Background: an optimization exercise with open tools, aiming at small area and few clock cycles. Do not read the settings as production practice.
RTL that was checked went through simulation tests only; none was proved equivalent to the original.
Some runs may be left out. An edit can pass the tests and still lose a function that they never use.
The RTL of run 9 was laid out without a check of its function.

**flow/design.v**
```verilog
`timescale 1ns/1ps
`default_nettype none
module CordicRotStage #(
    parameter integer DW = 10,
    parameter integer AW = DW,
    parameter integer STG = 0
)(
    input wire clk, rst,
    input wire signed [DW-1 : 0] xin,       
    input wire signed [DW-1 : 0] yin,       
    input wire signed [AW-1 : 0] ain,       
    input wire                   in_last,
    input wire                   in_valid,
    output wire                  in_ready,
    output logic signed [DW-1 : 0] xout,    
    output logic signed [DW-1 : 0] yout,    
    output logic signed [AW-1 : 0] aout,    
    output logic                   out_last,
    output logic                   out_valid,
    input wire                     out_ready
);
    wire en = in_valid & in_ready;
    wire out_hs = out_valid & out_ready;
    assign in_ready = out_hs | ~out_valid;
    always_ff @(posedge clk) begin : proc_out_valid
        if(rst) out_valid <= 1'b0;
        else if(en) out_valid <= 1'b1;
        else if(out_ready) out_valid <= 1'b0;
    end
    function automatic integer atan_q(input integer stg);
        case (stg)
            0: atan_q = 1024;
            1: atan_q = 605;
            2: atan_q = 319;
            3: atan_q = 162;
            4: atan_q = 81;
            5: atan_q = 41;
            6: atan_q = 20;
            7: atan_q = 10;
            8: atan_q = 5;
            9: atan_q = 3;
            10: atan_q = 1;
            11: atan_q = 1;
            default: atan_q = 0;
        endcase
    endfunction
    wire [AW-1 : 0] theta = AW'(atan_q(STG));
    wire signed [DW-1 : 0] x_shifted = (xin >>> STG);                                    
    wire signed [DW-1 : 0] y_shifted = (yin >>> STG);
    always_ff@(posedge clk) begin
        if(rst) begin
            aout <= 1'b0;
            xout <= 1'b0;
            yout <= 1'b0;
            out_last <= 1'b0;
        end
        else if(en) begin
            out_last <= in_last;
            if(ain > 0) begin
                aout <= ain - theta;
                xout <= xin - y_shifted;
                yout <= yin + x_shifted;
            end
            else begin
                aout <= ain + theta;
                xout <= xin + y_shifted;
                yout <= yin - x_shifted;
            end
        end
    end
endmodule
module CordicVecStage #(
    parameter integer DW = 10,
    parameter integer AW = DW,
    parameter integer STG = 0
)(
    input wire clk, rst,
    input wire        [DW-1 : 0] xin,       
    input wire signed [DW-1 : 0] yin,       
    input wire signed [AW-1 : 0] ain,       
    input wire                   in_last,
    input wire                   in_valid,
    output wire                  in_ready,
    output logic signed [DW-1 : 0] xout,    
    output logic signed [DW-1 : 0] yout,    
    output logic signed [AW-1 : 0] aout,    
    output logic                   out_last,
    output logic                   out_valid,
    input wire                     out_ready
);
    wire en = in_valid & in_ready;
    wire out_hs = out_valid & out_ready;
    assign in_ready = out_hs | ~out_valid;
    always_ff @(posedge clk) begin : proc_out_valid
        if(rst) out_valid <= 1'b0;
        else if(en) out_valid <= 1'b1;
        else if(out_ready) out_valid <= 1'b0;
    end
    function automatic integer atan_q(input integer stg);
        case (stg)
            0: atan_q = 1024;
            1: atan_q = 605;
            2: atan_q = 319;
            3: atan_q = 162;
            4: atan_q = 81;
            5: atan_q = 41;
            6: atan_q = 20;
            7: atan_q = 10;
            8: atan_q = 5;
            9: atan_q = 3;
            10: atan_q = 1;
            11: atan_q = 1;
            default: atan_q = 0;
        endcase
    endfunction
    wire [AW-1 : 0] theta = AW'(atan_q(STG));
    wire        [DW-1 : 0] x_shifted = (xin >>> STG);    
    wire signed [DW-1 : 0] y_shifted = (yin >>> STG);
    always_ff@(posedge clk) begin
        if(rst) begin
            aout <= 1'b0;
            xout <= 1'b0;
            yout <= 1'b0;
            out_last <= 1'b0;
        end
        else if(en) begin
            out_last <= in_last;
            if(yin < 0) begin
                aout <= ain - theta;
                xout <= xin - y_shifted;
                yout <= yin + x_shifted;
            end
            else begin
                aout <= ain + theta;
                xout <= xin + y_shifted;
                yout <= yin - x_shifted;
            end
        end
    end
endmodule
module CordicQuadrantTrans #(
    parameter MODE = "ROT",   
    parameter integer DW = 10, AW = DW
)(
    input wire clk, rst,
    input wire signed [DW-1 : 0] xin,        
    input wire signed [DW-1 : 0] yin,        
    input wire signed [AW-1 : 0] ain,        
    input wire                   in_last,
    input wire                   in_valid,
    output wire                  in_ready,
    output logic signed [DW : 0] xout,       
    output logic signed [DW : 0] yout,       
    output logic signed [AW : 0] aout,       
    output logic                 out_last,
    output logic                 out_valid,
    input wire                   out_ready
);
    wire en = in_valid & in_ready;
    wire out_hs = out_valid & out_ready;
    assign in_ready = out_hs | ~out_valid;
    always_ff @(posedge clk) begin
        if(rst) out_valid <= 1'b0;
        else if(en) out_valid <= 1'b1;
        else if(out_ready) out_valid <= 1'b0;
    end
    generate if(MODE == "ROT") begin
        always_ff @(posedge clk) begin
            if(rst) begin
                xout <= '0;
                yout <= '0;
                aout <= '0;
                out_last <= '0;
            end
            else if(en) begin
                out_last <= in_last;
                if(~^ain[AW-1 -: 2]) begin    
                    xout <= xin;
                    yout <= yin;
                    aout <= ain <<< 1;
                end
                else begin     
                    xout <= -xin;
                    yout <= -yin;
                    aout <= (ain + (AW'(1) << (AW-1))) <<< 1;    
                end
            end
        end
    end
    else if(MODE == "VEC") begin
        always_ff @(posedge clk) begin
            if(rst) begin
                xout <= '0;
                yout <= '0;
                aout <= '0;
                out_last <= '0;
            end
            else if(en) begin
                out_last <= in_last;
                if(~xin[DW-1]) begin     
                    xout <= xin;
                    yout <= yin;
                    aout <= ain <<< 1;
                end
                else begin     
                    xout <= -xin;
                    yout <= -yin;
                    aout <= (ain + (AW'(1) << (AW-1))) <<< 1;    
                end
            end
        end
    end
    endgenerate
endmodule
module CordicStr #(
    parameter MODE = "ROT",       
    parameter integer DW = 10, AW = DW, ITER = DW
)(  
    input  wire                      clk, rst,
    input  wire signed [DW - 1 : 0]  xin,     
    input  wire signed [DW - 1 : 0]  yin,     
    input  wire signed [AW - 1 : 0]  ain,     
    input  wire                      in_last,
    input  wire                      in_valid,
    output wire                      in_ready,
    output logic signed [DW - 1 : 0] xout,  
    output logic signed [DW - 1 : 0] yout,  
    output logic signed [AW - 1 : 0] aout,  
    output logic                     out_last,
    output logic                     out_valid,
    input  wire                      out_ready
);
    wire signed [DW : 0] x [ITER+1];   
    wire signed [DW : 0] y [ITER+1];   
    wire signed [AW : 0] a [ITER+1];   
    wire                 l [ITER+1];
    wire                 v [ITER+1];
    wire                 r [ITER+1];
    CordicQuadrantTrans #(MODE, DW, AW) quadtrans_inst(
        clk, rst,
        xin, yin, ain, in_last, in_valid, in_ready,
        x[0], y[0], a[0], l[0], v[0], r[0]);
    generate for(genvar i = 0; i < ITER; i++)
    begin : stages
        if(MODE == "ROT")
        begin : rot_stages
            CordicRotStage #(DW+1, AW+1, i) cordicStgs(clk, rst,
                x[i],   y[i],   a[i],   l[i],   v[i],   r[i],
                x[i+1], y[i+1], a[i+1], l[i+1], v[i+1], r[i+1]
            );
        end
        else if(MODE == "VEC")
        begin : vec_stages
            CordicVecStage #(DW+1, AW+1, i) cordicStgs(clk, rst,
                x[i],   y[i],   a[i],   l[i],   v[i],   r[i],
                x[i+1], y[i+1], a[i+1], l[i+1], v[i+1], r[i+1]
            );
        end
        else
        begin
            $fatal("Parameter \"MODE\" in module \"CordicDM\" must be \"ROT\" or \"VEC\"");
        end
    end    
    endgenerate
    wire scale_hs = v[ITER] & r[ITER];
    wire out_hs = out_valid & out_ready;
    assign r[ITER] = out_hs | ~out_valid;
    always_ff@(posedge clk) begin
        if(rst) out_valid <= 1'b0;
        else if(scale_hs) out_valid <= 1'b1;
        else if(out_ready) out_valid <= 1'b0;
    end
    wire signed [DW : 0] lam = 13'sd2487;  
    always_ff@(posedge clk) begin
        if(rst) begin
            xout <= 1'b0;
            yout <= 1'b0;
            aout <= 1'b0;
            out_last <= 1'b0;
        end
        else if(scale_hs) begin
            xout <= ((2*DW)'(x[ITER]) * lam) >>> DW;
            yout <= ((2*DW)'(y[ITER]) * lam) >>> DW;
            aout <= a[ITER] >>> 1;
            out_last <= l[ITER];
        end
    end
endmodule
module axi4s_cordic #(
    parameter MODE = "ROT",       
    parameter integer DW = 12,
    parameter integer PAR = 1,
    parameter integer TDW = ((DW + 7) / 8) * 8
)(  
    input  wire clk, resetn,
    input  wire signed [TDW*3*PAR - 1 : 0]  s_axis_tdata,
    input  wire                             s_axis_tlast,
    input  wire                             s_axis_tvalid,
    output wire                             s_axis_tready,
    output logic signed [TDW*3*PAR - 1 : 0] m_axis_tdata,
    output logic                            m_axis_tlast,
    output logic                            m_axis_tvalid,
    input  wire                             m_axis_tready
);
    localparam integer PADW = TDW - DW;
    (* debug = "true" *) wire signed [DW-1:0] xin[PAR];
    (* debug = "true" *) wire signed [DW-1:0] yin[PAR];
    (* debug = "true" *) wire signed [DW-1:0] ain[PAR];
    (* debug = "true" *) wire signed [DW-1:0] xout[PAR];
    (* debug = "true" *) wire signed [DW-1:0] yout[PAR];
    (* debug = "true" *) wire signed [DW-1:0] aout[PAR];
    (* debug = "true" *) wire [PAR-1:0] in_ready;
    (* debug = "true" *) wire [PAR-1:0] out_last;
    (* debug = "true" *) wire [PAR-1:0] out_valid;
    assign s_axis_tready = &in_ready;
    assign m_axis_tvalid = &out_valid;
    assign m_axis_tlast = |out_last;
    generate
        for(genvar i = 0; i < PAR; i++) begin : parallel_units
            assign xin[i] = s_axis_tdata[(i*3+1)*TDW-1 -: DW];
            assign yin[i] = s_axis_tdata[(i*3+2)*TDW-1 -: DW];
            assign ain[i] = s_axis_tdata[(i*3+3)*TDW-1 -: DW];
            assign m_axis_tdata[(i*3)*TDW +: 3*TDW] = PADW ?
                    {aout[i], PADW'(0), yout[i], PADW'(0), xout[i], PADW'(0)} :
                    {aout[i], yout[i], xout[i]};
            CordicStr #(MODE, DW) cordic_inst(  
                clk, ~resetn,
                xin[i], yin[i], ain[i], s_axis_tlast, s_axis_tvalid & s_axis_tready, in_ready[i],
                xout[i], yout[i], aout[i], out_last[i], out_valid[i], m_axis_tready & m_axis_tvalid
            );
        end
    endgenerate
endmodule
`default_nettype wire
```
**flow/run.sh**
```bash
#!/bin/bash
# synth_recipe.tcl (not shown) runs the flow's synth.tcl, then flattens the netlist and writes it again
# the make line also repeats each setting of config.mk as NAME=value (left out here)
make -C /OpenROAD-flow-scripts/flow DESIGN_CONFIG=/design/flow/config.mk WORK_HOME=/design/flow/orfs CLKGATE_MAP_FILE= SYNTH_SCRIPT=/design/flow/synth_recipe.tcl finish
```
**flow/config.mk**
```make
export PLATFORM = sky130hd
export DESIGN_NAME = axi4s_cordic
export DESIGN_NICKNAME = axi4s_cordic
export VERILOG_FILES = /design/flow/design.v
export SDC_FILE = /design/flow/constraint.sdc
export NUM_CORES = 4
export LEC_CHECK = 0
export CAP_MARGIN = 20
export CORE_MARGIN = 2
export CORE_UTILIZATION = 40
export SLEW_MARGIN = 20
```
**flow/constraint.sdc**
```tcl
create_clock -name core_clock -period 8.0 [get_ports {clk}]
set_input_delay 1.6000 -clock core_clock [delete_from_list [all_inputs] [get_ports {clk}]]
set_output_delay 1.6000 -clock core_clock [all_outputs]
set_load 0.01 [all_outputs]
```
==> results.sh, run 1 <==
export IMPL_io_pins=104
export IMPL_buffer_levels_on_the_longest_clock_path=3
export IMPL_worst_slew_pin_slew_ns=1.07
export IMPL_final_max_slew_viol_count=0
export IMPL_number_of_enable_flip_flop_cells_after_synthesis=0
export IMPL_worst_path_most_repeated_cell="clkdlybuf4s50_1"
export IMPL_cts_sinks=567
export IMPL_die_area_mm2=0.122
export IMPL_cp_buffers_inverters=2
export IMPL_setup_violations_final=0
export IMPL_area_sequential_mm2=0.0114
export IMPL_viasPerCell=5.36
export IMPL_fin_worst_hold_slack_ns=0.452
export IMPL_outcome="finished clean"
export IMPL_clk_insertion_delay_late_ns=0.64
export IMPL_finalHoldViolations=0
export IMPL_drc_errors=0
export IMPL_critical_path_top_delay_family="simple AND/OR/NAND/NOR gates"
export IMPL_ys_top_cells_by_area="dfxtp_1 (24%), ha_1 (16%), a21oi_1 (6.9%)"
export IMPL_die_width_um=349
export IMPL_synth_ff_latch_count=567
export IMPL_path_cells="clkdlybuf4s50_1 > nand4b_2 > nor2_2 > and3_2 > and3_1 > nand4_4 > clkdlybuf4s50_1"
export IMPL_hold_wc_path_type="reg2reg"
export IMPL_antenna_diode_count=0
export IMPL_count_of_mapped_cells_out_of_synthesis=5959
export IMPL_fmax_mhz=170
export IMPL_fraction_of_post_synthesis_cell_area_in_the_top_cell_type_by_area_pct=23.8
export IMPL_rsz_0062_raised_after_global_routing="false"
export IMPL_required_ns=6.40
export IMPL_finalWorstPathRequiredPeriod_ns=5.87
export IMPL_synth_commonest_cells="nand2_1 (804), a21oi_1 (659), ha_1 (617), dfxtp_1 (567), nor2_1 (453)"
export IMPL_tritoncts_num_buffers=70
export IMPL_h_tree_depth=3
export IMPL_layout_nets=6727
export IMPL_largest_net_degree_at_the_start_of_global_routing=154
Testbench counts for the RTL of run 1, summed over its fixed seeds: cycles 12,112.
## run 1: metal layers
| layer | vias to the layer above | routed length [um] | GRT usage (%) |
|---|---|---|---|
| met1 | 19012 | 56100 | 25.9 |
| met5 | - | 0 | 0 |
| li1 | 20659 | - | - |
| met3 | 117 | 3560 | 2.21 |
| met2 | 442 | 50900 | 30.6 |
| met4 | 0 | 1850 | 3.77 |
## run 1: logic make-up (layout without fill, tap and decap cells)
logic type               Yosys count  after routing  synth area share (%)
AO/OA/AOI/OAI                   1485           1485                  19.5
XOR/XNOR                         516            516                  9.57
adder cells (fa/ha/maj)          760            760                  22.2
buffers and inverters            685            684                  5.68
flip-flops                       567            567                  23.8
multiplexers                      65             65                  1.43
other                              1             12               0.00786
AND/OR/NAND/NOR                 1880           1880                  17.8
## run 1: worst register-to-register path, delay by kind of cell (launching register included)
kind,cells,cell delay [ns]
buffers and inverters,2,0.16
adders and majority gates,6,2.61
AOI/OAI and AO/OA,7,1.82
and+or+nand+nor,1,0.19
DFF,1,0.52
## run 1: state kept, by name (all words and copies together) (netlist names), 13 cells and up, named ones only
name,count
parallel_units.cordic_inst.quadtrans_inst.xout,13
parallel_units.cordic_inst.quadtrans_inst.yout,13
parallel_units.cordic_inst.stages.rot_stages.cordicStgs.aout,154
parallel_units.cordic_inst.stages.rot_stages.cordicStgs.xout,156
parallel_units.cordic_inst.stages.rot_stages.cordicStgs.yout,155
## run 1: layout by cell type, fill, tap and decap left out, drive strengths merged, types with 143 or more instances in the layout
cell type,netlist,routed
xor2,165,165
o21ai,192,192
nand2,805,805
a21o,159,159
a21oi,660,660
ha,617,617
xnor2,348,348
dfxtp,567,567
nor2,454,454
fa,143,143
inv,435,444
## run 1: final cells by class
cell class,count,area share (%)
Clock buffer,96,3.79
Tap cell,1536,3.68
Clock inverter,31,0.773
Timing Repair Buffer,120,2.22
Multi-Input combinational cell,4718,64.7
Inverter,437,3.15
Sequential cell,567,21.7
## run 1: through the flow
stage	util (%)	setup slack [ns]	std cells	cell area (um2)
after floorplan	-	3.20	5970	47700
after global placement	42.1	2.15	7376	49800
after detailed placement	42.1	2.15	7376	49800
after CTS	44.1	2.13	7503	52200
after global routing	44.2	2.03	7505	52300
final	44.2	2.13	7505	52300
## run 1: path summary, 6_finish.rpt
kind	end	slack, ns	depth (start not counted)
setup reg to reg	parallel_units[0].cordic_inst.xout[6]$_SDFFE_PN0P_	2.61	16
hold reg to reg	register	0.45	2
setup / recovery	s_axis_tready	2.13	7
hold / removal	register	0.45	2
**Run 1: congestion heat map**

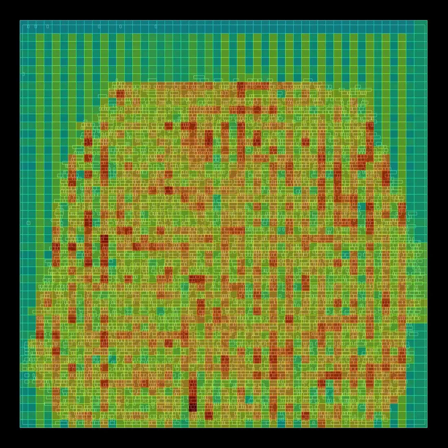
routed wirelength normalized by instance count: 15.0 um
met2 Track Usage GR: 30.6%
fin util: 44.2%

**Run 1: cell density map**

(1 px per um) 35 x 35 tiles, from dark blue (low) to red (high), 0 to 100% covered.
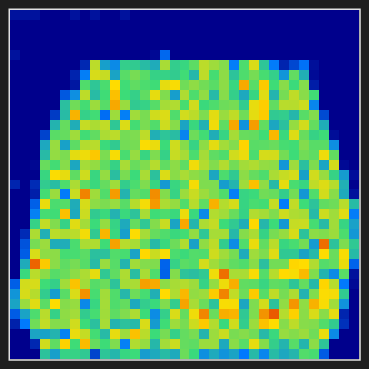
The emptiest ninth of the die: top left. The mean over all tiles is 41%. 24% of the tiles are nearly empty. 4.7% of the tiles are over 75% full. The fullest tile reaches 90%.
Starting Density: 40.3%
Core Box Area: 0.118 mm2

**Run 1: routed metal, one colour a layer**

(1.5 px per um) Two of the layers only.
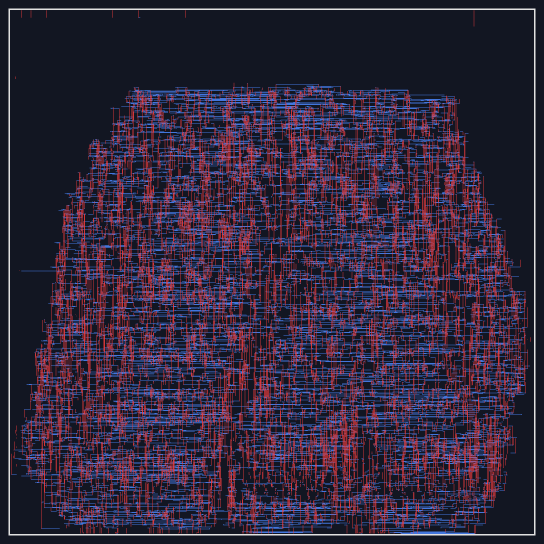
Key: met2 = red [wire length 50.9 mm]; met1 = blue [wire length 56.1 mm]
total wire length: 112000 um
global router's overall resource usage: 18.5%
DR vias: 40230

--- run 2 (changed files replaced; the others as in run 1) ---
==> flow/design.v <==
`timescale 1ns/1ps
`default_nettype none
module axi4s_cordic #(
    parameter MODE = "ROT",       
    parameter integer DW = 12,
    parameter integer PAR = 1,
    parameter integer TDW = ((DW + 7) / 8) * 8
)(
    input  wire clk, resetn,
    input  wire signed [TDW*3*PAR - 1 : 0]  s_axis_tdata,
    input  wire                             s_axis_tlast,
    input  wire                             s_axis_tvalid,
    output wire                             s_axis_tready,
    output logic signed [TDW*3*PAR - 1 : 0] m_axis_tdata,
    output logic                            m_axis_tlast,
    output logic                            m_axis_tvalid,
    input  wire                             m_axis_tready
);
    function automatic [12:0] addsub13(input [12:0] a, input [12:0] b, input sub);
        logic c;
        logic bb;
        begin
            c = sub;
            for (int k = 0; k < 13; k++) begin
                bb = b[k] ^ sub;
                addsub13[k] = a[k] ^ bb ^ c;
                c = (a[k] & bb) | (c & (a[k] ^ bb));
            end
        end
    endfunction
    function automatic [12:0] addsub13bk(input [12:0] a, input [12:0] b, input sub);
        logic [13:0] g, p, G, P;
        logic [12:0] bb;
        begin
            bb = b ^ {13{sub}};
            g = {a & bb, sub};
            p = {a ^ bb, 1'b0};
            G = g; P = p;
            for (int l = 1; l < 14; l = l * 2)
                for (int k = 2 * l - 1; k < 14; k += 2 * l) begin
                    G[k] = G[k] | (P[k] & G[k - l]);
                    P[k] = P[k] & P[k - l];
                end
            for (int l = 4; l >= 1; l = l / 2)
                for (int k = 3 * l - 1; k < 14; k += 2 * l) begin
                    G[k] = G[k] | (P[k] & G[k - l]);
                    P[k] = P[k] & P[k - l];
                end
            addsub13bk = p[13:1] ^ G[12:0];
        end
    endfunction
    logic [9:0] v;
    logic [9:0] l;
    wire en = ~v[9] | m_axis_tready;
    assign s_axis_tready = en;
    assign m_axis_tvalid = v[9];
    assign m_axis_tlast = l[9];
    always_ff @(posedge clk) begin
        if (!resetn) v <= '0;
        else if (en) v <= {v[8:0], s_axis_tvalid};
    end
    always_ff @(posedge clk) begin
        if (en) l <= {l[8:0], s_axis_tlast};
    end
    wire [11:0] x_in = s_axis_tdata[15:4];
    wire [11:0] y_in = s_axis_tdata[31:20];
    wire [10:0] a_in = s_axis_tdata[46:36];
    wire q_in = s_axis_tdata[47] ^ s_axis_tdata[46];   
    wire signed [12:0] ang0 = {a_in[10], a_in, 1'b0};
    wire signed [11:0] ang0n = ang0[11:0];
    wire signed [12:0] x_q = q_in ? -{x_in[11], x_in} : {x_in[11], x_in};
    wire signed [12:0] y_q = q_in ? -{y_in[11], y_in} : {y_in[11], y_in};
    wire d0 = ang0n > 0;
    wire signed [11:0] ang1 = d0 ? 12'(ang0n - 12'sd1024) : 12'(ang0n + 12'sd1024);
    wire signed [11:0] ang1n = ang1[11:0];
    wire signed [12:0] x_1 = addsub13(x_q, 13'(y_q >>> 0), d0);
    wire signed [12:0] y_1 = addsub13(y_q, 13'(x_q >>> 0), ~d0);
    wire d1 = ang1n > 0;
    wire signed [10:0] ang2 = d1 ? 11'(ang1n - 12'sd605) : 11'(ang1n + 12'sd605);
    wire signed [10:0] ang2n = ang2[10:0];
    wire d2 = ang2n > 0;
    wire signed [9:0] ang3 = d2 ? 10'(ang2n - 11'sd319) : 10'(ang2n + 11'sd319);
    wire signed [9:0] ang3n = ang3[9:0];
    logic signed [12:0] x_r0;
    logic signed [12:0] y_r0;
    logic signed [0:0] d1_r0;
    logic signed [0:0] d2_r0;
    logic signed [9:0] ang_r0;
    always_ff @(posedge clk) begin
        if (en) begin
            x_r0 <= x_1;
            y_r0 <= y_1;
            d1_r0 <= d1;
            d2_r0 <= d2;
            ang_r0 <= ang3n;
        end
    end
    wire signed [12:0] x_2 = addsub13(x_r0, 13'(y_r0 >>> 1), d1_r0);
    wire signed [12:0] y_2 = addsub13(y_r0, 13'(x_r0 >>> 1), ~d1_r0);
    wire signed [12:0] x_3 = addsub13(x_2, 13'(y_2 >>> 2), d2_r0);
    wire signed [12:0] y_3 = addsub13(y_2, 13'(x_2 >>> 2), ~d2_r0);
    wire d3 = ang_r0 > 0;
    wire signed [8:0] ang4 = d3 ? 9'(ang_r0 - 10'sd162) : 9'(ang_r0 + 10'sd162);
    wire signed [8:0] ang4n = ang4[8:0];
    wire d4 = ang4n > 0;
    wire signed [7:0] ang5 = d4 ? 8'(ang4n - 9'sd81) : 8'(ang4n + 9'sd81);
    wire signed [7:0] ang5n = ang5[7:0];
    logic signed [12:0] x_r1;
    logic signed [12:0] y_r1;
    logic signed [0:0] d3_r1;
    logic signed [0:0] d4_r1;
    logic signed [7:0] ang_r1;
    always_ff @(posedge clk) begin
        if (en) begin
            x_r1 <= x_3;
            y_r1 <= y_3;
            d3_r1 <= d3;
            d4_r1 <= d4;
            ang_r1 <= ang5n;
        end
    end
    wire signed [12:0] x_4 = addsub13(x_r1, 13'(y_r1 >>> 3), d3_r1);
    wire signed [12:0] y_4 = addsub13(y_r1, 13'(x_r1 >>> 3), ~d3_r1);
    wire signed [12:0] x_5 = addsub13(x_4, 13'(y_4 >>> 4), d4_r1);
    wire signed [12:0] y_5 = addsub13(y_4, 13'(x_4 >>> 4), ~d4_r1);
    wire d5 = ang_r1 > 0;
    wire signed [6:0] ang6 = d5 ? 7'(ang_r1 - 8'sd41) : 7'(ang_r1 + 8'sd41);
    wire signed [6:0] ang6n = ang6[6:0];
    logic signed [12:0] x_r2;
    logic signed [12:0] y_r2;
    logic signed [0:0] d5_r2;
    logic signed [6:0] ang_r2;
    always_ff @(posedge clk) begin
        if (en) begin
            x_r2 <= x_5;
            y_r2 <= y_5;
            d5_r2 <= d5;
            ang_r2 <= ang6n;
        end
    end
    wire signed [12:0] x_6 = addsub13(x_r2, 13'(y_r2 >>> 5), d5_r2);
    wire signed [12:0] y_6 = addsub13(y_r2, 13'(x_r2 >>> 5), ~d5_r2);
    wire d6 = ang_r2 > 0;
    wire signed [5:0] ang7 = d6 ? 6'(ang_r2 - 7'sd20) : 6'(ang_r2 + 7'sd20);
    wire signed [5:0] ang7n = ang7[5:0];
    logic signed [12:0] x_r3;
    logic signed [12:0] y_r3;
    logic signed [0:0] d6_r3;
    logic signed [5:0] ang_r3;
    always_ff @(posedge clk) begin
        if (en) begin
            x_r3 <= x_6;
            y_r3 <= y_6;
            d6_r3 <= d6;
            ang_r3 <= ang7n;
        end
    end
    wire signed [12:0] x_7 = addsub13(x_r3, 13'(y_r3 >>> 6), d6_r3);
    wire signed [12:0] y_7 = addsub13(y_r3, 13'(x_r3 >>> 6), ~d6_r3);
    wire d7 = ang_r3 > 0;
    wire signed [4:0] ang8 = d7 ? 5'(ang_r3 - 6'sd10) : 5'(ang_r3 + 6'sd10);
    wire signed [4:0] ang8n = ang8[4:0];
    logic signed [12:0] x_r4;
    logic signed [12:0] y_r4;
    logic signed [0:0] d7_r4;
    logic signed [4:0] ang_r4;
    always_ff @(posedge clk) begin
        if (en) begin
            x_r4 <= x_7;
            y_r4 <= y_7;
            d7_r4 <= d7;
            ang_r4 <= ang8n;
        end
    end
    wire signed [12:0] x_8 = addsub13(x_r4, 13'(y_r4 >>> 7), d7_r4);
    wire signed [12:0] y_8 = addsub13(y_r4, 13'(x_r4 >>> 7), ~d7_r4);
    wire d8 = ang_r4 > 0;
    wire signed [3:0] ang9 = d8 ? 4'(ang_r4 - 5'sd5) : 4'(ang_r4 + 5'sd5);
    wire signed [3:0] ang9n = ang9[3:0];
    logic signed [12:0] x_r5;
    logic signed [12:0] y_r5;
    logic signed [0:0] d8_r5;
    logic signed [3:0] ang_r5;
    always_ff @(posedge clk) begin
        if (en) begin
            x_r5 <= x_8;
            y_r5 <= y_8;
            d8_r5 <= d8;
            ang_r5 <= ang9n;
        end
    end
    wire signed [12:0] x_9 = addsub13(x_r5, 13'(y_r5 >>> 8), d8_r5);
    wire signed [12:0] y_9 = addsub13(y_r5, 13'(x_r5 >>> 8), ~d8_r5);
    wire d9 = ang_r5 > 0;
    wire signed [2:0] ang10 = d9 ? 3'(ang_r5 - 4'sd3) : 3'(ang_r5 + 4'sd3);
    wire signed [2:0] ang10n = ang10[2:0];
    logic signed [12:0] x_r6;
    logic signed [12:0] y_r6;
    logic signed [0:0] d9_r6;
    logic signed [2:0] ang_r6;
    always_ff @(posedge clk) begin
        if (en) begin
            x_r6 <= x_9;
            y_r6 <= y_9;
            d9_r6 <= d9;
            ang_r6 <= ang10n;
        end
    end
    wire signed [12:0] x_10 = addsub13(x_r6, 13'(y_r6 >>> 9), d9_r6);
    wire signed [12:0] y_10 = addsub13(y_r6, 13'(x_r6 >>> 9), ~d9_r6);
    wire d10 = ang_r6 > 0;
    wire signed [1:0] ang11 = d10 ? 2'(ang_r6 - 3'sd1) : 2'(ang_r6 + 3'sd1);
    wire signed [1:0] ang11n = ang11[1:0];
    logic signed [12:0] x_r7;
    logic signed [12:0] y_r7;
    logic signed [0:0] d10_r7;
    logic signed [1:0] ang_r7;
    always_ff @(posedge clk) begin
        if (en) begin
            x_r7 <= x_10;
            y_r7 <= y_10;
            d10_r7 <= d10;
            ang_r7 <= ang11n;
        end
    end
    wire signed [12:0] x_11 = addsub13(x_r7, 13'(y_r7 >>> 10), d10_r7);
    wire signed [12:0] y_11 = addsub13(y_r7, 13'(x_r7 >>> 10), ~d10_r7);
    wire d11 = ang_r7 > 0;
    logic signed [12:0] x_r8;
    logic signed [12:0] y_r8;
    logic signed [0:0] d11_r8;
    always_ff @(posedge clk) begin
        if (en) begin
            x_r8 <= x_11;
            y_r8 <= y_11;
            d11_r8 <= d11;
        end
    end
    wire signed [12:0] x_12 = addsub13(x_r8, 13'(y_r8 >>> 11), d11_r8);
    wire signed [12:0] y_12 = addsub13(y_r8, 13'(x_r8 >>> 11), ~d11_r8);
    logic signed [12:0] x_r9;
    logic signed [12:0] y_r9;
    always_ff @(posedge clk) begin
        if (en) begin
            x_r9 <= x_12;
            y_r9 <= y_12;
        end
    end
    wire [23:0] x_e = {{11{x_r9[12]}}, x_r9};
    wire [23:0] x_p = (x_e << 11) + (x_e << 9) - (x_e << 6) - (x_e << 3) - x_e;   
    wire [11:0] x_g = x_p[23:12];
    wire [23:0] y_e = {{11{y_r9[12]}}, y_r9};
    wire [23:0] y_p = (y_e << 11) + (y_e << 9) - (y_e << 6) - (y_e << 3) - y_e;   
    wire [11:0] y_g = y_p[23:12];
    assign m_axis_tdata = {12'd0, 4'd0, y_g, 4'd0, x_g, 4'd0};
endmodule
`default_nettype wire
==> results.sh, run 2 <==
export IMPL_synth_ff_latch_count=327
export IMPL_drc_errors=0
export IMPL_fmax_mhz=129
export IMPL_io_buffers=67
export IMPL_fin_worst_skew_ns=0.0118
export IMPL_initial_utilization_pct=40.3
export IMPL_largest_net_degree_at_the_start_of_global_routing=90
export IMPL_count_of_mapped_cells_out_of_synthesis=1954
export IMPL_buffer_levels_on_the_longest_clock_path=3
export IMPL_number_of_enable_flip_flop_cells_after_synthesis=317
export IMPL_yosys_area_share_simple_pct=3.63
export IMPL_final_max_slew_viol_count=0
export IMPL_finalHoldViolations=0
export IMPL_ys_top_cells_by_area="edfxtp_1 (38%), fa_1 (27%), ha_1 (6.5%)"
export IMPL_tritoncts_num_buffers=38
export IMPL_outcome="finished clean"
export IMPL_synth_area_leader_cell="edfxtp_1"
export IMPL_setup_violations_final=0
export IMPL_fin_worst_hold_slack_ns=0.417
export IMPL_layout_common_cells="inv_1 (422), fa_1 (325), edfxtp_1 (317), xnor2_1 (149), xor2_1 (149)"
export IMPL_h_tree_depth=2
export IMPL_portion_of_the_post_synthesis_area_used_by_sequential_elements_pct=39.3
export IMPL_layout_nets=2579
export IMPL_detail_route_first_pass_iterations=5
export IMPL_layout_commonest_cell="inv_1"
export IMPL_dpl_cell_count=2816
export IMPL_antenna_violating_nets_post_route=0
export IMPL_hpwl_um=31000
export IMPL_required_ns=8.28
export IMPL_viasPerCell=4.57
export IMPL_clk_insertion_delay_late_ns=0.54
export IMPL_finish_cell_count_without_fillers=2885
export IMPL_fraction_of_post_synthesis_cell_area_in_the_top_cell_type_by_area_pct=38.5
export IMPL_yosys_area_share_adder_pct=33.2
export IMPL_postSynth_asyncResetShare_pct=0
export IMPL_finalWorstPathRequiredPeriod_ns=7.74
export IMPL_synth_commonest_cells="inv_1 (422), fa_1 (329), edfxtp_1 (317), xnor2_1 (151), xor2_1 (149)"
export IMPL_largest_family_of_logic_cells_by_synthesized_area="adder cells"
export IMPL_area_sequential_mm2=0.00972
export IMPL_muxShareOfSynthArea_pct=0.617
export IMPL_floorplan_core_area_mm2=0.0614
export IMPL_die_area_mm2=0.0638
export IMPL_rsz_0062_raised_after_global_routing="false"
export IMPL_worst_path_most_repeated_cell="fa_1"
export IMPL_path_cells="buf_4 > xnor2_1 > fa_1 > fa_1 > inv_1 > fa_1 > inv_1 > fa_1 > fa_1 > xor2_1 > fa_1 > fa_1 > fa_1 > fa_1 > fa_1 > fa_1 > fa_1 > fa_1 > fa_1 > fa_1 > fa_1 > xor2_1"
export IMPL_antenna_diode_count=0
export IMPL_io_pins=104
export IMPL_post_synth_xor_area_fraction_pct=10.6
export IMPL_die_width_um=253
export IMPL_hold_wc_path_type="reg2reg"
export IMPL_worst_slew_pin_slew_ns=1.04
export IMPL_cts_reportedPaths_clkPinSlew_ns=0.06
export IMPL_cts_sinks=327
export IMPL_synth_compound_gate_area_share_pct=5.10
Testbench counts for the RTL of run 2, summed over its fixed seeds: cycles 12,080.
[run 2: critical path, delay by kind of cell (launching register included)]
family     cells  cell delay [ns]
xor+xnor       3             0.49
buf+inv        3             0.30
fa+ha+maj     16             6.23
flops          1             0.44
[run 2: repair_timing]
action                     in CTS  in global routing
resized for setup               0                  4
hold buffers                    0                  0
setup endpoints to repair       0                  1
buffers inserted                0                  2
[run 2: stage by stage]
stage	util, %	worst slack [ns]	area, um2
floorplan	-	0.128	24800
global placement	43.1	0.0975	26500
detailed placement	43.1	0.0729	26500
CTS	45.0	0.153	27600
global route	45.0	0.00710	27600
finish	45.0	0.261	27600
[run 2: cells by family (layout without fill, tap and decap cells)]
kind of cell               after synthesis  after routing
adders and majority gates              458            458
other                                    1             24
buffers and inverters                  472            590
AOI/OAI and AO/OA                      200            200
muxes                                   15             15
xor gates and xnor gates               300            300
and+or+nand+nor                        181            181
DFF                                    327            327
[run 2: final cells by class]
type / instances / area share, %
multi-input cells: 1178 / 48.0
flip-flops and latches: 327 / 35.2
inverters: 423 / 5.79
clock buffers: 46 / 3.63
well taps: 790 / 3.58
repair buffers: 100 / 3.32
clock inverters: 21 / 0.489
[run 2: layer usage]
layer | vias to the layer above | share of wire [%] | GRT usage (%)
met5 | - | 0 | 0
met4 | 0 | 3.0 | 3.97
met3 | 67 | 2.6 | 2.01
met2 | 137 | 59 | 25.8
met1 | 6541 | 35 | 12.4
li1 | 6430 | - | -
[run 2: worst paths after layout]
check                                     start                  to  slack [ns]  cells after the start
worst max-delay path            d3_r1$_DFFE_PP_  x_r2[12]$_DFFE_PP_        0.26                     22
worst min-delay path             l[3]$_DFFE_PP_      l[4]$_DFFE_PP_        0.42                      0
worst max register to register  d3_r1$_DFFE_PP_  x_r2[12]$_DFFE_PP_        0.26                     22
worst min register to register   l[3]$_DFFE_PP_      l[4]$_DFFE_PP_        0.42                      0
**Run 2: M3 wires**

(3 px per um) Cells faint in the background.
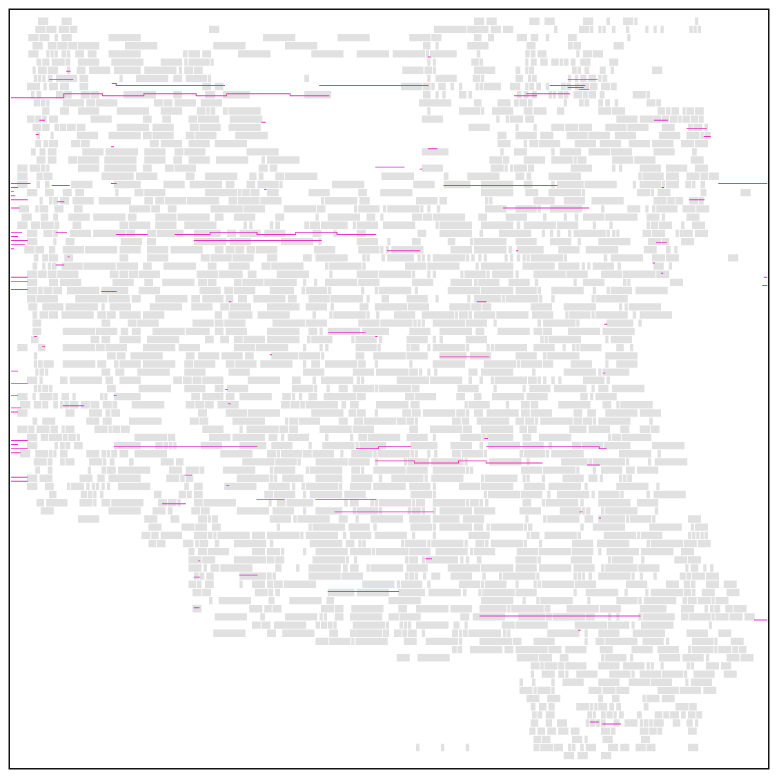
The layer holds 2.6% of the routed length. The longest straight run is 53.4 um. 64 nets have wire on it.
DR vias: 13175
met3 usage in global routing: 2.01%
total wire length: 38000 um

**Run 2: congestion heat map**

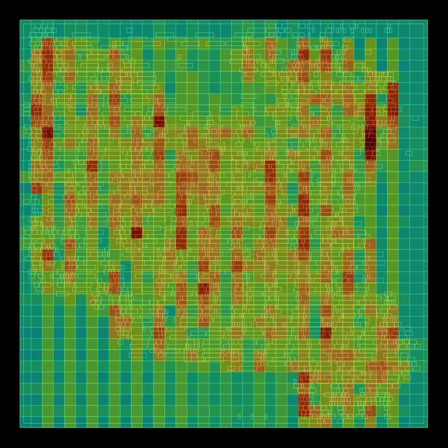
global router's overall resource usage: 12.5%
met2 Track Usage GR: 25.8%

**Run 2: routed metal, one colour a layer**

(2 px per um) Two of the layers only.
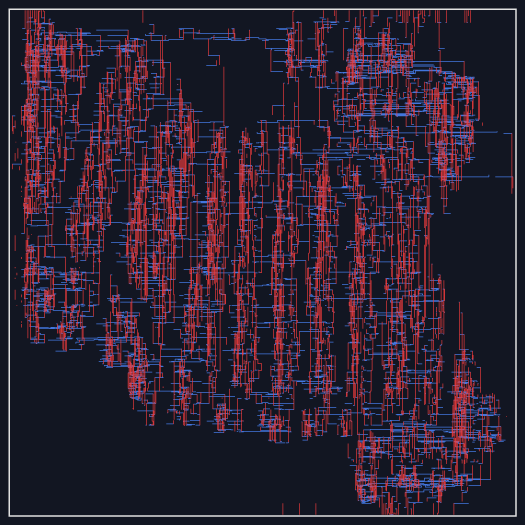
Key: met2 = red [wire length 22.4 mm]; met1 = blue [wire length 13400 um]
routed wirelength normalized by instance count: 13.2 um

--- run 3 (changed files replaced; the others as in run 2) ---
==> flow/design.v <==
`timescale 1ns/1ps
`default_nettype none
module axi4s_cordic #(
    parameter MODE = "ROT",       
    parameter integer DW = 12,
    parameter integer PAR = 1,
    parameter integer TDW = ((DW + 7) / 8) * 8
)(
    input  wire clk, resetn,
    input  wire signed [TDW*3*PAR - 1 : 0]  s_axis_tdata,
    input  wire                             s_axis_tlast,
    input  wire                             s_axis_tvalid,
    output wire                             s_axis_tready,
    output logic signed [TDW*3*PAR - 1 : 0] m_axis_tdata,
    output logic                            m_axis_tlast,
    output logic                            m_axis_tvalid,
    input  wire                             m_axis_tready
);
    function automatic [12:0] addsub13(input [12:0] a, input [12:0] b, input sub);
        logic c;
        logic bb;
        begin
            c = sub;
            for (int k = 0; k < 13; k++) begin
                bb = b[k] ^ sub;
                addsub13[k] = a[k] ^ bb ^ c;
                c = (a[k] & bb) | (c & (a[k] ^ bb));
            end
        end
    endfunction
    function automatic [12:0] addsub13bk(input [12:0] a, input [12:0] b, input sub);
        logic [13:0] g, p, G, P;
        logic [12:0] bb;
        begin
            bb = b ^ {13{sub}};
            g = {a & bb, sub};
            p = {a ^ bb, 1'b0};
            G = g; P = p;
            for (int l = 1; l < 14; l = l * 2)
                for (int k = 2 * l - 1; k < 14; k += 2 * l) begin
                    G[k] = G[k] | (P[k] & G[k - l]);
                    P[k] = P[k] & P[k - l];
                end
            for (int l = 4; l >= 1; l = l / 2)
                for (int k = 3 * l - 1; k < 14; k += 2 * l) begin
                    G[k] = G[k] | (P[k] & G[k - l]);
                    P[k] = P[k] & P[k - l];
                end
            addsub13bk = p[13:1] ^ G[12:0];
        end
    endfunction
    function automatic [12:0] step0(input [12:0] a, input [12:0] b, input sub);
        logic [12:0] bs;
        logic c, k, sb;
        begin
            bs = b >>> 0;
            c = sub;
            for (int j = 0; j < 13; j++) begin
                bs[j] = b[j + 0] ^ sub;
                step0[j] = a[j] ^ bs[j] ^ c;
                c = (a[j] & bs[j]) | (c & (a[j] ^ bs[j]));
            end
        end
    endfunction
    function automatic [12:0] step1(input [12:0] a, input [12:0] b, input sub);
        logic [12:0] bs;
        logic c, k, sb;
        begin
            bs = b >>> 0;
            c = sub;
            for (int j = 0; j < 13; j++) begin
                bs[j] = ((j + 1 < 13) ? b[j + 1] : b[12]) ^ sub;
                step1[j] = a[j] ^ bs[j] ^ c;
                c = (a[j] & bs[j]) | (c & (a[j] ^ bs[j]));
            end
        end
    endfunction
    function automatic [12:0] step2(input [12:0] a, input [12:0] b, input sub);
        logic [12:0] bs;
        logic c, k, sb;
        begin
            bs = b >>> 0;
            c = sub;
            for (int j = 0; j < 11; j++) begin
                bs[j] = b[j + 2] ^ sub;
                step2[j] = a[j] ^ bs[j] ^ c;
                c = (a[j] & bs[j]) | (c & (a[j] ^ bs[j]));
            end
            sb = b[12] ^ sub;
            k = c ^ sb;
            for (int j = 11; j < 13; j++) begin
                step2[j] = a[j] ^ k;
                k = k & (a[j] ^ sb);
            end
        end
    endfunction
    function automatic [12:0] step3(input [12:0] a, input [12:0] b, input sub);
        logic [12:0] bs;
        logic c, k, sb;
        begin
            bs = b >>> 0;
            c = sub;
            for (int j = 0; j < 10; j++) begin
                bs[j] = b[j + 3] ^ sub;
                step3[j] = a[j] ^ bs[j] ^ c;
                c = (a[j] & bs[j]) | (c & (a[j] ^ bs[j]));
            end
            sb = b[12] ^ sub;
            k = c ^ sb;
            for (int j = 10; j < 13; j++) begin
                step3[j] = a[j] ^ k;
                k = k & (a[j] ^ sb);
            end
        end
    endfunction
    function automatic [12:0] step4(input [12:0] a, input [12:0] b, input sub);
        logic [12:0] bs;
        logic c, k, sb;
        begin
            bs = b >>> 0;
            c = sub;
            for (int j = 0; j < 9; j++) begin
                bs[j] = b[j + 4] ^ sub;
                step4[j] = a[j] ^ bs[j] ^ c;
                c = (a[j] & bs[j]) | (c & (a[j] ^ bs[j]));
            end
            sb = b[12] ^ sub;
            k = c ^ sb;
            for (int j = 9; j < 13; j++) begin
                step4[j] = a[j] ^ k;
                k = k & (a[j] ^ sb);
            end
        end
    endfunction
    function automatic [12:0] step5(input [12:0] a, input [12:0] b, input sub);
        logic [12:0] bs;
        logic c, k, sb;
        begin
            bs = b >>> 0;
            c = sub;
            for (int j = 0; j < 8; j++) begin
                bs[j] = b[j + 5] ^ sub;
                step5[j] = a[j] ^ bs[j] ^ c;
                c = (a[j] & bs[j]) | (c & (a[j] ^ bs[j]));
            end
            sb = b[12] ^ sub;
            k = c ^ sb;
            for (int j = 8; j < 13; j++) begin
                step5[j] = a[j] ^ k;
                k = k & (a[j] ^ sb);
            end
        end
    endfunction
    function automatic [12:0] step6(input [12:0] a, input [12:0] b, input sub);
        logic [12:0] bs;
        logic c, k, sb;
        begin
            bs = b >>> 0;
            c = sub;
            for (int j = 0; j < 7; j++) begin
                bs[j] = b[j + 6] ^ sub;
                step6[j] = a[j] ^ bs[j] ^ c;
                c = (a[j] & bs[j]) | (c & (a[j] ^ bs[j]));
            end
            sb = b[12] ^ sub;
            k = c ^ sb;
            for (int j = 7; j < 13; j++) begin
                step6[j] = a[j] ^ k;
                k = k & (a[j] ^ sb);
            end
        end
    endfunction
    function automatic [12:0] step7(input [12:0] a, input [12:0] b, input sub);
        logic [12:0] bs;
        logic c, k, sb;
        begin
            bs = b >>> 0;
            c = sub;
            for (int j = 0; j < 6; j++) begin
                bs[j] = b[j + 7] ^ sub;
                step7[j] = a[j] ^ bs[j] ^ c;
                c = (a[j] & bs[j]) | (c & (a[j] ^ bs[j]));
            end
            sb = b[12] ^ sub;
            k = c ^ sb;
            for (int j = 6; j < 13; j++) begin
                step7[j] = a[j] ^ k;
                k = k & (a[j] ^ sb);
            end
        end
    endfunction
    function automatic [12:0] step8(input [12:0] a, input [12:0] b, input sub);
        logic [12:0] bs;
        logic c, k, sb;
        begin
            bs = b >>> 0;
            c = sub;
            for (int j = 0; j < 5; j++) begin
                bs[j] = b[j + 8] ^ sub;
                step8[j] = a[j] ^ bs[j] ^ c;
                c = (a[j] & bs[j]) | (c & (a[j] ^ bs[j]));
            end
            sb = b[12] ^ sub;
            k = c ^ sb;
            for (int j = 5; j < 13; j++) begin
                step8[j] = a[j] ^ k;
                k = k & (a[j] ^ sb);
            end
        end
    endfunction
    function automatic [12:0] step9(input [12:0] a, input [12:0] b, input sub);
        logic [12:0] bs;
        logic c, k, sb;
        begin
            bs = b >>> 0;
            c = sub;
            for (int j = 0; j < 4; j++) begin
                bs[j] = b[j + 9] ^ sub;
                step9[j] = a[j] ^ bs[j] ^ c;
                c = (a[j] & bs[j]) | (c & (a[j] ^ bs[j]));
            end
            sb = b[12] ^ sub;
            k = c ^ sb;
            for (int j = 4; j < 13; j++) begin
                step9[j] = a[j] ^ k;
                k = k & (a[j] ^ sb);
            end
        end
    endfunction
    function automatic [12:0] step10(input [12:0] a, input [12:0] b, input sub);
        logic [12:0] bs;
        logic c, k, sb;
        begin
            bs = b >>> 0;
            c = sub;
            for (int j = 0; j < 3; j++) begin
                bs[j] = b[j + 10] ^ sub;
                step10[j] = a[j] ^ bs[j] ^ c;
                c = (a[j] & bs[j]) | (c & (a[j] ^ bs[j]));
            end
            sb = b[12] ^ sub;
            k = c ^ sb;
            for (int j = 3; j < 13; j++) begin
                step10[j] = a[j] ^ k;
                k = k & (a[j] ^ sb);
            end
        end
    endfunction
    function automatic [12:0] step11(input [12:0] a, input [12:0] b, input sub);
        logic [12:0] bs;
        logic c, k, sb;
        begin
            bs = b >>> 0;
            c = sub;
            for (int j = 0; j < 2; j++) begin
                bs[j] = b[j + 11] ^ sub;
                step11[j] = a[j] ^ bs[j] ^ c;
                c = (a[j] & bs[j]) | (c & (a[j] ^ bs[j]));
            end
            sb = b[12] ^ sub;
            k = c ^ sb;
            for (int j = 2; j < 13; j++) begin
                step11[j] = a[j] ^ k;
                k = k & (a[j] ^ sb);
            end
        end
    endfunction
    function automatic [12:0] step12(input [12:0] a, input [12:0] b, input sub);
        logic [12:0] bs;
        logic c, k, sb;
        begin
            bs = b >>> 0;
            c = sub;
            for (int j = 0; j < 1; j++) begin
                bs[j] = b[j + 12] ^ sub;
                step12[j] = a[j] ^ bs[j] ^ c;
                c = (a[j] & bs[j]) | (c & (a[j] ^ bs[j]));
            end
            sb = b[12] ^ sub;
            k = c ^ sb;
            for (int j = 1; j < 13; j++) begin
                step12[j] = a[j] ^ k;
                k = k & (a[j] ^ sb);
            end
        end
    endfunction
    logic [5:0] v;
    logic [5:0] l;
    wire en = ~v[5] | m_axis_tready;
    assign s_axis_tready = en;
    assign m_axis_tvalid = v[5];
    assign m_axis_tlast = l[5];
    always_ff @(posedge clk) begin
        if (!resetn) v <= '0;
        else if (en) v <= {v[4:0], s_axis_tvalid};
    end
    always_ff @(posedge clk) begin
        if (en) l <= {l[4:0], s_axis_tlast};
    end
    wire [11:0] x_in = s_axis_tdata[15:4];
    wire [11:0] y_in = s_axis_tdata[31:20];
    wire [10:0] a_in = s_axis_tdata[46:36];
    wire q_in = s_axis_tdata[47] ^ s_axis_tdata[46];   
    wire signed [12:0] ang0 = {a_in[10], a_in, 1'b0};
    wire signed [11:0] ang0n = ang0[11:0];
    wire signed [12:0] x_q = q_in ? -{x_in[11], x_in} : {x_in[11], x_in};
    wire signed [12:0] y_q = q_in ? -{y_in[11], y_in} : {y_in[11], y_in};
    wire d0 = ang0n > 0;
    wire signed [11:0] ang1 = d0 ? 12'(ang0n - 12'sd1024) : 12'(ang0n + 12'sd1024);
    wire signed [11:0] ang1n = ang1[11:0];
    wire signed [12:0] x_1 = step0(x_q, y_q, d0);
    wire signed [12:0] y_1 = step0(y_q, x_q, ~d0);
    wire d1 = ang1n > 0;
    wire signed [10:0] ang2 = d1 ? 11'(ang1n - 12'sd605) : 11'(ang1n + 12'sd605);
    wire signed [10:0] ang2n = ang2[10:0];
    wire d2 = ang2n > 0;
    wire signed [9:0] ang3 = d2 ? 10'(ang2n - 11'sd319) : 10'(ang2n + 11'sd319);
    wire signed [9:0] ang3n = ang3[9:0];
    logic signed [12:0] x_r0;
    logic signed [12:0] y_r0;
    logic signed [0:0] d1_r0;
    logic signed [0:0] d2_r0;
    logic signed [9:0] ang_r0;
    always_ff @(posedge clk) begin
        if (en) begin
            x_r0 <= x_1;
            y_r0 <= y_1;
            d1_r0 <= d1;
            d2_r0 <= d2;
            ang_r0 <= ang3n;
        end
    end
    wire signed [12:0] x_2 = step1(x_r0, y_r0, d1_r0);
    wire signed [12:0] y_2 = step1(y_r0, x_r0, ~d1_r0);
    wire signed [12:0] x_3 = step2(x_2, y_2, d2_r0);
    wire signed [12:0] y_3 = step2(y_2, x_2, ~d2_r0);
    wire d3 = ang_r0 > 0;
    wire signed [8:0] ang4 = d3 ? 9'(ang_r0 - 10'sd162) : 9'(ang_r0 + 10'sd162);
    wire signed [8:0] ang4n = ang4[8:0];
    wire d4 = ang4n > 0;
    wire signed [7:0] ang5 = d4 ? 8'(ang4n - 9'sd81) : 8'(ang4n + 9'sd81);
    wire signed [7:0] ang5n = ang5[7:0];
    logic signed [12:0] x_r1;
    logic signed [12:0] y_r1;
    logic signed [0:0] d3_r1;
    logic signed [0:0] d4_r1;
    logic signed [7:0] ang_r1;
    always_ff @(posedge clk) begin
        if (en) begin
            x_r1 <= x_3;
            y_r1 <= y_3;
            d3_r1 <= d3;
            d4_r1 <= d4;
            ang_r1 <= ang5n;
        end
    end
    wire signed [12:0] x_4 = step3(x_r1, y_r1, d3_r1);
    wire signed [12:0] y_4 = step3(y_r1, x_r1, ~d3_r1);
    wire signed [12:0] x_5 = step4(x_4, y_4, d4_r1);
    wire signed [12:0] y_5 = step4(y_4, x_4, ~d4_r1);
    wire d5 = ang_r1 > 0;
    wire signed [6:0] ang6 = d5 ? 7'(ang_r1 - 8'sd41) : 7'(ang_r1 + 8'sd41);
    wire signed [6:0] ang6n = ang6[6:0];
    wire d6 = ang6n > 0;
    wire signed [5:0] ang7 = d6 ? 6'(ang6n - 7'sd20) : 6'(ang6n + 7'sd20);
    wire signed [5:0] ang7n = ang7[5:0];
    logic signed [12:0] x_r2;
    logic signed [12:0] y_r2;
    logic signed [0:0] d5_r2;
    logic signed [0:0] d6_r2;
    logic signed [5:0] ang_r2;
    always_ff @(posedge clk) begin
        if (en) begin
            x_r2 <= x_5;
            y_r2 <= y_5;
            d5_r2 <= d5;
            d6_r2 <= d6;
            ang_r2 <= ang7n;
        end
    end
    wire signed [12:0] x_6 = step5(x_r2, y_r2, d5_r2);
    wire signed [12:0] y_6 = step5(y_r2, x_r2, ~d5_r2);
    wire signed [12:0] x_7 = step6(x_6, y_6, d6_r2);
    wire signed [12:0] y_7 = step6(y_6, x_6, ~d6_r2);
    wire d7 = ang_r2 > 0;
    wire signed [4:0] ang8 = d7 ? 5'(ang_r2 - 6'sd10) : 5'(ang_r2 + 6'sd10);
    wire signed [4:0] ang8n = ang8[4:0];
    wire d8 = ang8n > 0;
    wire signed [3:0] ang9 = d8 ? 4'(ang8n - 5'sd5) : 4'(ang8n + 5'sd5);
    wire signed [3:0] ang9n = ang9[3:0];
    logic signed [12:0] x_r3;
    logic signed [12:0] y_r3;
    logic signed [0:0] d7_r3;
    logic signed [0:0] d8_r3;
    logic signed [3:0] ang_r3;
    always_ff @(posedge clk) begin
        if (en) begin
            x_r3 <= x_7;
            y_r3 <= y_7;
            d7_r3 <= d7;
            d8_r3 <= d8;
            ang_r3 <= ang9n;
        end
    end
    wire signed [12:0] x_8 = step7(x_r3, y_r3, d7_r3);
    wire signed [12:0] y_8 = step7(y_r3, x_r3, ~d7_r3);
    wire signed [12:0] x_9 = step8(x_8, y_8, d8_r3);
    wire signed [12:0] y_9 = step8(y_8, x_8, ~d8_r3);
    wire d9 = ang_r3 > 0;
    wire signed [2:0] ang10 = d9 ? 3'(ang_r3 - 4'sd3) : 3'(ang_r3 + 4'sd3);
    wire signed [2:0] ang10n = ang10[2:0];
    wire d10 = ang10n > 0;
    wire signed [1:0] ang11 = d10 ? 2'(ang10n - 3'sd1) : 2'(ang10n + 3'sd1);
    wire signed [1:0] ang11n = ang11[1:0];
    wire d11 = ang11n > 0;
    logic signed [12:0] x_r4;
    logic signed [12:0] y_r4;
    logic signed [0:0] d9_r4;
    logic signed [0:0] d10_r4;
    logic signed [0:0] d11_r4;
    always_ff @(posedge clk) begin
        if (en) begin
            x_r4 <= x_9;
            y_r4 <= y_9;
            d9_r4 <= d9;
            d10_r4 <= d10;
            d11_r4 <= d11;
        end
    end
    wire signed [12:0] x_10 = step9(x_r4, y_r4, d9_r4);
    wire signed [12:0] y_10 = step9(y_r4, x_r4, ~d9_r4);
    wire signed [12:0] x_11 = step10(x_10, y_10, d10_r4);
    wire signed [12:0] y_11 = step10(y_10, x_10, ~d10_r4);
    wire signed [12:0] x_12 = step11(x_11, y_11, d11_r4);
    wire signed [12:0] y_12 = step11(y_11, x_11, ~d11_r4);
    logic signed [12:0] x_r5;
    logic signed [12:0] y_r5;
    always_ff @(posedge clk) begin
        if (en) begin
            x_r5 <= x_12;
            y_r5 <= y_12;
        end
    end
    wire [23:0] x_e = {{11{x_r5[12]}}, x_r5};
    wire [23:0] x_p = (x_e << 11) + (x_e << 9) - (x_e << 6) - (x_e << 3) - x_e;   
    wire [11:0] x_g = x_p[23:12];
    wire [23:0] y_e = {{11{y_r5[12]}}, y_r5};
    wire [23:0] y_p = (y_e << 11) + (y_e << 9) - (y_e << 6) - (y_e << 3) - y_e;   
    wire [11:0] y_g = y_p[23:12];
    assign m_axis_tdata = {12'd0, 4'd0, y_g, 4'd0, x_g, 4'd0};
endmodule
`default_nettype wire
==> results.sh, run 3 <==
export IMPL_area_sequential_mm2=0.00601
export IMPL_worstHoldEndpoint="l[1]$_DFFE_PP_"
export IMPL_muxShareOfSynthArea_pct=2.65
export IMPL_cts_reportedPaths_clkPinSlew_ns=0.06
export IMPL_postSynth_asyncResetShare_pct=0
export IMPL_detail_route_first_pass_iterations=4
export IMPL_post_placement_setup_slack_ns=-0.0602
export IMPL_ff2ff_path_depth=20
export IMPL_path_cells="mux2_2 > fa_1 > fa_1 > fa_1 > fa_1 > fa_1 > fa_1 > fa_1 > xnor2_1 > fa_1 > fa_1 > fa_1 > fa_1 > fa_1 > fa_1 > nor3_1 > nor2_1 > a21oi_2 > o21ai_0 > xnor2_1"
export IMPL_ys_top_cells_by_area="edfxtp_1 (27%), fa_1 (20%), xnor2_1 (11%)"
export IMPL_cts_hold_fix_buffers=0
export IMPL_r2r_start="x_r2[0]$_DFFE_PP_"
export IMPL_finalWorstSetupSlack_ns=0.434
export IMPL_h_tree_depth=1
export IMPL_rsz_0062_raised_after_global_routing="false"
export IMPL_largest_family_of_logic_cells_by_synthesized_area="adder cells"
export IMPL_synth_compound_gate_area_share_pct=7.93
export IMPL_critPathLaunch="x_r2[0]$_DFFE_PP_"
export IMPL_design_area_mm2=0.0239
export IMPL_clk_insertion_delay_late_ns=0.53
export IMPL_finalHoldViolations=0
export IMPL_worst_path_most_repeated_cell="fa_1"
export IMPL_fmax_mhz=132
export IMPL_outcome="finished clean"
export IMPL_buffer_levels_on_the_longest_clock_path=3
Testbench counts for the RTL of run 3, summed over its fixed seeds: cycles 12,048.
[run 3: cell types whose count changed after synthesis, moves of 45 or more]
cell	previous run	this run
edfxtp_1	317	196
nor2_1	56	106
inv_1	422	165
fa_1	329	219
nand2_1	44	89
xnor2_1	151	281
[run 3: repair_timing]
item / CTS / global route
resized for setup: 0 / 17
buffers inserted: 0 / 2
setup endpoints to repair: 0 / 12
[run 3: layer usage]
metal  part of all wire, %  vias up
met5                     0        -
met3                   2.2       70
li1                      -     6758
met2                    58      142
met1                    37     6685
met4                   3.1        0
[run 3: how the worst max path moves through the flow]
stage,to,slack (ns),cells past startpoint
after CTS,y_r5[9]$_DFFE_PP_,0.12,32
after detailed placement,x_r0[12]$_DFFE_PP_,-0.06,19
final,y_r3[12]$_DFFE_PP_,0.43,20
after floorplan,y_r0[12]$_DFFE_PP_,0.18,18
after global placement,x_r0[12]$_DFFE_PP_,-0.05,19
after global routing,x_r5[12]$_DFFE_PP_,0.03,29
[run 3: cell type report]
type                    count  area share, %
clock buffers              29           2.69
clock inverters            13          0.456
well taps                 688           3.61
inverters                 171           2.73
multi-input cells        1536           61.0
flip-flops and latches    202           25.2
repair buffers            115           4.32
[run 3: metrics by stage]
step	cells
2_1_floorplan	1983
3_5_place_dp	2710
6_report	2754
4_1_cts	2752
5_1_grt	2754
3_3_place_gp	2710
[run 3: cells by family after synthesis]
kind of cell	count (synthesis)
AOI/OAI and AO/OA	262
xor gates and xnor gates	451
adders and majority gates	351
buffers and inverters	245
DFF	202
muxes	52
other	1
and+or+nand+nor	396
**Run 3: routed metal, one colour a layer**

(2 px per um) Two of the layers only.
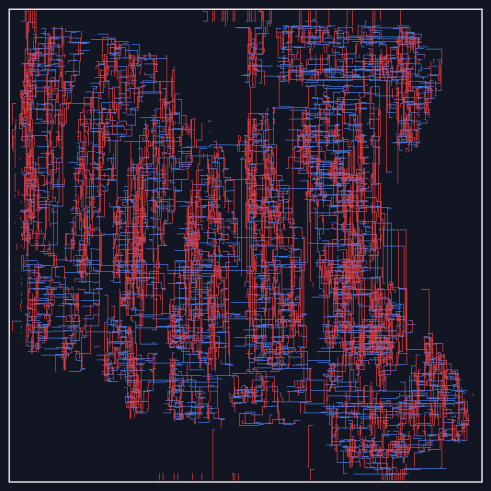
Key: met2 = red [wire length 22.7 mm]; met1 = blue [wire length 14400 um]
routed wirelength normalized by instance count: 14.2 um
DR vias: 13655

**Run 3: metal 2**

(3 px per um)
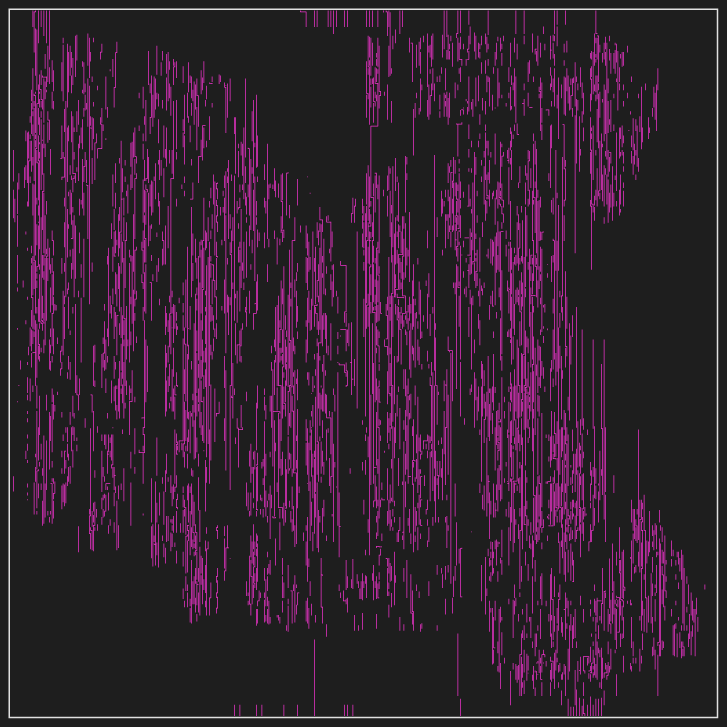
2112 nets have wire on it. The longest straight run is 96.0 um. The layer carries 22.7 mm of wire. The layer holds 58% of the routed length.
total wire length: 39200 um
met2 Track Usage GR: 29.4%

**Run 3: M3 wires**

(3 px per um) Cells faint in the background.
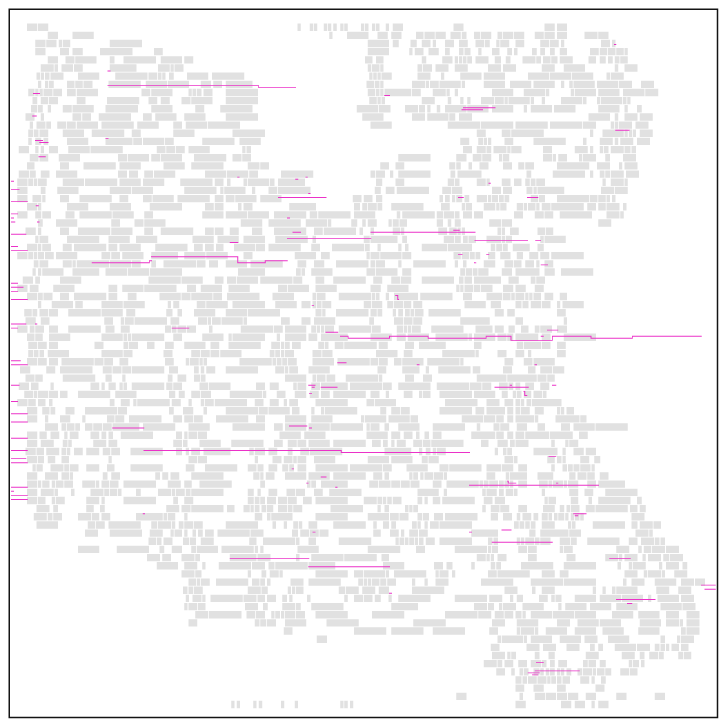
The layer holds 2.2% of the routed length. The longest straight run is 65.8 um.
met3 usage in global routing: 1.59%

==> run 4: too many edits to list; what changed since run 3 <==
flow/design.v: 452 -> 843 lines; modules unchanged: 0
  axi4s_cordic: edited, 449 -> 840 lines
--- a/flow/config.mk
+++ b/flow/config.mk
@@ -6,4 +6,5 @@
 export NUM_CORES = 4
 export LEC_CHECK = 0
+export ABC_AREA = 1
 export CAP_MARGIN = 20
 export CORE_MARGIN = 2
==> results.sh, run 4 <==
export IMPL_ctsResizeCount=0
export IMPL_synth_main_ff_cell="edfxtp_1"
export IMPL_die_area_mm2=0.0510
export IMPL_fraction_of_post_synthesis_cell_area_in_the_top_cell_type_by_area_pct=30.7
export IMPL_outcome="finished clean"
export IMPL_antenna_violating_nets_post_route=0
export IMPL_synth_area_leader_cell="edfxtp_1"
export IMPL_rsz_0062_raised_after_global_routing="false"
export IMPL_setup_violations_final=0
export IMPL_layout_common_cells="inv_1 (347), xor2_1 (275), fa_1 (244), nand2_1 (201), edfxtp_1 (201)"
export IMPL_cts_setup_buffers=0
export IMPL_cts_sinks=207
export IMPL_tritoncts_num_buffers=26
export IMPL_detailed_place_area_mm2=0.0211
export IMPL_global_route_wire_length_before_repair_um=59100
export IMPL_fmax_mhz=132
export IMPL_final_max_slew_viol_count=0
export IMPL_minimum_setup_slack_among_reg_to_reg_paths_ns=0.49
export IMPL_synth_commonest_cells="inv_1 (348), xor2_1 (275), fa_1 (244), edfxtp_1 (201), nand2_1 (201)"
export IMPL_worst_slew_pin_slew_ns=0.783
export IMPL_worst_hold_path_num_cells=0
export IMPL_postSynth_asyncResetShare_pct=0
export IMPL_design_area_mm2=0.0220
export IMPL_layout_nets=2313
export IMPL_synth_ff_latch_count=207
export IMPL_die_width_um=226
export IMPL_portion_of_the_post_synthesis_area_used_by_sequential_elements_pct=31.3
export IMPL_finalWorstPathRequiredPeriod_ns=7.57
export IMPL_post_drt_wl_per_cell_um=12.8
export IMPL_count_of_mapped_cells_out_of_synthesis=1878
export IMPL_hp_start="l[3]$_DFFE_PP_"
export IMPL_timing_max_cap_violations=0
export IMPL_ys_top_cells_by_area="edfxtp_1 (31%), fa_1 (25%), xor2_1 (12%)"
export IMPL_r2r_start="d_r2$_DFFE_PP_"
export IMPL_worstHoldEndpoint="l[4]$_DFFE_PP_"
export IMPL_fin_worst_skew_ns=0.0226
export IMPL_h_tree_depth=1
export IMPL_syn2layout_area_growth_pct=11.8
export IMPL_regToRegEndpoint="y_r3[11]$_DFFE_PP_"
export IMPL_ff2ff_path_depth=21
export IMPL_required_ns=6.40
export IMPL_antenna_diode_count=0
export IMPL_buffer_levels_on_the_longest_clock_path=3
export IMPL_hold_wc_path_type="reg2reg"
export IMPL_io_buffers=67
export IMPL_finalHoldViolations=0
export IMPL_max_slew_margin_rel_pct=47.8
export IMPL_clk_insertion_delay_late_ns=0.55
export IMPL_largest_net_degree_at_the_start_of_global_routing=152
export IMPL_cts_reportedPaths_clkPinSlew_ns=0.06
export IMPL_detail_route_first_pass_iterations=5
export IMPL_cp_end_kind="primary output"
export IMPL_layout_commonest_cell="inv_1"
export IMPL_hpwl_um=28400
export IMPL_viasPerCell=4.54
Testbench counts for the RTL of run 4, summed over its fixed seeds: cycles 12,048.
==> run 4: cell types whose count changed after synthesis, sizes merged, moves of 70 or more <==
cell,before,now
xor2,162,277
inv,171,356
nand2,90,229
nand3,20,90
xnor2,287,103
ha,132,49
==> run 4: per-layer routing <==
metal | wire [um] | track usage, %
met1 | 11800 | 13.8
met2 | 20300 | 30.0
met3 | 805 | 1.82
met4 | 1120 | 4.70
met5 | 0 | 0
==> run 4: area by class of cell <==
| class | instances | area, um2 | share of cell area (%) |
|---|---|---|---|
| multi-input combinational | 1294 | 12000 | 54.5 |
| sequential | 207 | 6160 | 28.0 |
| inverter | 357 | 1350 | 6.12 |
| tap | 664 | 831 | 3.78 |
| timing repair buffer | 81 | 788 | 3.58 |
| clock buffer | 34 | 681 | 3.09 |
| clock inverter | 14 | 215 | 0.978 |
==> run 4: stage by stage <==
stage                     setup slack (ns)  util, %  std cells  hold slack, ns
final                                0.430     45.1       2651           0.417
after global routing                0.0195     45.1       2651           0.428
after CTS                            0.348     45.1       2651           0.419
after detailed placement            0.0965     43.3       2603           0.405
after global placement               0.140     43.3       2603           0.403
after floorplan                      0.358        -       1901           0.400
==> run 4: worst max path at each step <==
stage / slack, ns / endpoint / cells after the start / start
after global placement: 0.14 / y_r0[12]$_DFFE_PP_ / 19 / s_axis_tdata[36]
after detailed placement: 0.1 / y_r0[12]$_DFFE_PP_ / 19 / s_axis_tdata[36]
after global routing: 0.02 / m_axis_tdata[15] / 23 / x_r5[3]$_DFFE_PP_
after floorplan: 0.36 / x_r2[12]$_DFFE_PP_ / 27 / d_r1$_DFFE_PP_
final: 0.43 / m_axis_tdata[15] / 23 / x_r5[3]$_DFFE_PP_
after CTS: 0.35 / m_axis_tdata[15] / 23 / x_r5[3]$_DFFE_PP_
==> run 4: critical path, cell delays in order (launching register included) <==
cell and delay (ns):
edfxtp_1 0.60, ha_1 0.22, inv_1 0.05, fa_1 0.40, fa_1 0.40, inv_1 0.07, ha_1 0.13, inv_1 0.05
fa_1 0.45, fa_1 0.45, ha_1 0.30, nand4_1 0.09, nor4_1 0.05, o21a_1 0.16, o21a_1 0.18, and3b_1 0.19
a31o_2 0.23, nand4_1 0.08, nand2_1 0.07, a31o_2 0.20, ha_1 0.18, xnor2_1 0.16, xor2_1 0.17, clkdlybuf4s50_1 0.55
==> run 4: cell families after synthesis <==
group           share of synthesized area (%)
compound gates                           3.17
mux                                     0.388
fa+ha+maj                                27.9
other cells                            0.0191
simple gates                             11.9
xor+xnor                                 17.1
buf+inv                                  8.23
flops                                    31.3
**Run 4: M3 wires**

(3 px per um) Cells faint in the background.
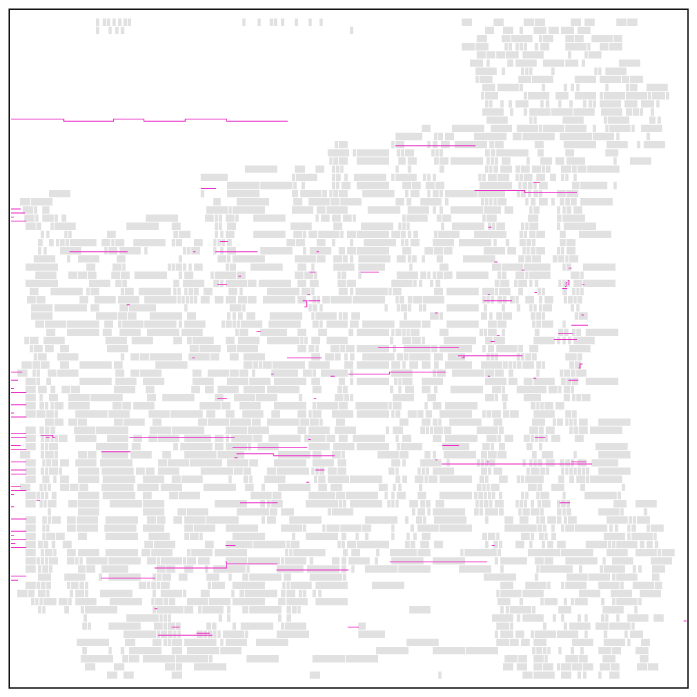
The layer holds 2.4% of the routed length. 67 nets have wire on it. The wires run mostly horizontal. The longest straight run is 49.9 um. The layer carries 806 um of wire.
met3 usage in global routing: 1.82%
DR vias: 12034
total wire length: 34000 um

**Run 4: cell density map**

(1.5 px per um) 23 x 23 tiles, from dark blue (low) to red (high), 0 to 100% covered.
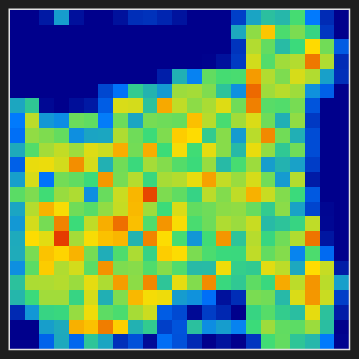
The fullest tile reaches 93%. The densest ninth of the die: middle. 9.1% of the tiles are over 75% full. 19% of the tiles are nearly empty.
Core Box Area: 0.0487 mm2
fin util: 45.1%
Starting Density: 40.4%

**Run 4: congestion heat map**

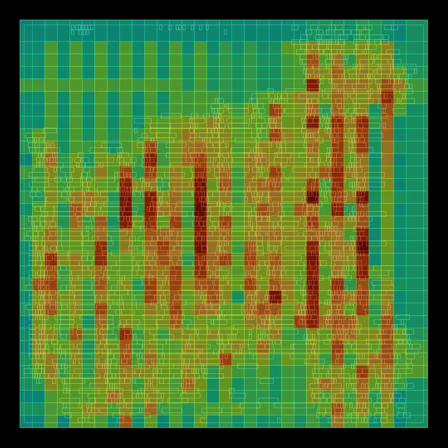
global router's overall resource usage: 14.2%
met1 GRT Util: 13.8%

## Run 5: what changed since run 4
--- a/flow/config.mk
+++ b/flow/config.mk
@@ -5,7 +5,6 @@
 export SDC_FILE = /design/flow/constraint.sdc
 export NUM_CORES = 4
 export LEC_CHECK = 0
-export ABC_AREA = 1
 export CAP_MARGIN = 20
 export CORE_MARGIN = 2
 export CORE_UTILIZATION = 40
==> results.sh, run 5 <==
export IMPL_largest_net_degree_at_the_start_of_global_routing=81
export IMPL_groute_usage_overall_pct=14.0
export IMPL_final_max_slew_viol_count=0
export IMPL_detail_route_first_pass_iterations=4
export IMPL_postSynth_asyncResetShare_pct=0
export IMPL_io_buffers=67
export IMPL_die_area_mm2=0.0513
export IMPL_cts_hold_fix_buffers=0
export IMPL_cts_reportedPaths_clkPinSlew_ns=0.06
export IMPL_detailed_place_area_mm2=0.0213
export IMPL_hold_wc_path_type="reg2reg"
export IMPL_layout_drive_gt1_share_pct=7.29
export IMPL_tritoncts="built"
export IMPL_synth_commonest_cells="fa_1 (244), xnor2_1 (229), inv_1 (223), edfxtp_1 (201), xor2_1 (163)"
export IMPL_count_of_mapped_cells_out_of_synthesis=1738
export IMPL_global_route_wire_length_before_repair_um=58200
export IMPL_fmax_mhz=130
export IMPL_fraction_of_post_synthesis_cell_area_in_the_top_cell_type_by_area_pct=30.5
export IMPL_cts_sinks=207
export IMPL_cp_end_kind="register"
export IMPL_io_pins=104
export IMPL_layout_nets=2168
export IMPL_drc_errors=0
export IMPL_antenna_diode_count=0
export IMPL_portion_of_the_post_synthesis_area_used_by_sequential_elements_pct=31.1
export IMPL_synth_area_leader_cell="edfxtp_1"
export IMPL_max_slew_margin_rel_pct=34.2
export IMPL_antenna_violating_nets_post_route=0
export IMPL_hpwl_um=28500
export IMPL_ys_top_cells_by_area="edfxtp_1 (31%), fa_1 (25%), xnor2_1 (10%)"
export IMPL_fin_worst_hold_slack_ns=0.419
export IMPL_synth_ff_latch_count=207
export IMPL_finalWorstPathRequiredPeriod_ns=7.68
export IMPL_fin_worst_skew_ns=0.0269
export IMPL_outcome="finished clean"
export IMPL_clk_insertion_delay_late_ns=0.55
export IMPL_syn2layout_area_growth_pct=11.8
export IMPL_worst_slew_pin_slew_ns=0.987
export IMPL_design_area_mm2=0.0221
export IMPL_viasPerCell=4.75
export IMPL_number_of_enable_flip_flop_cells_after_synthesis=201
export IMPL_tritoncts_num_buffers=24
export IMPL_critPathArrivalTime_ns=7.93
export IMPL_required_ns=8.25
export IMPL_post_drt_wl_per_cell_um=13.8
export IMPL_layout_commonest_cell="fa_1"
export IMPL_h_tree_depth=1
export IMPL_die_width_um=226
export IMPL_finish_cell_count_without_fillers=2502
export IMPL_buffer_levels_on_the_longest_clock_path=3
export IMPL_dpl_cell_count=2450
export IMPL_finalHoldViolations=0
export IMPL_layout_common_cells="fa_1 (244), xnor2_1 (226), inv_1 (221), edfxtp_1 (201), xor2_1 (163)"
export IMPL_setup_violations_final=0
export IMPL_rsz_0062_raised_after_global_routing="false"
-- run 5: cell types whose count changed in the layout (fill, tap and decap cells not counted), moves of 14 or more --
cell     change
nand3_1     -62
and3_1      +17
o21ai_0     -14
mux2i_1     +29
nand2_2     -21
nor3_1      +28
inv_1      -126
or2_2       -18
xor2_1     -112
xnor2_1    +123
nand2_1    -139
buf_4       +26
-- run 5: stage by stage --
stage	setup slack [ns]
2_1_floorplan	0.431
3_3_place_gp	0.166
3_5_place_dp	0.0859
4_1_cts	0.122
5_1_grt	0.000946
6_report	0.318
-- run 5: worst paths after layout --
kind / endpoint / slack, ns / depth (start not counted) / startpoint
max: y_r3[12]$_DFFE_PP_ / 0.32 / 20 / d_r2$_DFFE_PP_
min: l[1]$_DFFE_PP_ / 0.42 / 0 / l[0]$_DFFE_PP_
min reg2reg: l[1]$_DFFE_PP_ / 0.42 / 0 / l[0]$_DFFE_PP_
max reg2reg: y_r3[12]$_DFFE_PP_ / 0.32 / 20 / d_r2$_DFFE_PP_
-- run 5: cells by family after synthesis --
family                   count (synthesis)  share of synthesized area (%)
adder cells (fa/ha/maj)                293                           27.8
AND/OR/NAND/NOR                        343                           9.08
XOR/XNOR                               398                           18.0
buffers and inverters                  298                           6.22
AO/OA/AOI/OAI                          154                           5.43
multiplexers                            44                           2.35
other                                    1                         0.0190
flip-flops                             207                           31.1
-- run 5: layout make-up --
type                            count  area (um2)
Clock buffer                       27         612
Clock inverter                     15         151
Fill cell                        4580       26700
Inverter                          227         862
Multi-Input combinational cell   1256       12500
Sequential cell                   207        6160
Tap cell                          664         831
Timing Repair Buffer              106         966
-- run 5: timing repair --
| action | in CTS | in global routing |
|---|---|---|
| buffers inserted | 0 | 10 |
| hold endpoints to repair | 0 | 0 |
| endpoints found under the setup margin | 0 | 12 |
| gates resized for setup | 0 | 4 |
-- run 5: per-layer routing --
| metal | global-route usage (%) | routed length (um) | up-vias |
|---|---|---|---|
| met3 | 1.61 | 824 | 51 |
| met4 | 4.14 | 869 | 0 |
| li1 | - | - | 5836 |
| met1 | 13.9 | 12400 | 5862 |
| met5 | 0 | 0 | - |
| met2 | 29.7 | 20300 | 130 |
-- run 5: worst max-delay path, cell delays in order (launching register included) --
cell and delay [ns]:
edfxtp_1 0.53, inv_1 0.17, o21ai_0 0.13, fa_1 0.39
fa_1 0.40, fa_1 0.42, fa_1 0.42, fa_1 0.41
fa_1 0.43, fa_1 0.60, xnor2_1 0.13, fa_1 0.42
fa_1 0.39, fa_1 0.39, fa_1 0.40, fa_1 0.45
fa_1 0.47, nor4_1 0.36, mux2i_1 0.21, nor2_1 0.17
xnor2_1 0.09
**Run 5: cell density map**

(1.5 px per um) 23 x 23 tiles, from dark blue (low) to red (high), 0 to 100% covered.
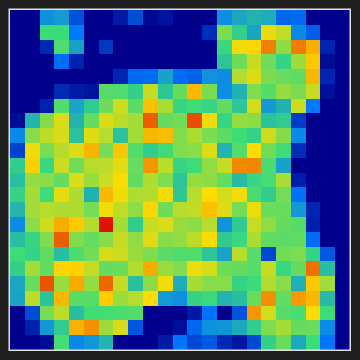
The emptiest ninth of the die: top left. The fullest tile reaches 98%. 20% of the tiles are nearly empty. 7.8% of the tiles are over 75% full.
Starting Density: 40.5%
Core Box Area: 0.0488 mm2

**Run 5: sequential cells grouped by signal name**

(3 px per um) Other sequential cells in the stronger grey, the rest of the logic in the fainter grey.
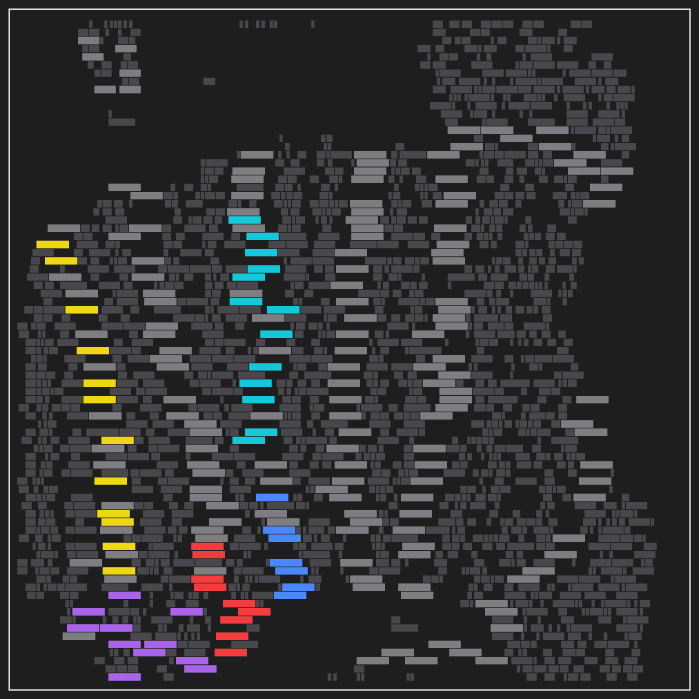
Key: ang_r2 = blue [placed flops 7, where bottom middle]; y_r2 = cyan [placed flops 13]; x_r0 = yellow [placed flops 12]; ang_r0 = purple [placed flops 11, where bottom left]; ang_r1 = red [placed flops 9]
Another 155 sequential cells are not coloured.
share of cell area taken by flip-flops and latches: 27.8%
sequential cell area: 0.00616 mm2
fin util: 45.3%

**Run 5: M3 wires**

(3 px per um) Cells faint in the background.
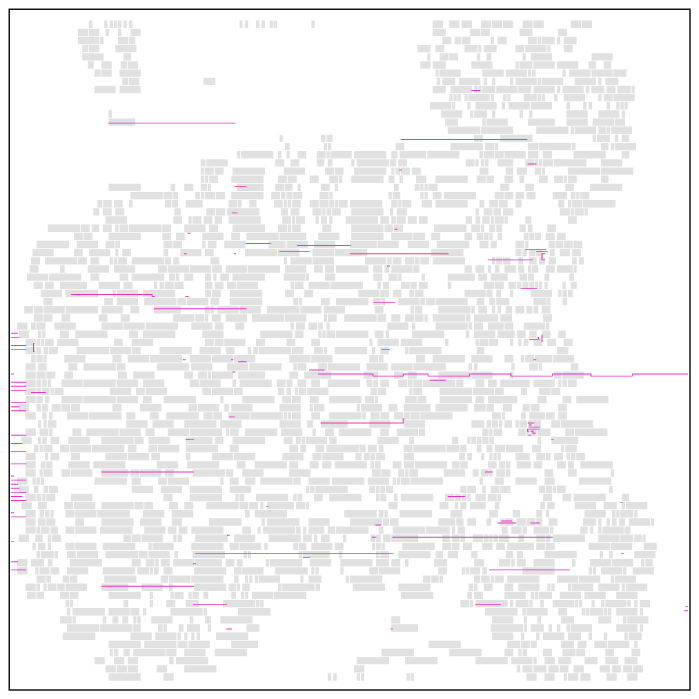
The layer carries 824 um of wire. The wires run mostly horizontal. The layer holds 2.4% of the routed length. The longest straight run is 65.8 um.
total wire length: 34400 um
DR vias: 11879
met3 usage in global routing: 1.61%

## Run 6: what changed since run 5
--- a/flow/config.mk
+++ b/flow/config.mk
@@ -5,7 +5,10 @@
 export SDC_FILE = /design/flow/constraint.sdc
 export NUM_CORES = 4
 export LEC_CHECK = 0
+export ABC_AREA = 1
 export CAP_MARGIN = 20
 export CORE_MARGIN = 2
 export CORE_UTILIZATION = 40
+export CTS_CLUSTER_DIAMETER = 60
+export CTS_CLUSTER_SIZE = 30
 export SLEW_MARGIN = 20
==> results.sh, run 6 <==
export IMPL_tritoncts="built"
export IMPL_outcome="finished clean"
export IMPL_buffer_levels_on_the_longest_clock_path=3
export IMPL_portion_of_the_post_synthesis_area_used_by_sequential_elements_pct=31.3
export IMPL_synth_commonest_cells="inv_1 (348), xor2_1 (275), fa_1 (244), edfxtp_1 (201), nand2_1 (201)"
export IMPL_critPathLaunch="x_r5[3]$_DFFE_PP_"
export IMPL_syn2layout_area_growth_pct=12.1
export IMPL_finalWorstPathRequiredPeriod_ns=7.58
export IMPL_die_width_um=226
export IMPL_io_pins=104
export IMPL_worst_slew_pin_slew_ns=0.778
export IMPL_synth_ff_latch_count=207
export IMPL_ys_top_cells_by_area="edfxtp_1 (31%), fa_1 (25%), xor2_1 (12%)"
export IMPL_minimum_setup_slack_among_reg_to_reg_paths_ns=0.45
export IMPL_synth_area_leader_cell="edfxtp_1"
export IMPL_cts_setup_buffers=0
export IMPL_fin_worst_hold_slack_ns=0.417
export IMPL_final_max_slew_viol_count=0
export IMPL_global_route_wire_length_before_repair_um=58800
export IMPL_synth_main_ff_cell="edfxtp_1"
export IMPL_h_tree_depth=1
export IMPL_ctsResizeCount=0
export IMPL_clk_insertion_delay_late_ns=0.56
export IMPL_fraction_of_post_synthesis_cell_area_in_the_top_cell_type_by_area_pct=30.7
export IMPL_drc_errors=0
export IMPL_detail_route_first_pass_iterations=5
export IMPL_viasPerCell=4.51
export IMPL_required_ns=6.40
export IMPL_dpl_cell_count=2603
export IMPL_number_of_enable_flip_flop_cells_after_synthesis=201
export IMPL_setup_violations_final=0
export IMPL_cts_sinks=207
export IMPL_rsz_0062_raised_after_global_routing="false"
export IMPL_layout_drive_gt1_share_pct=7.90
export IMPL_cts_hold_fix_buffers=0
export IMPL_largest_net_degree_at_the_start_of_global_routing=152
export IMPL_finish_cell_count_without_fillers=2651
export IMPL_antenna_violating_nets_post_route=0
export IMPL_ff2ff_path_depth=21
export IMPL_fmax_mhz=132
export IMPL_cts_reportedPaths_clkPinSlew_ns=0.05
export IMPL_layout_nets=2313
export IMPL_r2r_start="d_r2$_DFFE_PP_"
export IMPL_hpwl_um=28400
export IMPL_regToRegEndpoint="y_r3[11]$_DFFE_PP_"
export IMPL_cp_end_kind="primary output"
run 6: logic make-up (layout without fill, tap and decap cells):
family	count (synthesis)	count (layout)	synth area share [%]
AO/OA/AOI/OAI	103	103	3.17
XOR/XNOR	380	380	17.1
adder cells (fa/ha/maj)	293	293	27.9
buffers and inverters	400	486	8.23
flip-flops	207	207	31.3
multiplexers	7	7	0.388
other	1	24	0.0191
AND/OR/NAND/NOR	487	487	11.9
run 6: layer usage:
layer	routed length [um]	track usage, %
met1	11700	13.6
met2	20300	30.0
met5	0	0
met3	712	1.74
met4	1080	4.53
run 6: area by class of cell:
class,instances,area [um2]
well taps,664,831
clock buffers,27,654
inverters,357,1350
multi-input cells,1294,12000
fillers,4552,26700
repair buffers,81,788
clock inverters,21,287
flip-flops and latches,207,6160
run 6: through the flow:
stage	setup slack, ns	area (um2)	util, %
6_report	0.418	22000	45.2
5_1_grt	0.00682	22000	45.2
3_3_place_gp	0.140	21100	43.3
4_1_cts	0.337	22000	45.2
3_5_place_dp	0.0965	21100	43.3
2_1_floorplan	0.358	19800	-
run 6: worst max-delay path, cell delays in order, from the launching register on:
cell and delay [ns]:
edfxtp_1 0.60, ha_1 0.22, inv_1 0.05, fa_1 0.40
fa_1 0.40, inv_1 0.07, ha_1 0.13, inv_1 0.05
fa_1 0.45, fa_1 0.45, ha_1 0.30, nand4_1 0.09
nor4_1 0.05, o21a_1 0.16, o21a_1 0.18, and3b_1 0.19
a31o_2 0.23, nand4_1 0.08, nand2_1 0.07, a31o_2 0.20
ha_1 0.18, xnor2_1 0.16, xor2_1 0.17, clkdlybuf4s50_1 0.55
run 6: worst min path at each step:
stage / from / endpoint / slack, ns / cells past startpoint
global route: l[0]$_DFFE_PP_ / l[1]$_DFFE_PP_ / 0.43 / 0
CTS: l[4]$_DFFE_PP_ / l[5]$_DFFE_PP_ / 0.42 / 0
global placement: l[2]$_DFFE_PP_ / l[3]$_DFFE_PP_ / 0.40 / 0
finish: l[3]$_DFFE_PP_ / l[4]$_DFFE_PP_ / 0.42 / 0
floorplan: l[0]$_DFFE_PP_ / l[1]$_DFFE_PP_ / 0.40 / 0
detailed placement: l[0]$_DFFE_PP_ / l[1]$_DFFE_PP_ / 0.40 / 0
**Run 6: sequential cells grouped by signal name**

(3 px per um) Other sequential cells in the stronger grey, the rest of the logic in the fainter grey.
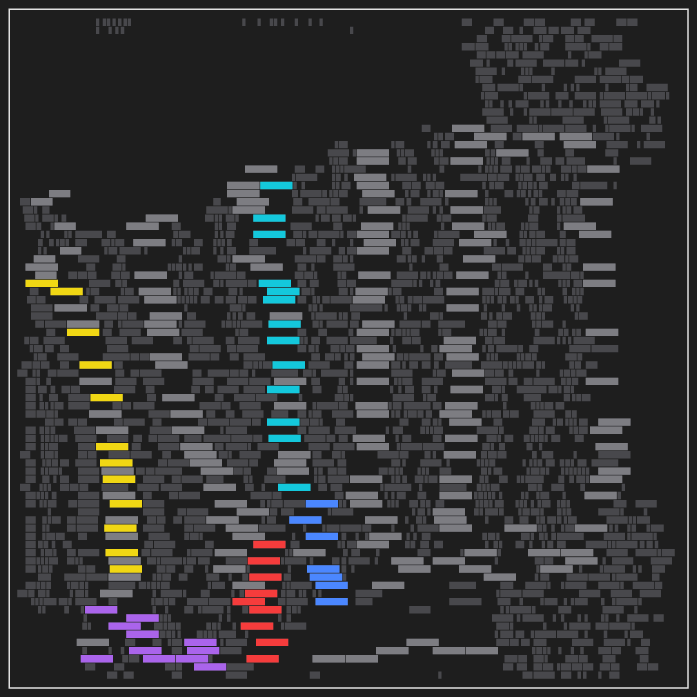
Key: y_r2 = cyan [placed flops 13, where middle]; x_r0 = yellow [placed flops 12]; ang_r2 = blue [placed flops 7, where bottom middle]; ang_r1 = red [placed flops 9]; ang_r0 = purple [placed flops 11, where bottom left]
Another 155 sequential cells are not coloured.
share of cell area taken by flip-flops and latches: 27.9%
fin util: 45.2%

**Run 6: cell density map**

(1.5 px per um) 23 x 23 tiles, from dark blue (low) to red (high), 0 to 100% covered.
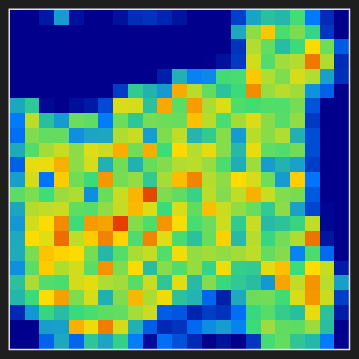
9.3% of the tiles are over 75% full. 19% of the tiles are nearly empty. The emptiest ninth of the die: top left. The fullest tile reaches 93%. The mean over all tiles is 42%.
Core Box Area: 0.0487 mm2
Starting Density: 40.4%

**Run 6: routed metal, one colour a layer**

(2 px per um) Two of the layers only.
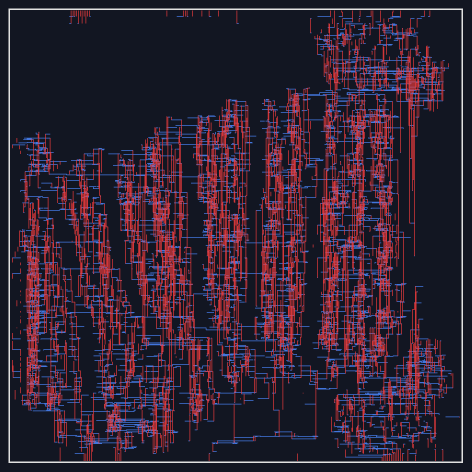
Key: met1 = blue [wire length 11700 um]; met2 = red [wire length 20.3 mm]
total wire length: 33800 um
routed wirelength normalized by instance count: 12.7 um
global router's overall resource usage: 14.1%
DR vias: 11960

## Run 7: what changed since run 6
--- a/flow/config.mk
+++ b/flow/config.mk
@@ -9,6 +9,6 @@
 export CAP_MARGIN = 20
 export CORE_MARGIN = 2
 export CORE_UTILIZATION = 40
-export CTS_CLUSTER_DIAMETER = 60
-export CTS_CLUSTER_SIZE = 30
+export CTS_CLUSTER_DIAMETER = 100
+export CTS_CLUSTER_SIZE = 50
 export SLEW_MARGIN = 20
==> results.sh, run 7 <==
export IMPL_worstHoldEndpoint="l[4]$_DFFE_PP_"
export IMPL_cts_setup_buffers=0
export IMPL_outcome="finished clean"
export IMPL_portion_of_the_post_synthesis_area_used_by_sequential_elements_pct=31.3
export IMPL_rsz_0062_raised_after_global_routing="false"
export IMPL_postSynth_asyncResetShare_pct=0
export IMPL_antenna_diode_count=0
export IMPL_cell_at_the_slowest_stage_of_the_critical_path="edfxtp_1"
export IMPL_critical_path_top_delay_family="adder cells"
export IMPL_fin_worst_hold_slack_ns=0.426
export IMPL_finalHoldViolations=0
export IMPL_ys_top_cells_by_area="edfxtp_1 (31%), fa_1 (25%), xor2_1 (12%)"
export IMPL_hpwl_um=28400
export IMPL_count_of_mapped_cells_out_of_synthesis=1878
export IMPL_synth_main_ff_cell="edfxtp_1"
export IMPL_critPathArrivalTime_ns=5.93
export IMPL_path_cells="ha_1 > inv_1 > fa_1 > fa_1 > inv_1 > ha_1 > inv_1 > fa_1 > fa_1 > ha_1 > nand4_1 > nor4_1 > o21a_1 > o21a_1 > and3b_1 > a31o_2 > nand4_1 > nand2_1 > a31o_2 > ha_1 > xnor2_1 > xor2_1 > clkdlybuf4s50_1"
export IMPL_final_max_slew_viol_count=0
export IMPL_timing_max_cap_violations=0
export IMPL_total_wire_length_um=33400
export IMPL_h_tree_depth=1
export IMPL_hp_start="l[3]$_DFFE_PP_"
export IMPL_io_pins=104
export IMPL_tritoncts_num_buffers=12
export IMPL_layout_commonest_cell="inv_1"
export IMPL_max_slew_margin_rel_pct=47.2
export IMPL_ctsResizeCount=0
[run 7: routing by layer]
metal  routed length (um)  vias up  share of wire [%]  global-route usage (%)
met2                20200      107                 60                    29.8
li1                     -     5939                  -                       -
met1                11800     5796                 35                    13.7
met3                  592       43                1.8                    1.22
met4                  891        0                2.7                    4.14
met5                    0        -                  0                       0
[run 7: worst max path at each step]
stage / to / slack [ns] / depth (start not counted)
final: m_axis_tdata[15] / 0.47 / 23
after global routing: m_axis_tdata[15] / 0.08 / 23
after CTS: m_axis_tdata[15] / 0.40 / 23
after detailed placement: y_r0[12]$_DFFE_PP_ / 0.1 / 19
after global placement: y_r0[12]$_DFFE_PP_ / 0.14 / 19
after floorplan: x_r2[12]$_DFFE_PP_ / 0.36 / 27
[run 7: metrics by stage]
stage	cells	area (um2)	utilization (%)	worst slack [ns]
floorplan	1901	19800	-	0.358
global placement	2603	21100	43.3	0.140
detailed placement	2603	21100	43.3	0.0965
CTS	2623	21500	44.2	0.400
global route	2623	21500	44.2	0.0784
finish	2623	21500	44.2	0.475
[run 7: kinds of logic after synthesis]
kind of cell	Yosys count	synth area share [%]
xor gates and xnor gates	380	17.1
AOI/OAI and AO/OA	103	3.17
DFF	207	31.3
other	1	0.0191
muxes	7	0.388
adders and majority gates	293	27.9
and+or+nand+nor	487	11.9
buffers and inverters	400	8.23
[run 7: cell type report]
| cell class | count | area [um2] |
|---|---|---|
| Sequential cell | 207 | 6160 |
| Multi-Input combinational cell | 1294 | 12000 |
| Clock buffer | 13 | 325 |
| Inverter | 357 | 1350 |
| Fill cell | 4582 | 27200 |
| Tap cell | 664 | 831 |
| Clock inverter | 7 | 114 |
| Timing Repair Buffer | 81 | 788 |
**Run 7: sequential cells grouped by signal name**

(3 px per um) Other sequential cells in the stronger grey, the rest of the logic in the fainter grey.
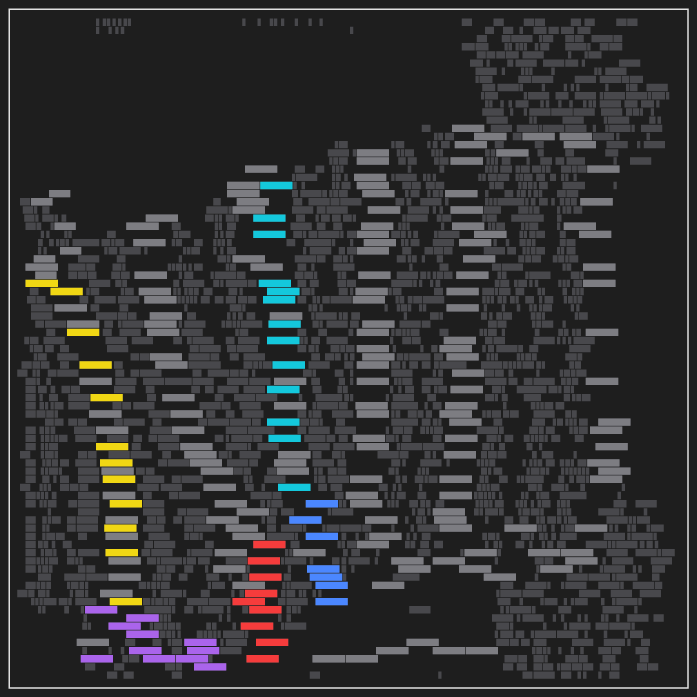
Key: ang_r1 = red [placed flops 9]; x_r0 = yellow [placed flops 12]; y_r2 = cyan [placed flops 13, where middle]; ang_r0 = purple [placed flops 11, where bottom left]; ang_r2 = blue [placed flops 7, where bottom middle]
Another 155 sequential cells are not coloured.
fin util: 44.2%
share of cell area taken by flip-flops and latches: 28.6%

**Run 7: congestion heat map**

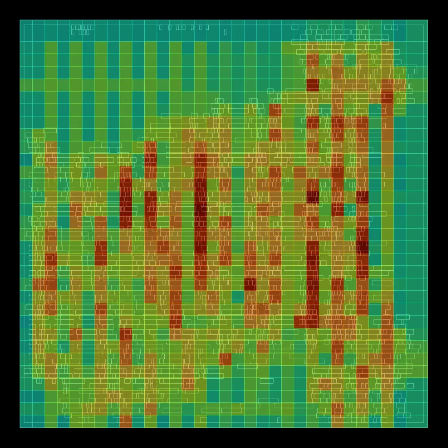
met2 Track Usage GR: 29.8%
Most Crowded Layer GR: met2
global router's overall resource usage: 13.9%
routed wirelength normalized by instance count: 12.7 um
met3 usage in global routing: 1.22%

**Run 7: cell density map**

(1.5 px per um) 23 x 23 tiles, from dark blue (low) to red (high), 0 to 100% covered.
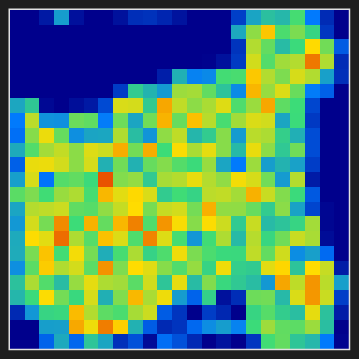
The fullest tile reaches 91%. The emptiest ninth of the die: top left. The mean over all tiles is 41%. 20% of the tiles are nearly empty. 7.2% of the tiles are over 75% full.

## Run 8: what changed since run 7
--- a/flow/config.mk
+++ b/flow/config.mk
@@ -9,6 +9,6 @@
 export CAP_MARGIN = 20
 export CORE_MARGIN = 2
 export CORE_UTILIZATION = 40
-export CTS_CLUSTER_DIAMETER = 100
-export CTS_CLUSTER_SIZE = 50
+export CTS_CLUSTER_DIAMETER = 80
+export CTS_CLUSTER_SIZE = 40
 export SLEW_MARGIN = 20
==> results.sh, run 8 <==
export IMPL_regToRegEndpoint="y_r3[11]$_DFFE_PP_"
export IMPL_layout_filler_cells=4574
export IMPL_synth_main_ff_cell="edfxtp_1"
export IMPL_final_max_slew_viol_count=0
export IMPL_r2r_start="d_r2$_DFFE_PP_"
export IMPL_worst_path_most_repeated_cell="fa_1"
export IMPL_crit_path_largest_cell_delay_ns=0.55
export IMPL_worst_hold_path_num_cells=0
export IMPL_hp_start="l[0]$_DFFE_PP_"
export IMPL_max_slew_margin_rel_pct=47.6
export IMPL_clk_insertion_delay_late_ns=0.52
export IMPL_postSynth_asyncResetShare_pct=0
export IMPL_fin_worst_skew_ns=0.0380
export IMPL_layout_common_cells="inv_1 (347), xor2_1 (275), fa_1 (244), nand2_1 (201), edfxtp_1 (201)"
export IMPL_critPathLaunch="d_r2$_DFFE_PP_"
export IMPL_global_route_wire_length_before_repair_um=58400
export IMPL_detail_route_first_pass_iterations=4
export IMPL_layout_drive_gt1_share_pct=7.22
export IMPL_io_buffers=67
export IMPL_worstSetupPathDepth=21
export IMPL_ys_top_cells_by_area="edfxtp_1 (31%), fa_1 (25%), xor2_1 (12%)"
export IMPL_syn2layout_area_growth_pct=10.2
export IMPL_io_pins=104
export IMPL_cell_at_the_slowest_stage_of_the_critical_path="edfxtp_1"
export IMPL_path_cells="xor2_1 > fa_1 > fa_1 > fa_1 > fa_1 > fa_1 > fa_1 > fa_1 > xor2_1 > fa_1 > fa_1 > fa_1 > fa_1 > fa_1 > fa_1 > xor2_1 > nand2_1 > inv_1 > nand2_1 > a21oi_1 > xnor2_1"
export IMPL_worstHoldEndpoint="l[1]$_DFFE_PP_"
export IMPL_buffer_levels_on_the_longest_clock_path=3
export IMPL_gr_usage_met2_pct=29.9
export IMPL_rsz_0062_raised_after_global_routing="false"
export IMPL_die_area_mm2=0.0510
export IMPL_floorplan_core_area_mm2=0.0487
export IMPL_viasPerCell=4.53
export IMPL_hpwl_um=28400
export IMPL_cts_hold_fix_buffers=0
export IMPL_critPathArrivalTime_ns=7.77
export IMPL_outcome="finished clean"
export IMPL_number_of_enable_flip_flop_cells_after_synthesis=201
export IMPL_count_of_mapped_cells_out_of_synthesis=1878
export IMPL_cp_end_kind="register"
export IMPL_antenna_diode_count=0
export IMPL_layout_commonest_cell="inv_1"
export IMPL_die_width_um=226
export IMPL_finalWorstPathRequiredPeriod_ns=7.53
export IMPL_initial_utilization_pct=40.4
export IMPL_portion_of_the_post_synthesis_area_used_by_sequential_elements_pct=31.3
export IMPL_cts_reportedPaths_clkPinSlew_ns=0.08
export IMPL_multi_input_comb_area_mm2=0.0120
export IMPL_synth_commonest_cells="inv_1 (348), xor2_1 (275), fa_1 (244), edfxtp_1 (201), nand2_1 (201)"
export IMPL_critical_path_top_delay_family="adder cells"
export IMPL_cts_sinks=207
export IMPL_cts_setup_buffers=0
export IMPL_fraction_of_post_synthesis_cell_area_in_the_top_cell_type_by_area_pct=30.7
export IMPL_groute_layer_met1_usage_pct=13.7
export IMPL_h_tree_depth=1
export IMPL_minimum_setup_slack_among_reg_to_reg_paths_ns=0.47
export IMPL_area_sequential_mm2=0.00616
export IMPL_setup_violations_final=0
export IMPL_timing_max_cap_violations=0
export IMPL_required_ns=8.23
-- run 8: cell counts after synthesis --
Identical to the previous run, type by type.
-- run 8: logic make-up (layout without fill, tap and decap cells) --
| family | Yosys count | count (layout) | share of synthesized area (%) |
|---|---|---|---|
| fa+ha+maj | 293 | 293 | 27.9 |
| compound gates | 103 | 103 | 3.17 |
| mux | 7 | 7 | 0.388 |
| flops | 207 | 207 | 31.3 |
| simple gates | 487 | 487 | 11.9 |
| buf+inv | 400 | 467 | 8.23 |
| other cells | 1 | 24 | 0.0191 |
| xor+xnor | 380 | 380 | 17.1 |
-- run 8: how the worst max path moves through the flow --
stage and end:
3_5_place_dp y_r0[12]$_DFFE_PP_, 2_1_floorplan x_r2[12]$_DFFE_PP_, 5_1_grt m_axis_tdata[15], 3_3_place_gp y_r0[12]$_DFFE_PP_, 6_report y_r3[11]$_DFFE_PP_, 4_1_cts m_axis_tdata[15]
-- run 8: through the flow --
stage                     worst slack (ns)  instance area, um2  instances  hold slack, ns
after detailed placement            0.0965               21100       2603           0.405
after global placement               0.140               21100       2603           0.403
after floorplan                      0.358               19800       1901           0.400
final                                0.465               21700       2632           0.419
after CTS                            0.395               21700       2632           0.418
after global routing                0.0658               21700       2632           0.428
-- run 8: cell type report --
type / instances / share of cell area (%)
Tap cell: 664 / 3.83
Clock buffer: 19 / 2.09
Timing Repair Buffer: 81 / 3.64
Multi-Input combinational cell: 1294 / 55.3
Clock inverter: 10 / 0.537
Sequential cell: 207 / 28.4
Inverter: 357 / 6.22
-- run 8: layer usage --
metal / vias up / share of wire, %
li1: 5954 / -
met1: 5811 / 35
met2: 105 / 60
met3: 57 / 1.7
met4: 0 / 3.1
met5: - / 0
**Run 8: M3 wires**

(3 px per um) Cells faint in the background.
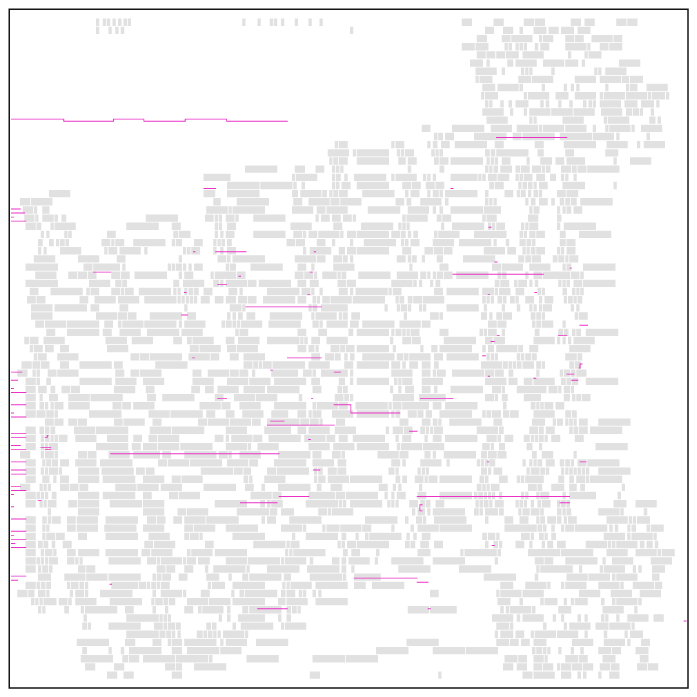
The wires run mostly horizontal. 59 nets have wire on it. The layer carries 588 um of wire. The layer holds 1.8% of the routed length.
total wire length: 33600 um
DR vias: 11927
met3 usage in global routing: 1.33%

**Run 8: routed metal, one colour a layer**

(2 px per um) Two of the layers only.
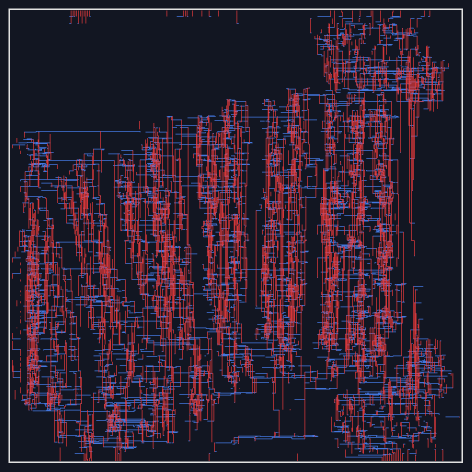
Key: met1 = blue [wire length 11700 um]; met2 = red [wire length 20.2 mm]
global router's overall resource usage: 14.0%
routed wirelength normalized by instance count: 12.8 um

**Run 8: sequential cells grouped by signal name**

(3 px per um) Other sequential cells in the stronger grey, the rest of the logic in the fainter grey.
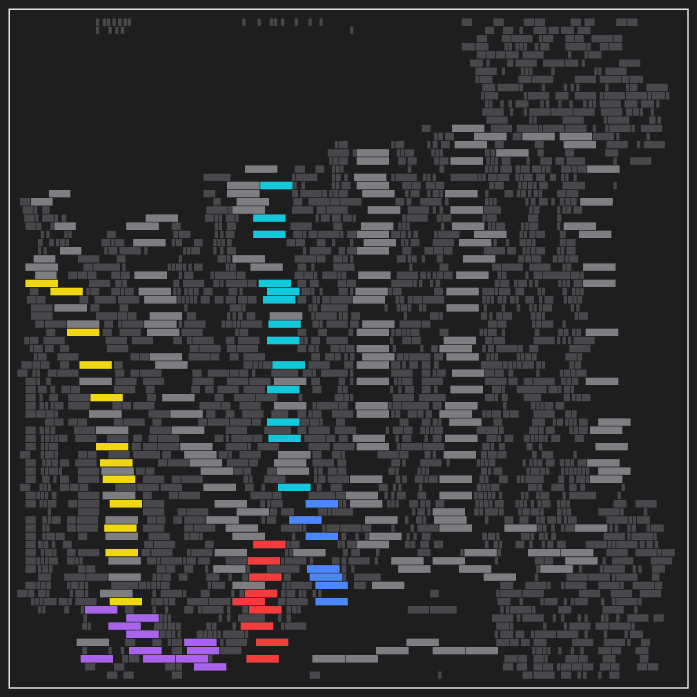
Key: ang_r1 = red [placed flops 9]; y_r2 = cyan [placed flops 13, where middle]; ang_r0 = purple [placed flops 11, where bottom left]; x_r0 = yellow [placed flops 12]; ang_r2 = blue [placed flops 7, where bottom middle]
Another 155 sequential cells are not coloured.
share of cell area taken by flip-flops and latches: 28.4%
fin util: 44.5%

## Run 9: what changed since run 8
--- a/flow/design.v
+++ b/flow/design.v
@@ -67,17 +67,11 @@
         begin
             bs = b;
             c = sub;
-            for (int j = 0; j < 10; j++) begin
-                bs[j] = b[j + 3] ^ sub;
+            for (int j = 0; j < 13; j++) begin
+                bs[j] = ((j + 3 < 13) ? b[j + 3] : b[12]) ^ sub;
                 step3[j] = a[j] ^ bs[j] ^ c;
                 c = (a[j] & bs[j]) | (c & (a[j] ^ bs[j]));
             end
-            sb = b[12] ^ sub;
-            k = c ^ sb;
-            for (int j = 10; j < 13; j++) begin
-                step3[j] = a[j] ^ k;
-                k = k & (a[j] ^ sb);
-            end
         end
     endfunction
     function automatic [12:0] step4(input [12:0] a, input [12:0] b, input sub);
@@ -105,17 +99,11 @@
         begin
             bs = b;
             c = sub;
-            for (int j = 0; j < 8; j++) begin
-                bs[j] = b[j + 5] ^ sub;
+            for (int j = 0; j < 13; j++) begin
+                bs[j] = ((j + 5 < 13) ? b[j + 5] : b[12]) ^ sub;
                 step5[j] = a[j] ^ bs[j] ^ c;
                 c = (a[j] & bs[j]) | (c & (a[j] ^ bs[j]));
             end
-            sb = b[12] ^ sub;
-            k = c ^ sb;
-            for (int j = 8; j < 13; j++) begin
-                step5[j] = a[j] ^ k;
-                k = k & (a[j] ^ sb);
-            end
         end
     endfunction
     function automatic [12:0] step6(input [12:0] a, input [12:0] b, input sub);
==> results.sh, run 9 <==
export IMPL_tritoncts="built"
export IMPL_buffer_levels_on_the_longest_clock_path=3
export IMPL_hp_start="l[2]$_DFFE_PP_"
export IMPL_die_width_um=225
export IMPL_setup_violations_final=0
export IMPL_h_tree_depth=1
export IMPL_met2_length_um=20400
export IMPL_cts_reportedPaths_clkPinSlew_ns=0.08
export IMPL_outcome="finished clean"
export IMPL_cp_buffers_inverters=1
export IMPL_r2r_start="d_r2$_DFFE_PP_"
export IMPL_portion_of_the_post_synthesis_area_used_by_sequential_elements_pct=31.4
export IMPL_critPathLaunch="d_r2$_DFFE_PP_"
export IMPL_path_cells="inv_1 > a21oi_1 > fa_1 > fa_1 > fa_1 > fa_1 > fa_1 > fa_1 > fa_1 > fa_1 > fa_1 > xor2_1 > fa_1 > fa_1 > fa_1 > fa_1 > xor2_1 > nand2_1 > nor2_1 > nand2_1 > nor2_1 > nand3_1 > xor2_1"
export IMPL_die_area_mm2=0.0508
export IMPL_critPathArrivalTime_ns=7.89
export IMPL_syn2layout_area_growth_pct=10.2
export IMPL_count_of_mapped_cells_out_of_synthesis=1836
export IMPL_cell_at_the_slowest_stage_of_the_critical_path="fa_1"
export IMPL_final_max_slew_viol_count=0
export IMPL_antenna_violating_nets_post_route=0
export IMPL_tritoncts_num_buffers=17
export IMPL_largest_net_degree_at_the_start_of_global_routing=173
export IMPL_postSynth_asyncResetShare_pct=0
export IMPL_layout_commonest_cell="inv_1"
export IMPL_finish_cell_count_without_fillers=2555
export IMPL_fmax_mhz=131
-- run 9: cell count changes after synthesis, sizes merged, moves of 4 or more --
cell	change
xor2	-18
nor2	-16
fa	+12
xnor2	+12
inv	-9
or2	-8
o21a	-4
-- run 9: path summary, 6_finish.rpt --
path,to,slack (ns),cells past startpoint
setup / recovery,y_r3[12]$_DFFE_PP_,0.36,23
hold / removal,l[3]$_DFFE_PP_,0.42,0
setup reg to reg,y_r3[12]$_DFFE_PP_,0.36,23
hold reg to reg,l[3]$_DFFE_PP_,0.42,0
-- run 9: routing by layer --
layer	global-route usage (%)	vias up
met5	0	-
met4	4.79	0
met3	1.60	52
met2	30.2	127
met1	13.2	5804
li1	-	5838
-- run 9: timing repair --
item,in CTS,in global routing
setup endpoints to repair,0,2
hold buffers,0,0
setup buffers,0,8
gates resized for setup,0,1
-- run 9: kinds of logic after synthesis --
kind of cell               Yosys count  share of synthesized area (%)
and+or+nand+nor                    461                           11.3
AOI/OAI and AO/OA                   91                           2.66
DFF                                207                           31.4
xor gates and xnor gates           374                           16.8
other                                1                         0.0191
muxes                                4                          0.287
adders and majority gates          306                           29.3
buffers and inverters              392                           8.09
-- run 9: area by class of cell --
type	count	area [um2]	share of cell area, %
multi-input cells	1260	11900	55.3
flip-flops and latches	207	6160	28.5
inverters	347	1310	6.07
repair buffers	90	856	3.96
well taps	622	778	3.61
clock buffers	17	425	1.97
clock inverters	12	128	0.591
-- run 9: per-stage QoR --
step / utilization, % / hold WS, ns / instance area [um2] / setup slack, ns
3_3_place_gp: 43.1 / 0.403 / 21000 / 0.0776
3_5_place_dp: 43.1 / 0.406 / 21000 / 0.0353
2_1_floorplan: - / 0.400 / 19700 / 0.124
6_report: 44.4 / 0.417 / 21600 / 0.360
5_1_grt: 44.4 / 0.431 / 21600 / 0.00592
4_1_cts: 44.2 / 0.414 / 21500 / 0.0354
**Run 9: sequential cells grouped by signal name**

(3 px per um) Other sequential cells in the stronger grey, the rest of the logic in the fainter grey.
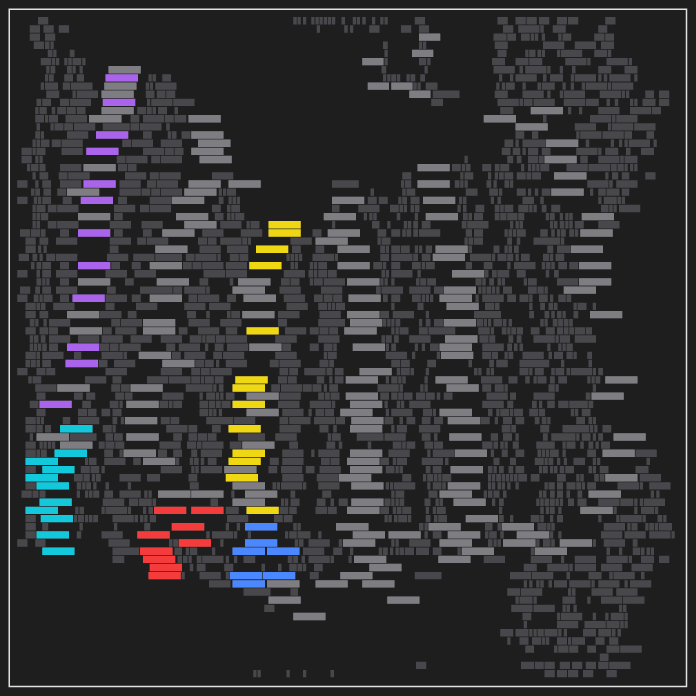
Key: y_r0 = purple [placed flops 12]; ang_r2 = blue [placed flops 7]; ang_r1 = red [placed flops 9, where bottom left]; ang_r0 = cyan [placed flops 11]; y_r2 = yellow [placed flops 13]
Another 155 sequential cells are not coloured.
fin util: 44.4%
share of cell area taken by flip-flops and latches: 28.5%

**Run 9: cell density map**

(1.5 px per um) 23 x 23 tiles, from dark blue (low) to red (high), 0 to 100% covered.
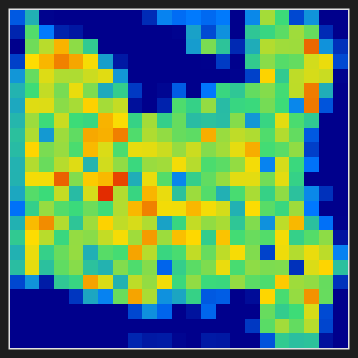
The emptiest ninth of the die: top middle. The mean over all tiles is 41%. 7.8% of the tiles are over 75% full. The fullest tile reaches 95%. 21% of the tiles are nearly empty.
Starting Density: 40.3%
Core Box Area: 0.0486 mm2

**Run 9: routed metal, one colour a layer**

(2 px per um) Two of the layers only.
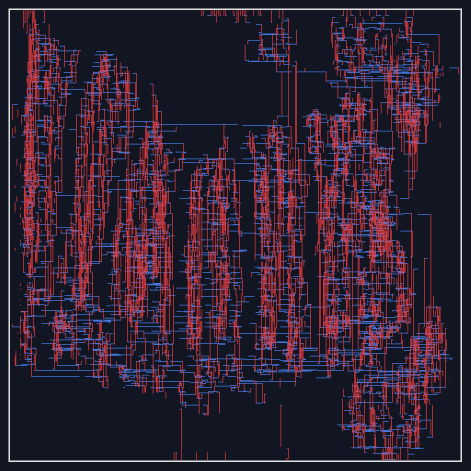
Key: met2 = red [wire length 20.4 mm]; met1 = blue [wire length 11700 um]
routed wirelength normalized by instance count: 13.3 um
global router's overall resource usage: 14.0%
total wire length: 34000 um
DR vias: 11821

## Run 10: what changed since run 9
--- a/flow/design.v
+++ b/flow/design.v
@@ -131,17 +131,11 @@
         begin
             bs = b;
             c = sub;
-            for (int j = 0; j < 6; j++) begin
-                bs[j] = b[j + 7] ^ sub;
+            for (int j = 0; j < 13; j++) begin
+                bs[j] = ((j + 7 < 13) ? b[j + 7] : b[12]) ^ sub;
                 step7[j] = a[j] ^ bs[j] ^ c;
                 c = (a[j] & bs[j]) | (c & (a[j] ^ bs[j]));
             end
-            sb = b[12] ^ sub;
-            k = c ^ sb;
-            for (int j = 6; j < 13; j++) begin
-                step7[j] = a[j] ^ k;
-                k = k & (a[j] ^ sb);
-            end
         end
     endfunction
     function automatic [12:0] step8(input [12:0] a, input [12:0] b, input sub);
==> results.sh, run 10 <==
export IMPL_detailed_place_area_mm2=0.0209
export IMPL_finalWorstPathRequiredPeriod_ns=7.67
export IMPL_drc_errors=0
export IMPL_global_route_wire_length_before_repair_um=56800
export IMPL_layout_common_cells="inv_1 (331), fa_1 (268), xor2_1 (246), edfxtp_1 (201), nand2_1 (177)"
export IMPL_layout_nets=2249
export IMPL_tritoncts_num_buffers=17
export IMPL_worst_slew_pin_slew_ns=0.981
export IMPL_postSynth_asyncResetShare_pct=0
export IMPL_count_of_mapped_cells_out_of_synthesis=1783
export IMPL_post_drt_wl_per_cell_um=13.2
export IMPL_cts_hold_fix_buffers=0
export IMPL_antenna_diode_count=0
export IMPL_worstHoldEndpoint="l[1]$_DFFE_PP_"
export IMPL_tritoncts="built"
export IMPL_required_ns=8.24
export IMPL_max_slew_margin_rel_pct=34.6
export IMPL_largest_net_degree_at_the_start_of_global_routing=80
export IMPL_rsz_0062_raised_after_global_routing="true"
export IMPL_die_width_um=224
export IMPL_synth_commonest_cells="inv_1 (332), fa_1 (268), xor2_1 (246), edfxtp_1 (201), nand2_1 (177)"
export IMPL_cell_at_the_slowest_stage_of_the_critical_path="fa_1"
export IMPL_multi_input_comb_area_mm2=0.0118
export IMPL_viasPerCell=4.62
export IMPL_critPathArrivalTime_ns=7.91
export IMPL_path_cells="xor2_1 > fa_1 > fa_1 > fa_1 > fa_1 > fa_1 > fa_1 > fa_1 > fa_1 > fa_1 > xor2_1 > fa_1 > fa_1 > fa_1 > fa_1 > xnor2_1 > nor3_2 > nand2_1 > nor2_1 > nand3_1 > xor2_1"
export IMPL_cts_sinks=207
export IMPL_buffer_levels_on_the_longest_clock_path=3
export IMPL_design_area_mm2=0.0215
export IMPL_hpwl_um=28200
export IMPL_fmax_mhz=130
export IMPL_die_area_mm2=0.0504
export IMPL_outcome="finished clean"
export IMPL_hold_wc_path_type="reg2reg"
export IMPL_io_pins=104
export IMPL_antenna_violating_nets_post_route=0
export IMPL_h_tree_depth=1
export IMPL_r2r_start="d_r2$_DFFE_PP_"
export IMPL_synth_main_ff_cell="edfxtp_1"
export IMPL_portion_of_the_post_synthesis_area_used_by_sequential_elements_pct=31.7
export IMPL_worst_path_most_repeated_cell="fa_1"
export IMPL_synth_ff_latch_count=207
export IMPL_ff2ff_path_depth=21
export IMPL_ys_top_cells_by_area="edfxtp_1 (31%), fa_1 (28%), xor2_1 (11%)"
export IMPL_setup_violations_final=0
export IMPL_cp_end_kind="register"
export IMPL_clk_insertion_delay_late_ns=0.52
export IMPL_regToRegEndpoint="y_r3[12]$_DFFE_PP_"
export IMPL_detail_route_first_pass_iterations=4
export IMPL_finalHoldViolations=0
export IMPL_cts_reportedPaths_clkPinSlew_ns=0.09
export IMPL_critPathLaunch="d_r2$_DFFE_PP_"
export IMPL_syn2layout_area_growth_pct=10.8
export IMPL_layout_commonest_cell="inv_1"
Testbench counts for the RTL of run 10, summed over its fixed seeds: cycles 12,048.
## run 10: cell count changes after synthesis, sizes merged, moves of 4 or more
cell / change
a21oi: -4
fa: +12
inv: -10
nand2: -24
nand3: -10
nor2: +5
xnor2: -9
xor2: -13
## run 10: what timing repair did
item | CTS | global route
buffers inserted | 0 | 3
hold endpoints to repair | 0 | 0
endpoints found under the setup margin | 0 | 3
resized for setup | 0 | 2
## run 10: layer usage
| layer | up-vias | GRT usage, % | share of wire (%) |
|---|---|---|---|
| li1 | 5698 | - | - |
| met1 | 5712 | 13.7 | 36 |
| met2 | 109 | 29.0 | 59 |
| met3 | 53 | 1.53 | 2.2 |
| met4 | 0 | 4.79 | 3.1 |
| met5 | - | 0 | 0 |
## run 10: logic make-up after synthesis
family / synth area share [%]
AOI/OAI and AO/OA: 2.81
xor gates and xnor gates: 15.9
adders and majority gates: 30.7
buffers and inverters: 7.95
DFF: 31.7
muxes: 0.283
other: 0.0193
and+or+nand+nor: 10.7
## run 10: cell type report
cell class	instances	share of cell area [%]
multi-input combinational	1216	54.9
sequential	207	28.6
inverter	337	5.91
timing repair buffer	100	4.28
tap	615	3.57
clock buffer	19	2.01
clock inverter	10	0.703
## run 10: critical path: cells and delay by family (launching register included)
kind,cells,cell delay (ns)
xor gates and xnor gates,4,0.77
adders and majority gates,13,5.54
DFF,1,0.49
and+or+nand+nor,4,0.58
## run 10: metrics by stage
| step | setup TNS [ns] | worst slack [ns] | hold WS [ns] | utilization (%) | std cells |
|---|---|---|---|---|---|
| floorplan | 0 | 0.0803 | 0.400 | - | 1806 |
| global placement | -0.149 | -0.0920 | 0.403 | 43.7 | 2472 |
| detailed placement | -0.301 | -0.132 | 0.407 | 43.7 | 2472 |
| CTS | 0 | 0.265 | 0.431 | 44.9 | 2501 |
| global route | -0.0617 | -0.0617 | 0.439 | 45.0 | 2504 |
| finish | 0 | 0.331 | 0.428 | 45.0 | 2504 |
## run 10: worst max-delay path by stage
stage	endpoint	slack [ns]
3_3_place_gp	x_r0[12]$_DFFE_PP_	-0.09
4_1_cts	y_r3[12]$_DFFE_PP_	0.27
3_5_place_dp	x_r0[12]$_DFFE_PP_	-0.13
5_1_grt	x_r3[12]$_DFFE_PP_	-0.06
2_1_floorplan	x_r0[12]$_DFFE_PP_	0.08
6_report	y_r3[12]$_DFFE_PP_	0.33
**Run 10: cell density map**

(1.5 px per um) 22 x 22 tiles, from dark blue (low) to red (high), 0 to 100% covered.
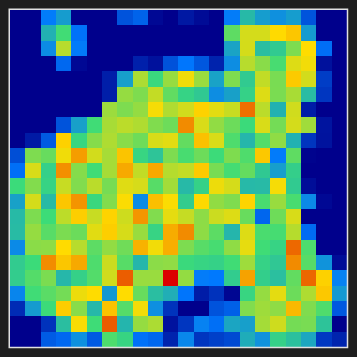
9.3% of the tiles are over 75% full. The emptiest ninth of the die: top left. The mean over all tiles is 41%. The densest ninth of the die: middle. 20% of the tiles are nearly empty.
Core Box Area: 0.0478 mm2
Starting Density: 40.6%
fin util: 45.0%

**Run 10: sequential cells grouped by signal name**

(3 px per um) Other sequential cells in the stronger grey, the rest of the logic in the fainter grey.
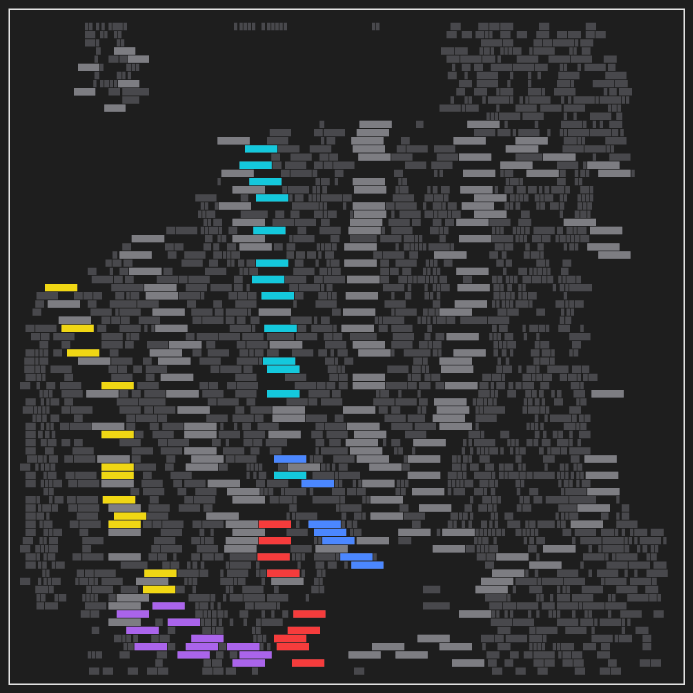
Key: ang_r1 = red [placed flops 9, where bottom middle]; ang_r0 = purple [placed flops 11, where bottom left]; y_r2 = cyan [placed flops 13]; x_r0 = yellow [placed flops 12]; ang_r2 = blue [placed flops 7, where bottom middle]
share of cell area taken by flip-flops and latches: 28.6%

**Run 10: routed metal, one colour a layer**

(2 px per um) Two of the layers only.
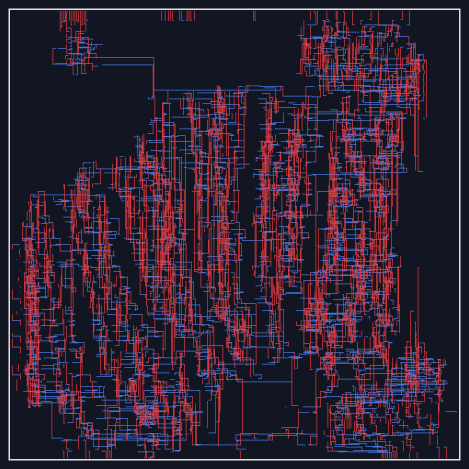
Key: met2 = red [wire length 19500 um]; met1 = blue [wire length 11900 um]
global router's overall resource usage: 13.8%
DR vias: 11572
total wire length: 33100 um


==> screenshots <==
Congestion heat map.
picture 1
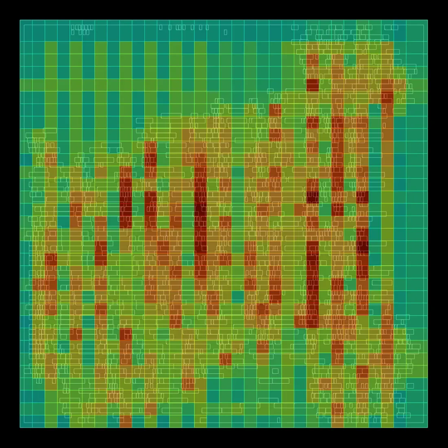
picture 2
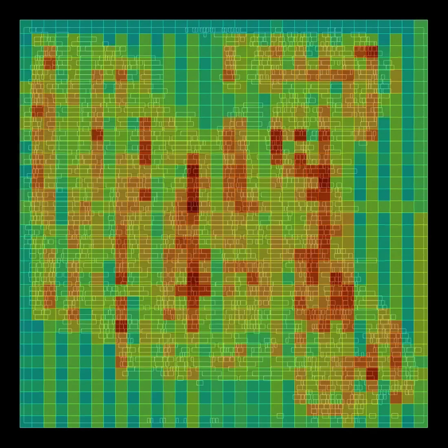
picture 3
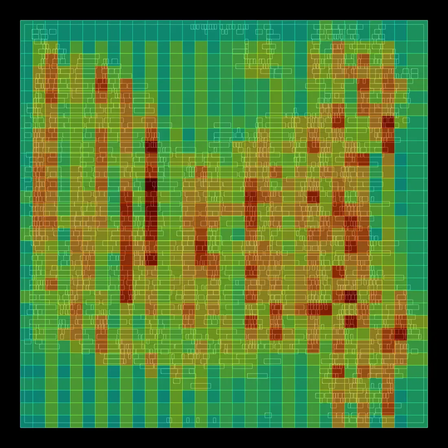
Picture 2 is run 3.
Picture 3 is run 9.
Picture 1 is run 8.

-- re-timing with driven ports --
No port has a modelled driver above. Below, the same layouts with a new extraction and two added sets of constraints.
Step 1, drivers: a clkbuf_16 drives clk and a buf_2 each remaining input, both assumed.
Step 2 moves the port delays by t, midway between the first and last clock arrival at a register: inputs arrive t later, outputs are due t later. That takes back most of the time a late clock gives input paths.
a / b / c = no drivers / after step 1 / after step 2; a / b = the first two.
run	t, ns	setup slack, ns	slew at the worst register clock pin (ns)	pins driven straight from the clock port
run 1	0.699	2.128 / 2.104 / 2.104	0.07 / 0.07	1
run 2	0.591	0.261 / 0.261 / 0.095	0.06 / 0.06	1
run 3	0.578	0.434 / 0.434 / -0.010	0.06 / 0.06	1
run 4	0.589	0.430 / 0.382 / 0.124	0.06 / 0.06	1
run 5	0.585	0.318 / 0.282 / 0.095	0.06 / 0.06	1
run 6	0.599	0.418 / 0.370 / 0.125	0.08 / 0.08	1
run 7	0.528	0.475 / 0.426 / 0.130	0.11 / 0.11	1
run 8	0.550	0.465 / 0.420 / 0.138	0.09 / 0.09	1
run 9	0.557	0.360 / 0.360 / 0.082	0.08 / 0.08	1
run 10	0.562	0.331 / 0.331 / -0.104	0.10 / 0.10	1
With both steps, setup timing fails in run 3 and run 10, where it was met with ideal ports. For run 3, which loses most, drivers alone change the setup slack by 0.000 ns; drivers and shift together by -0.444 ns.
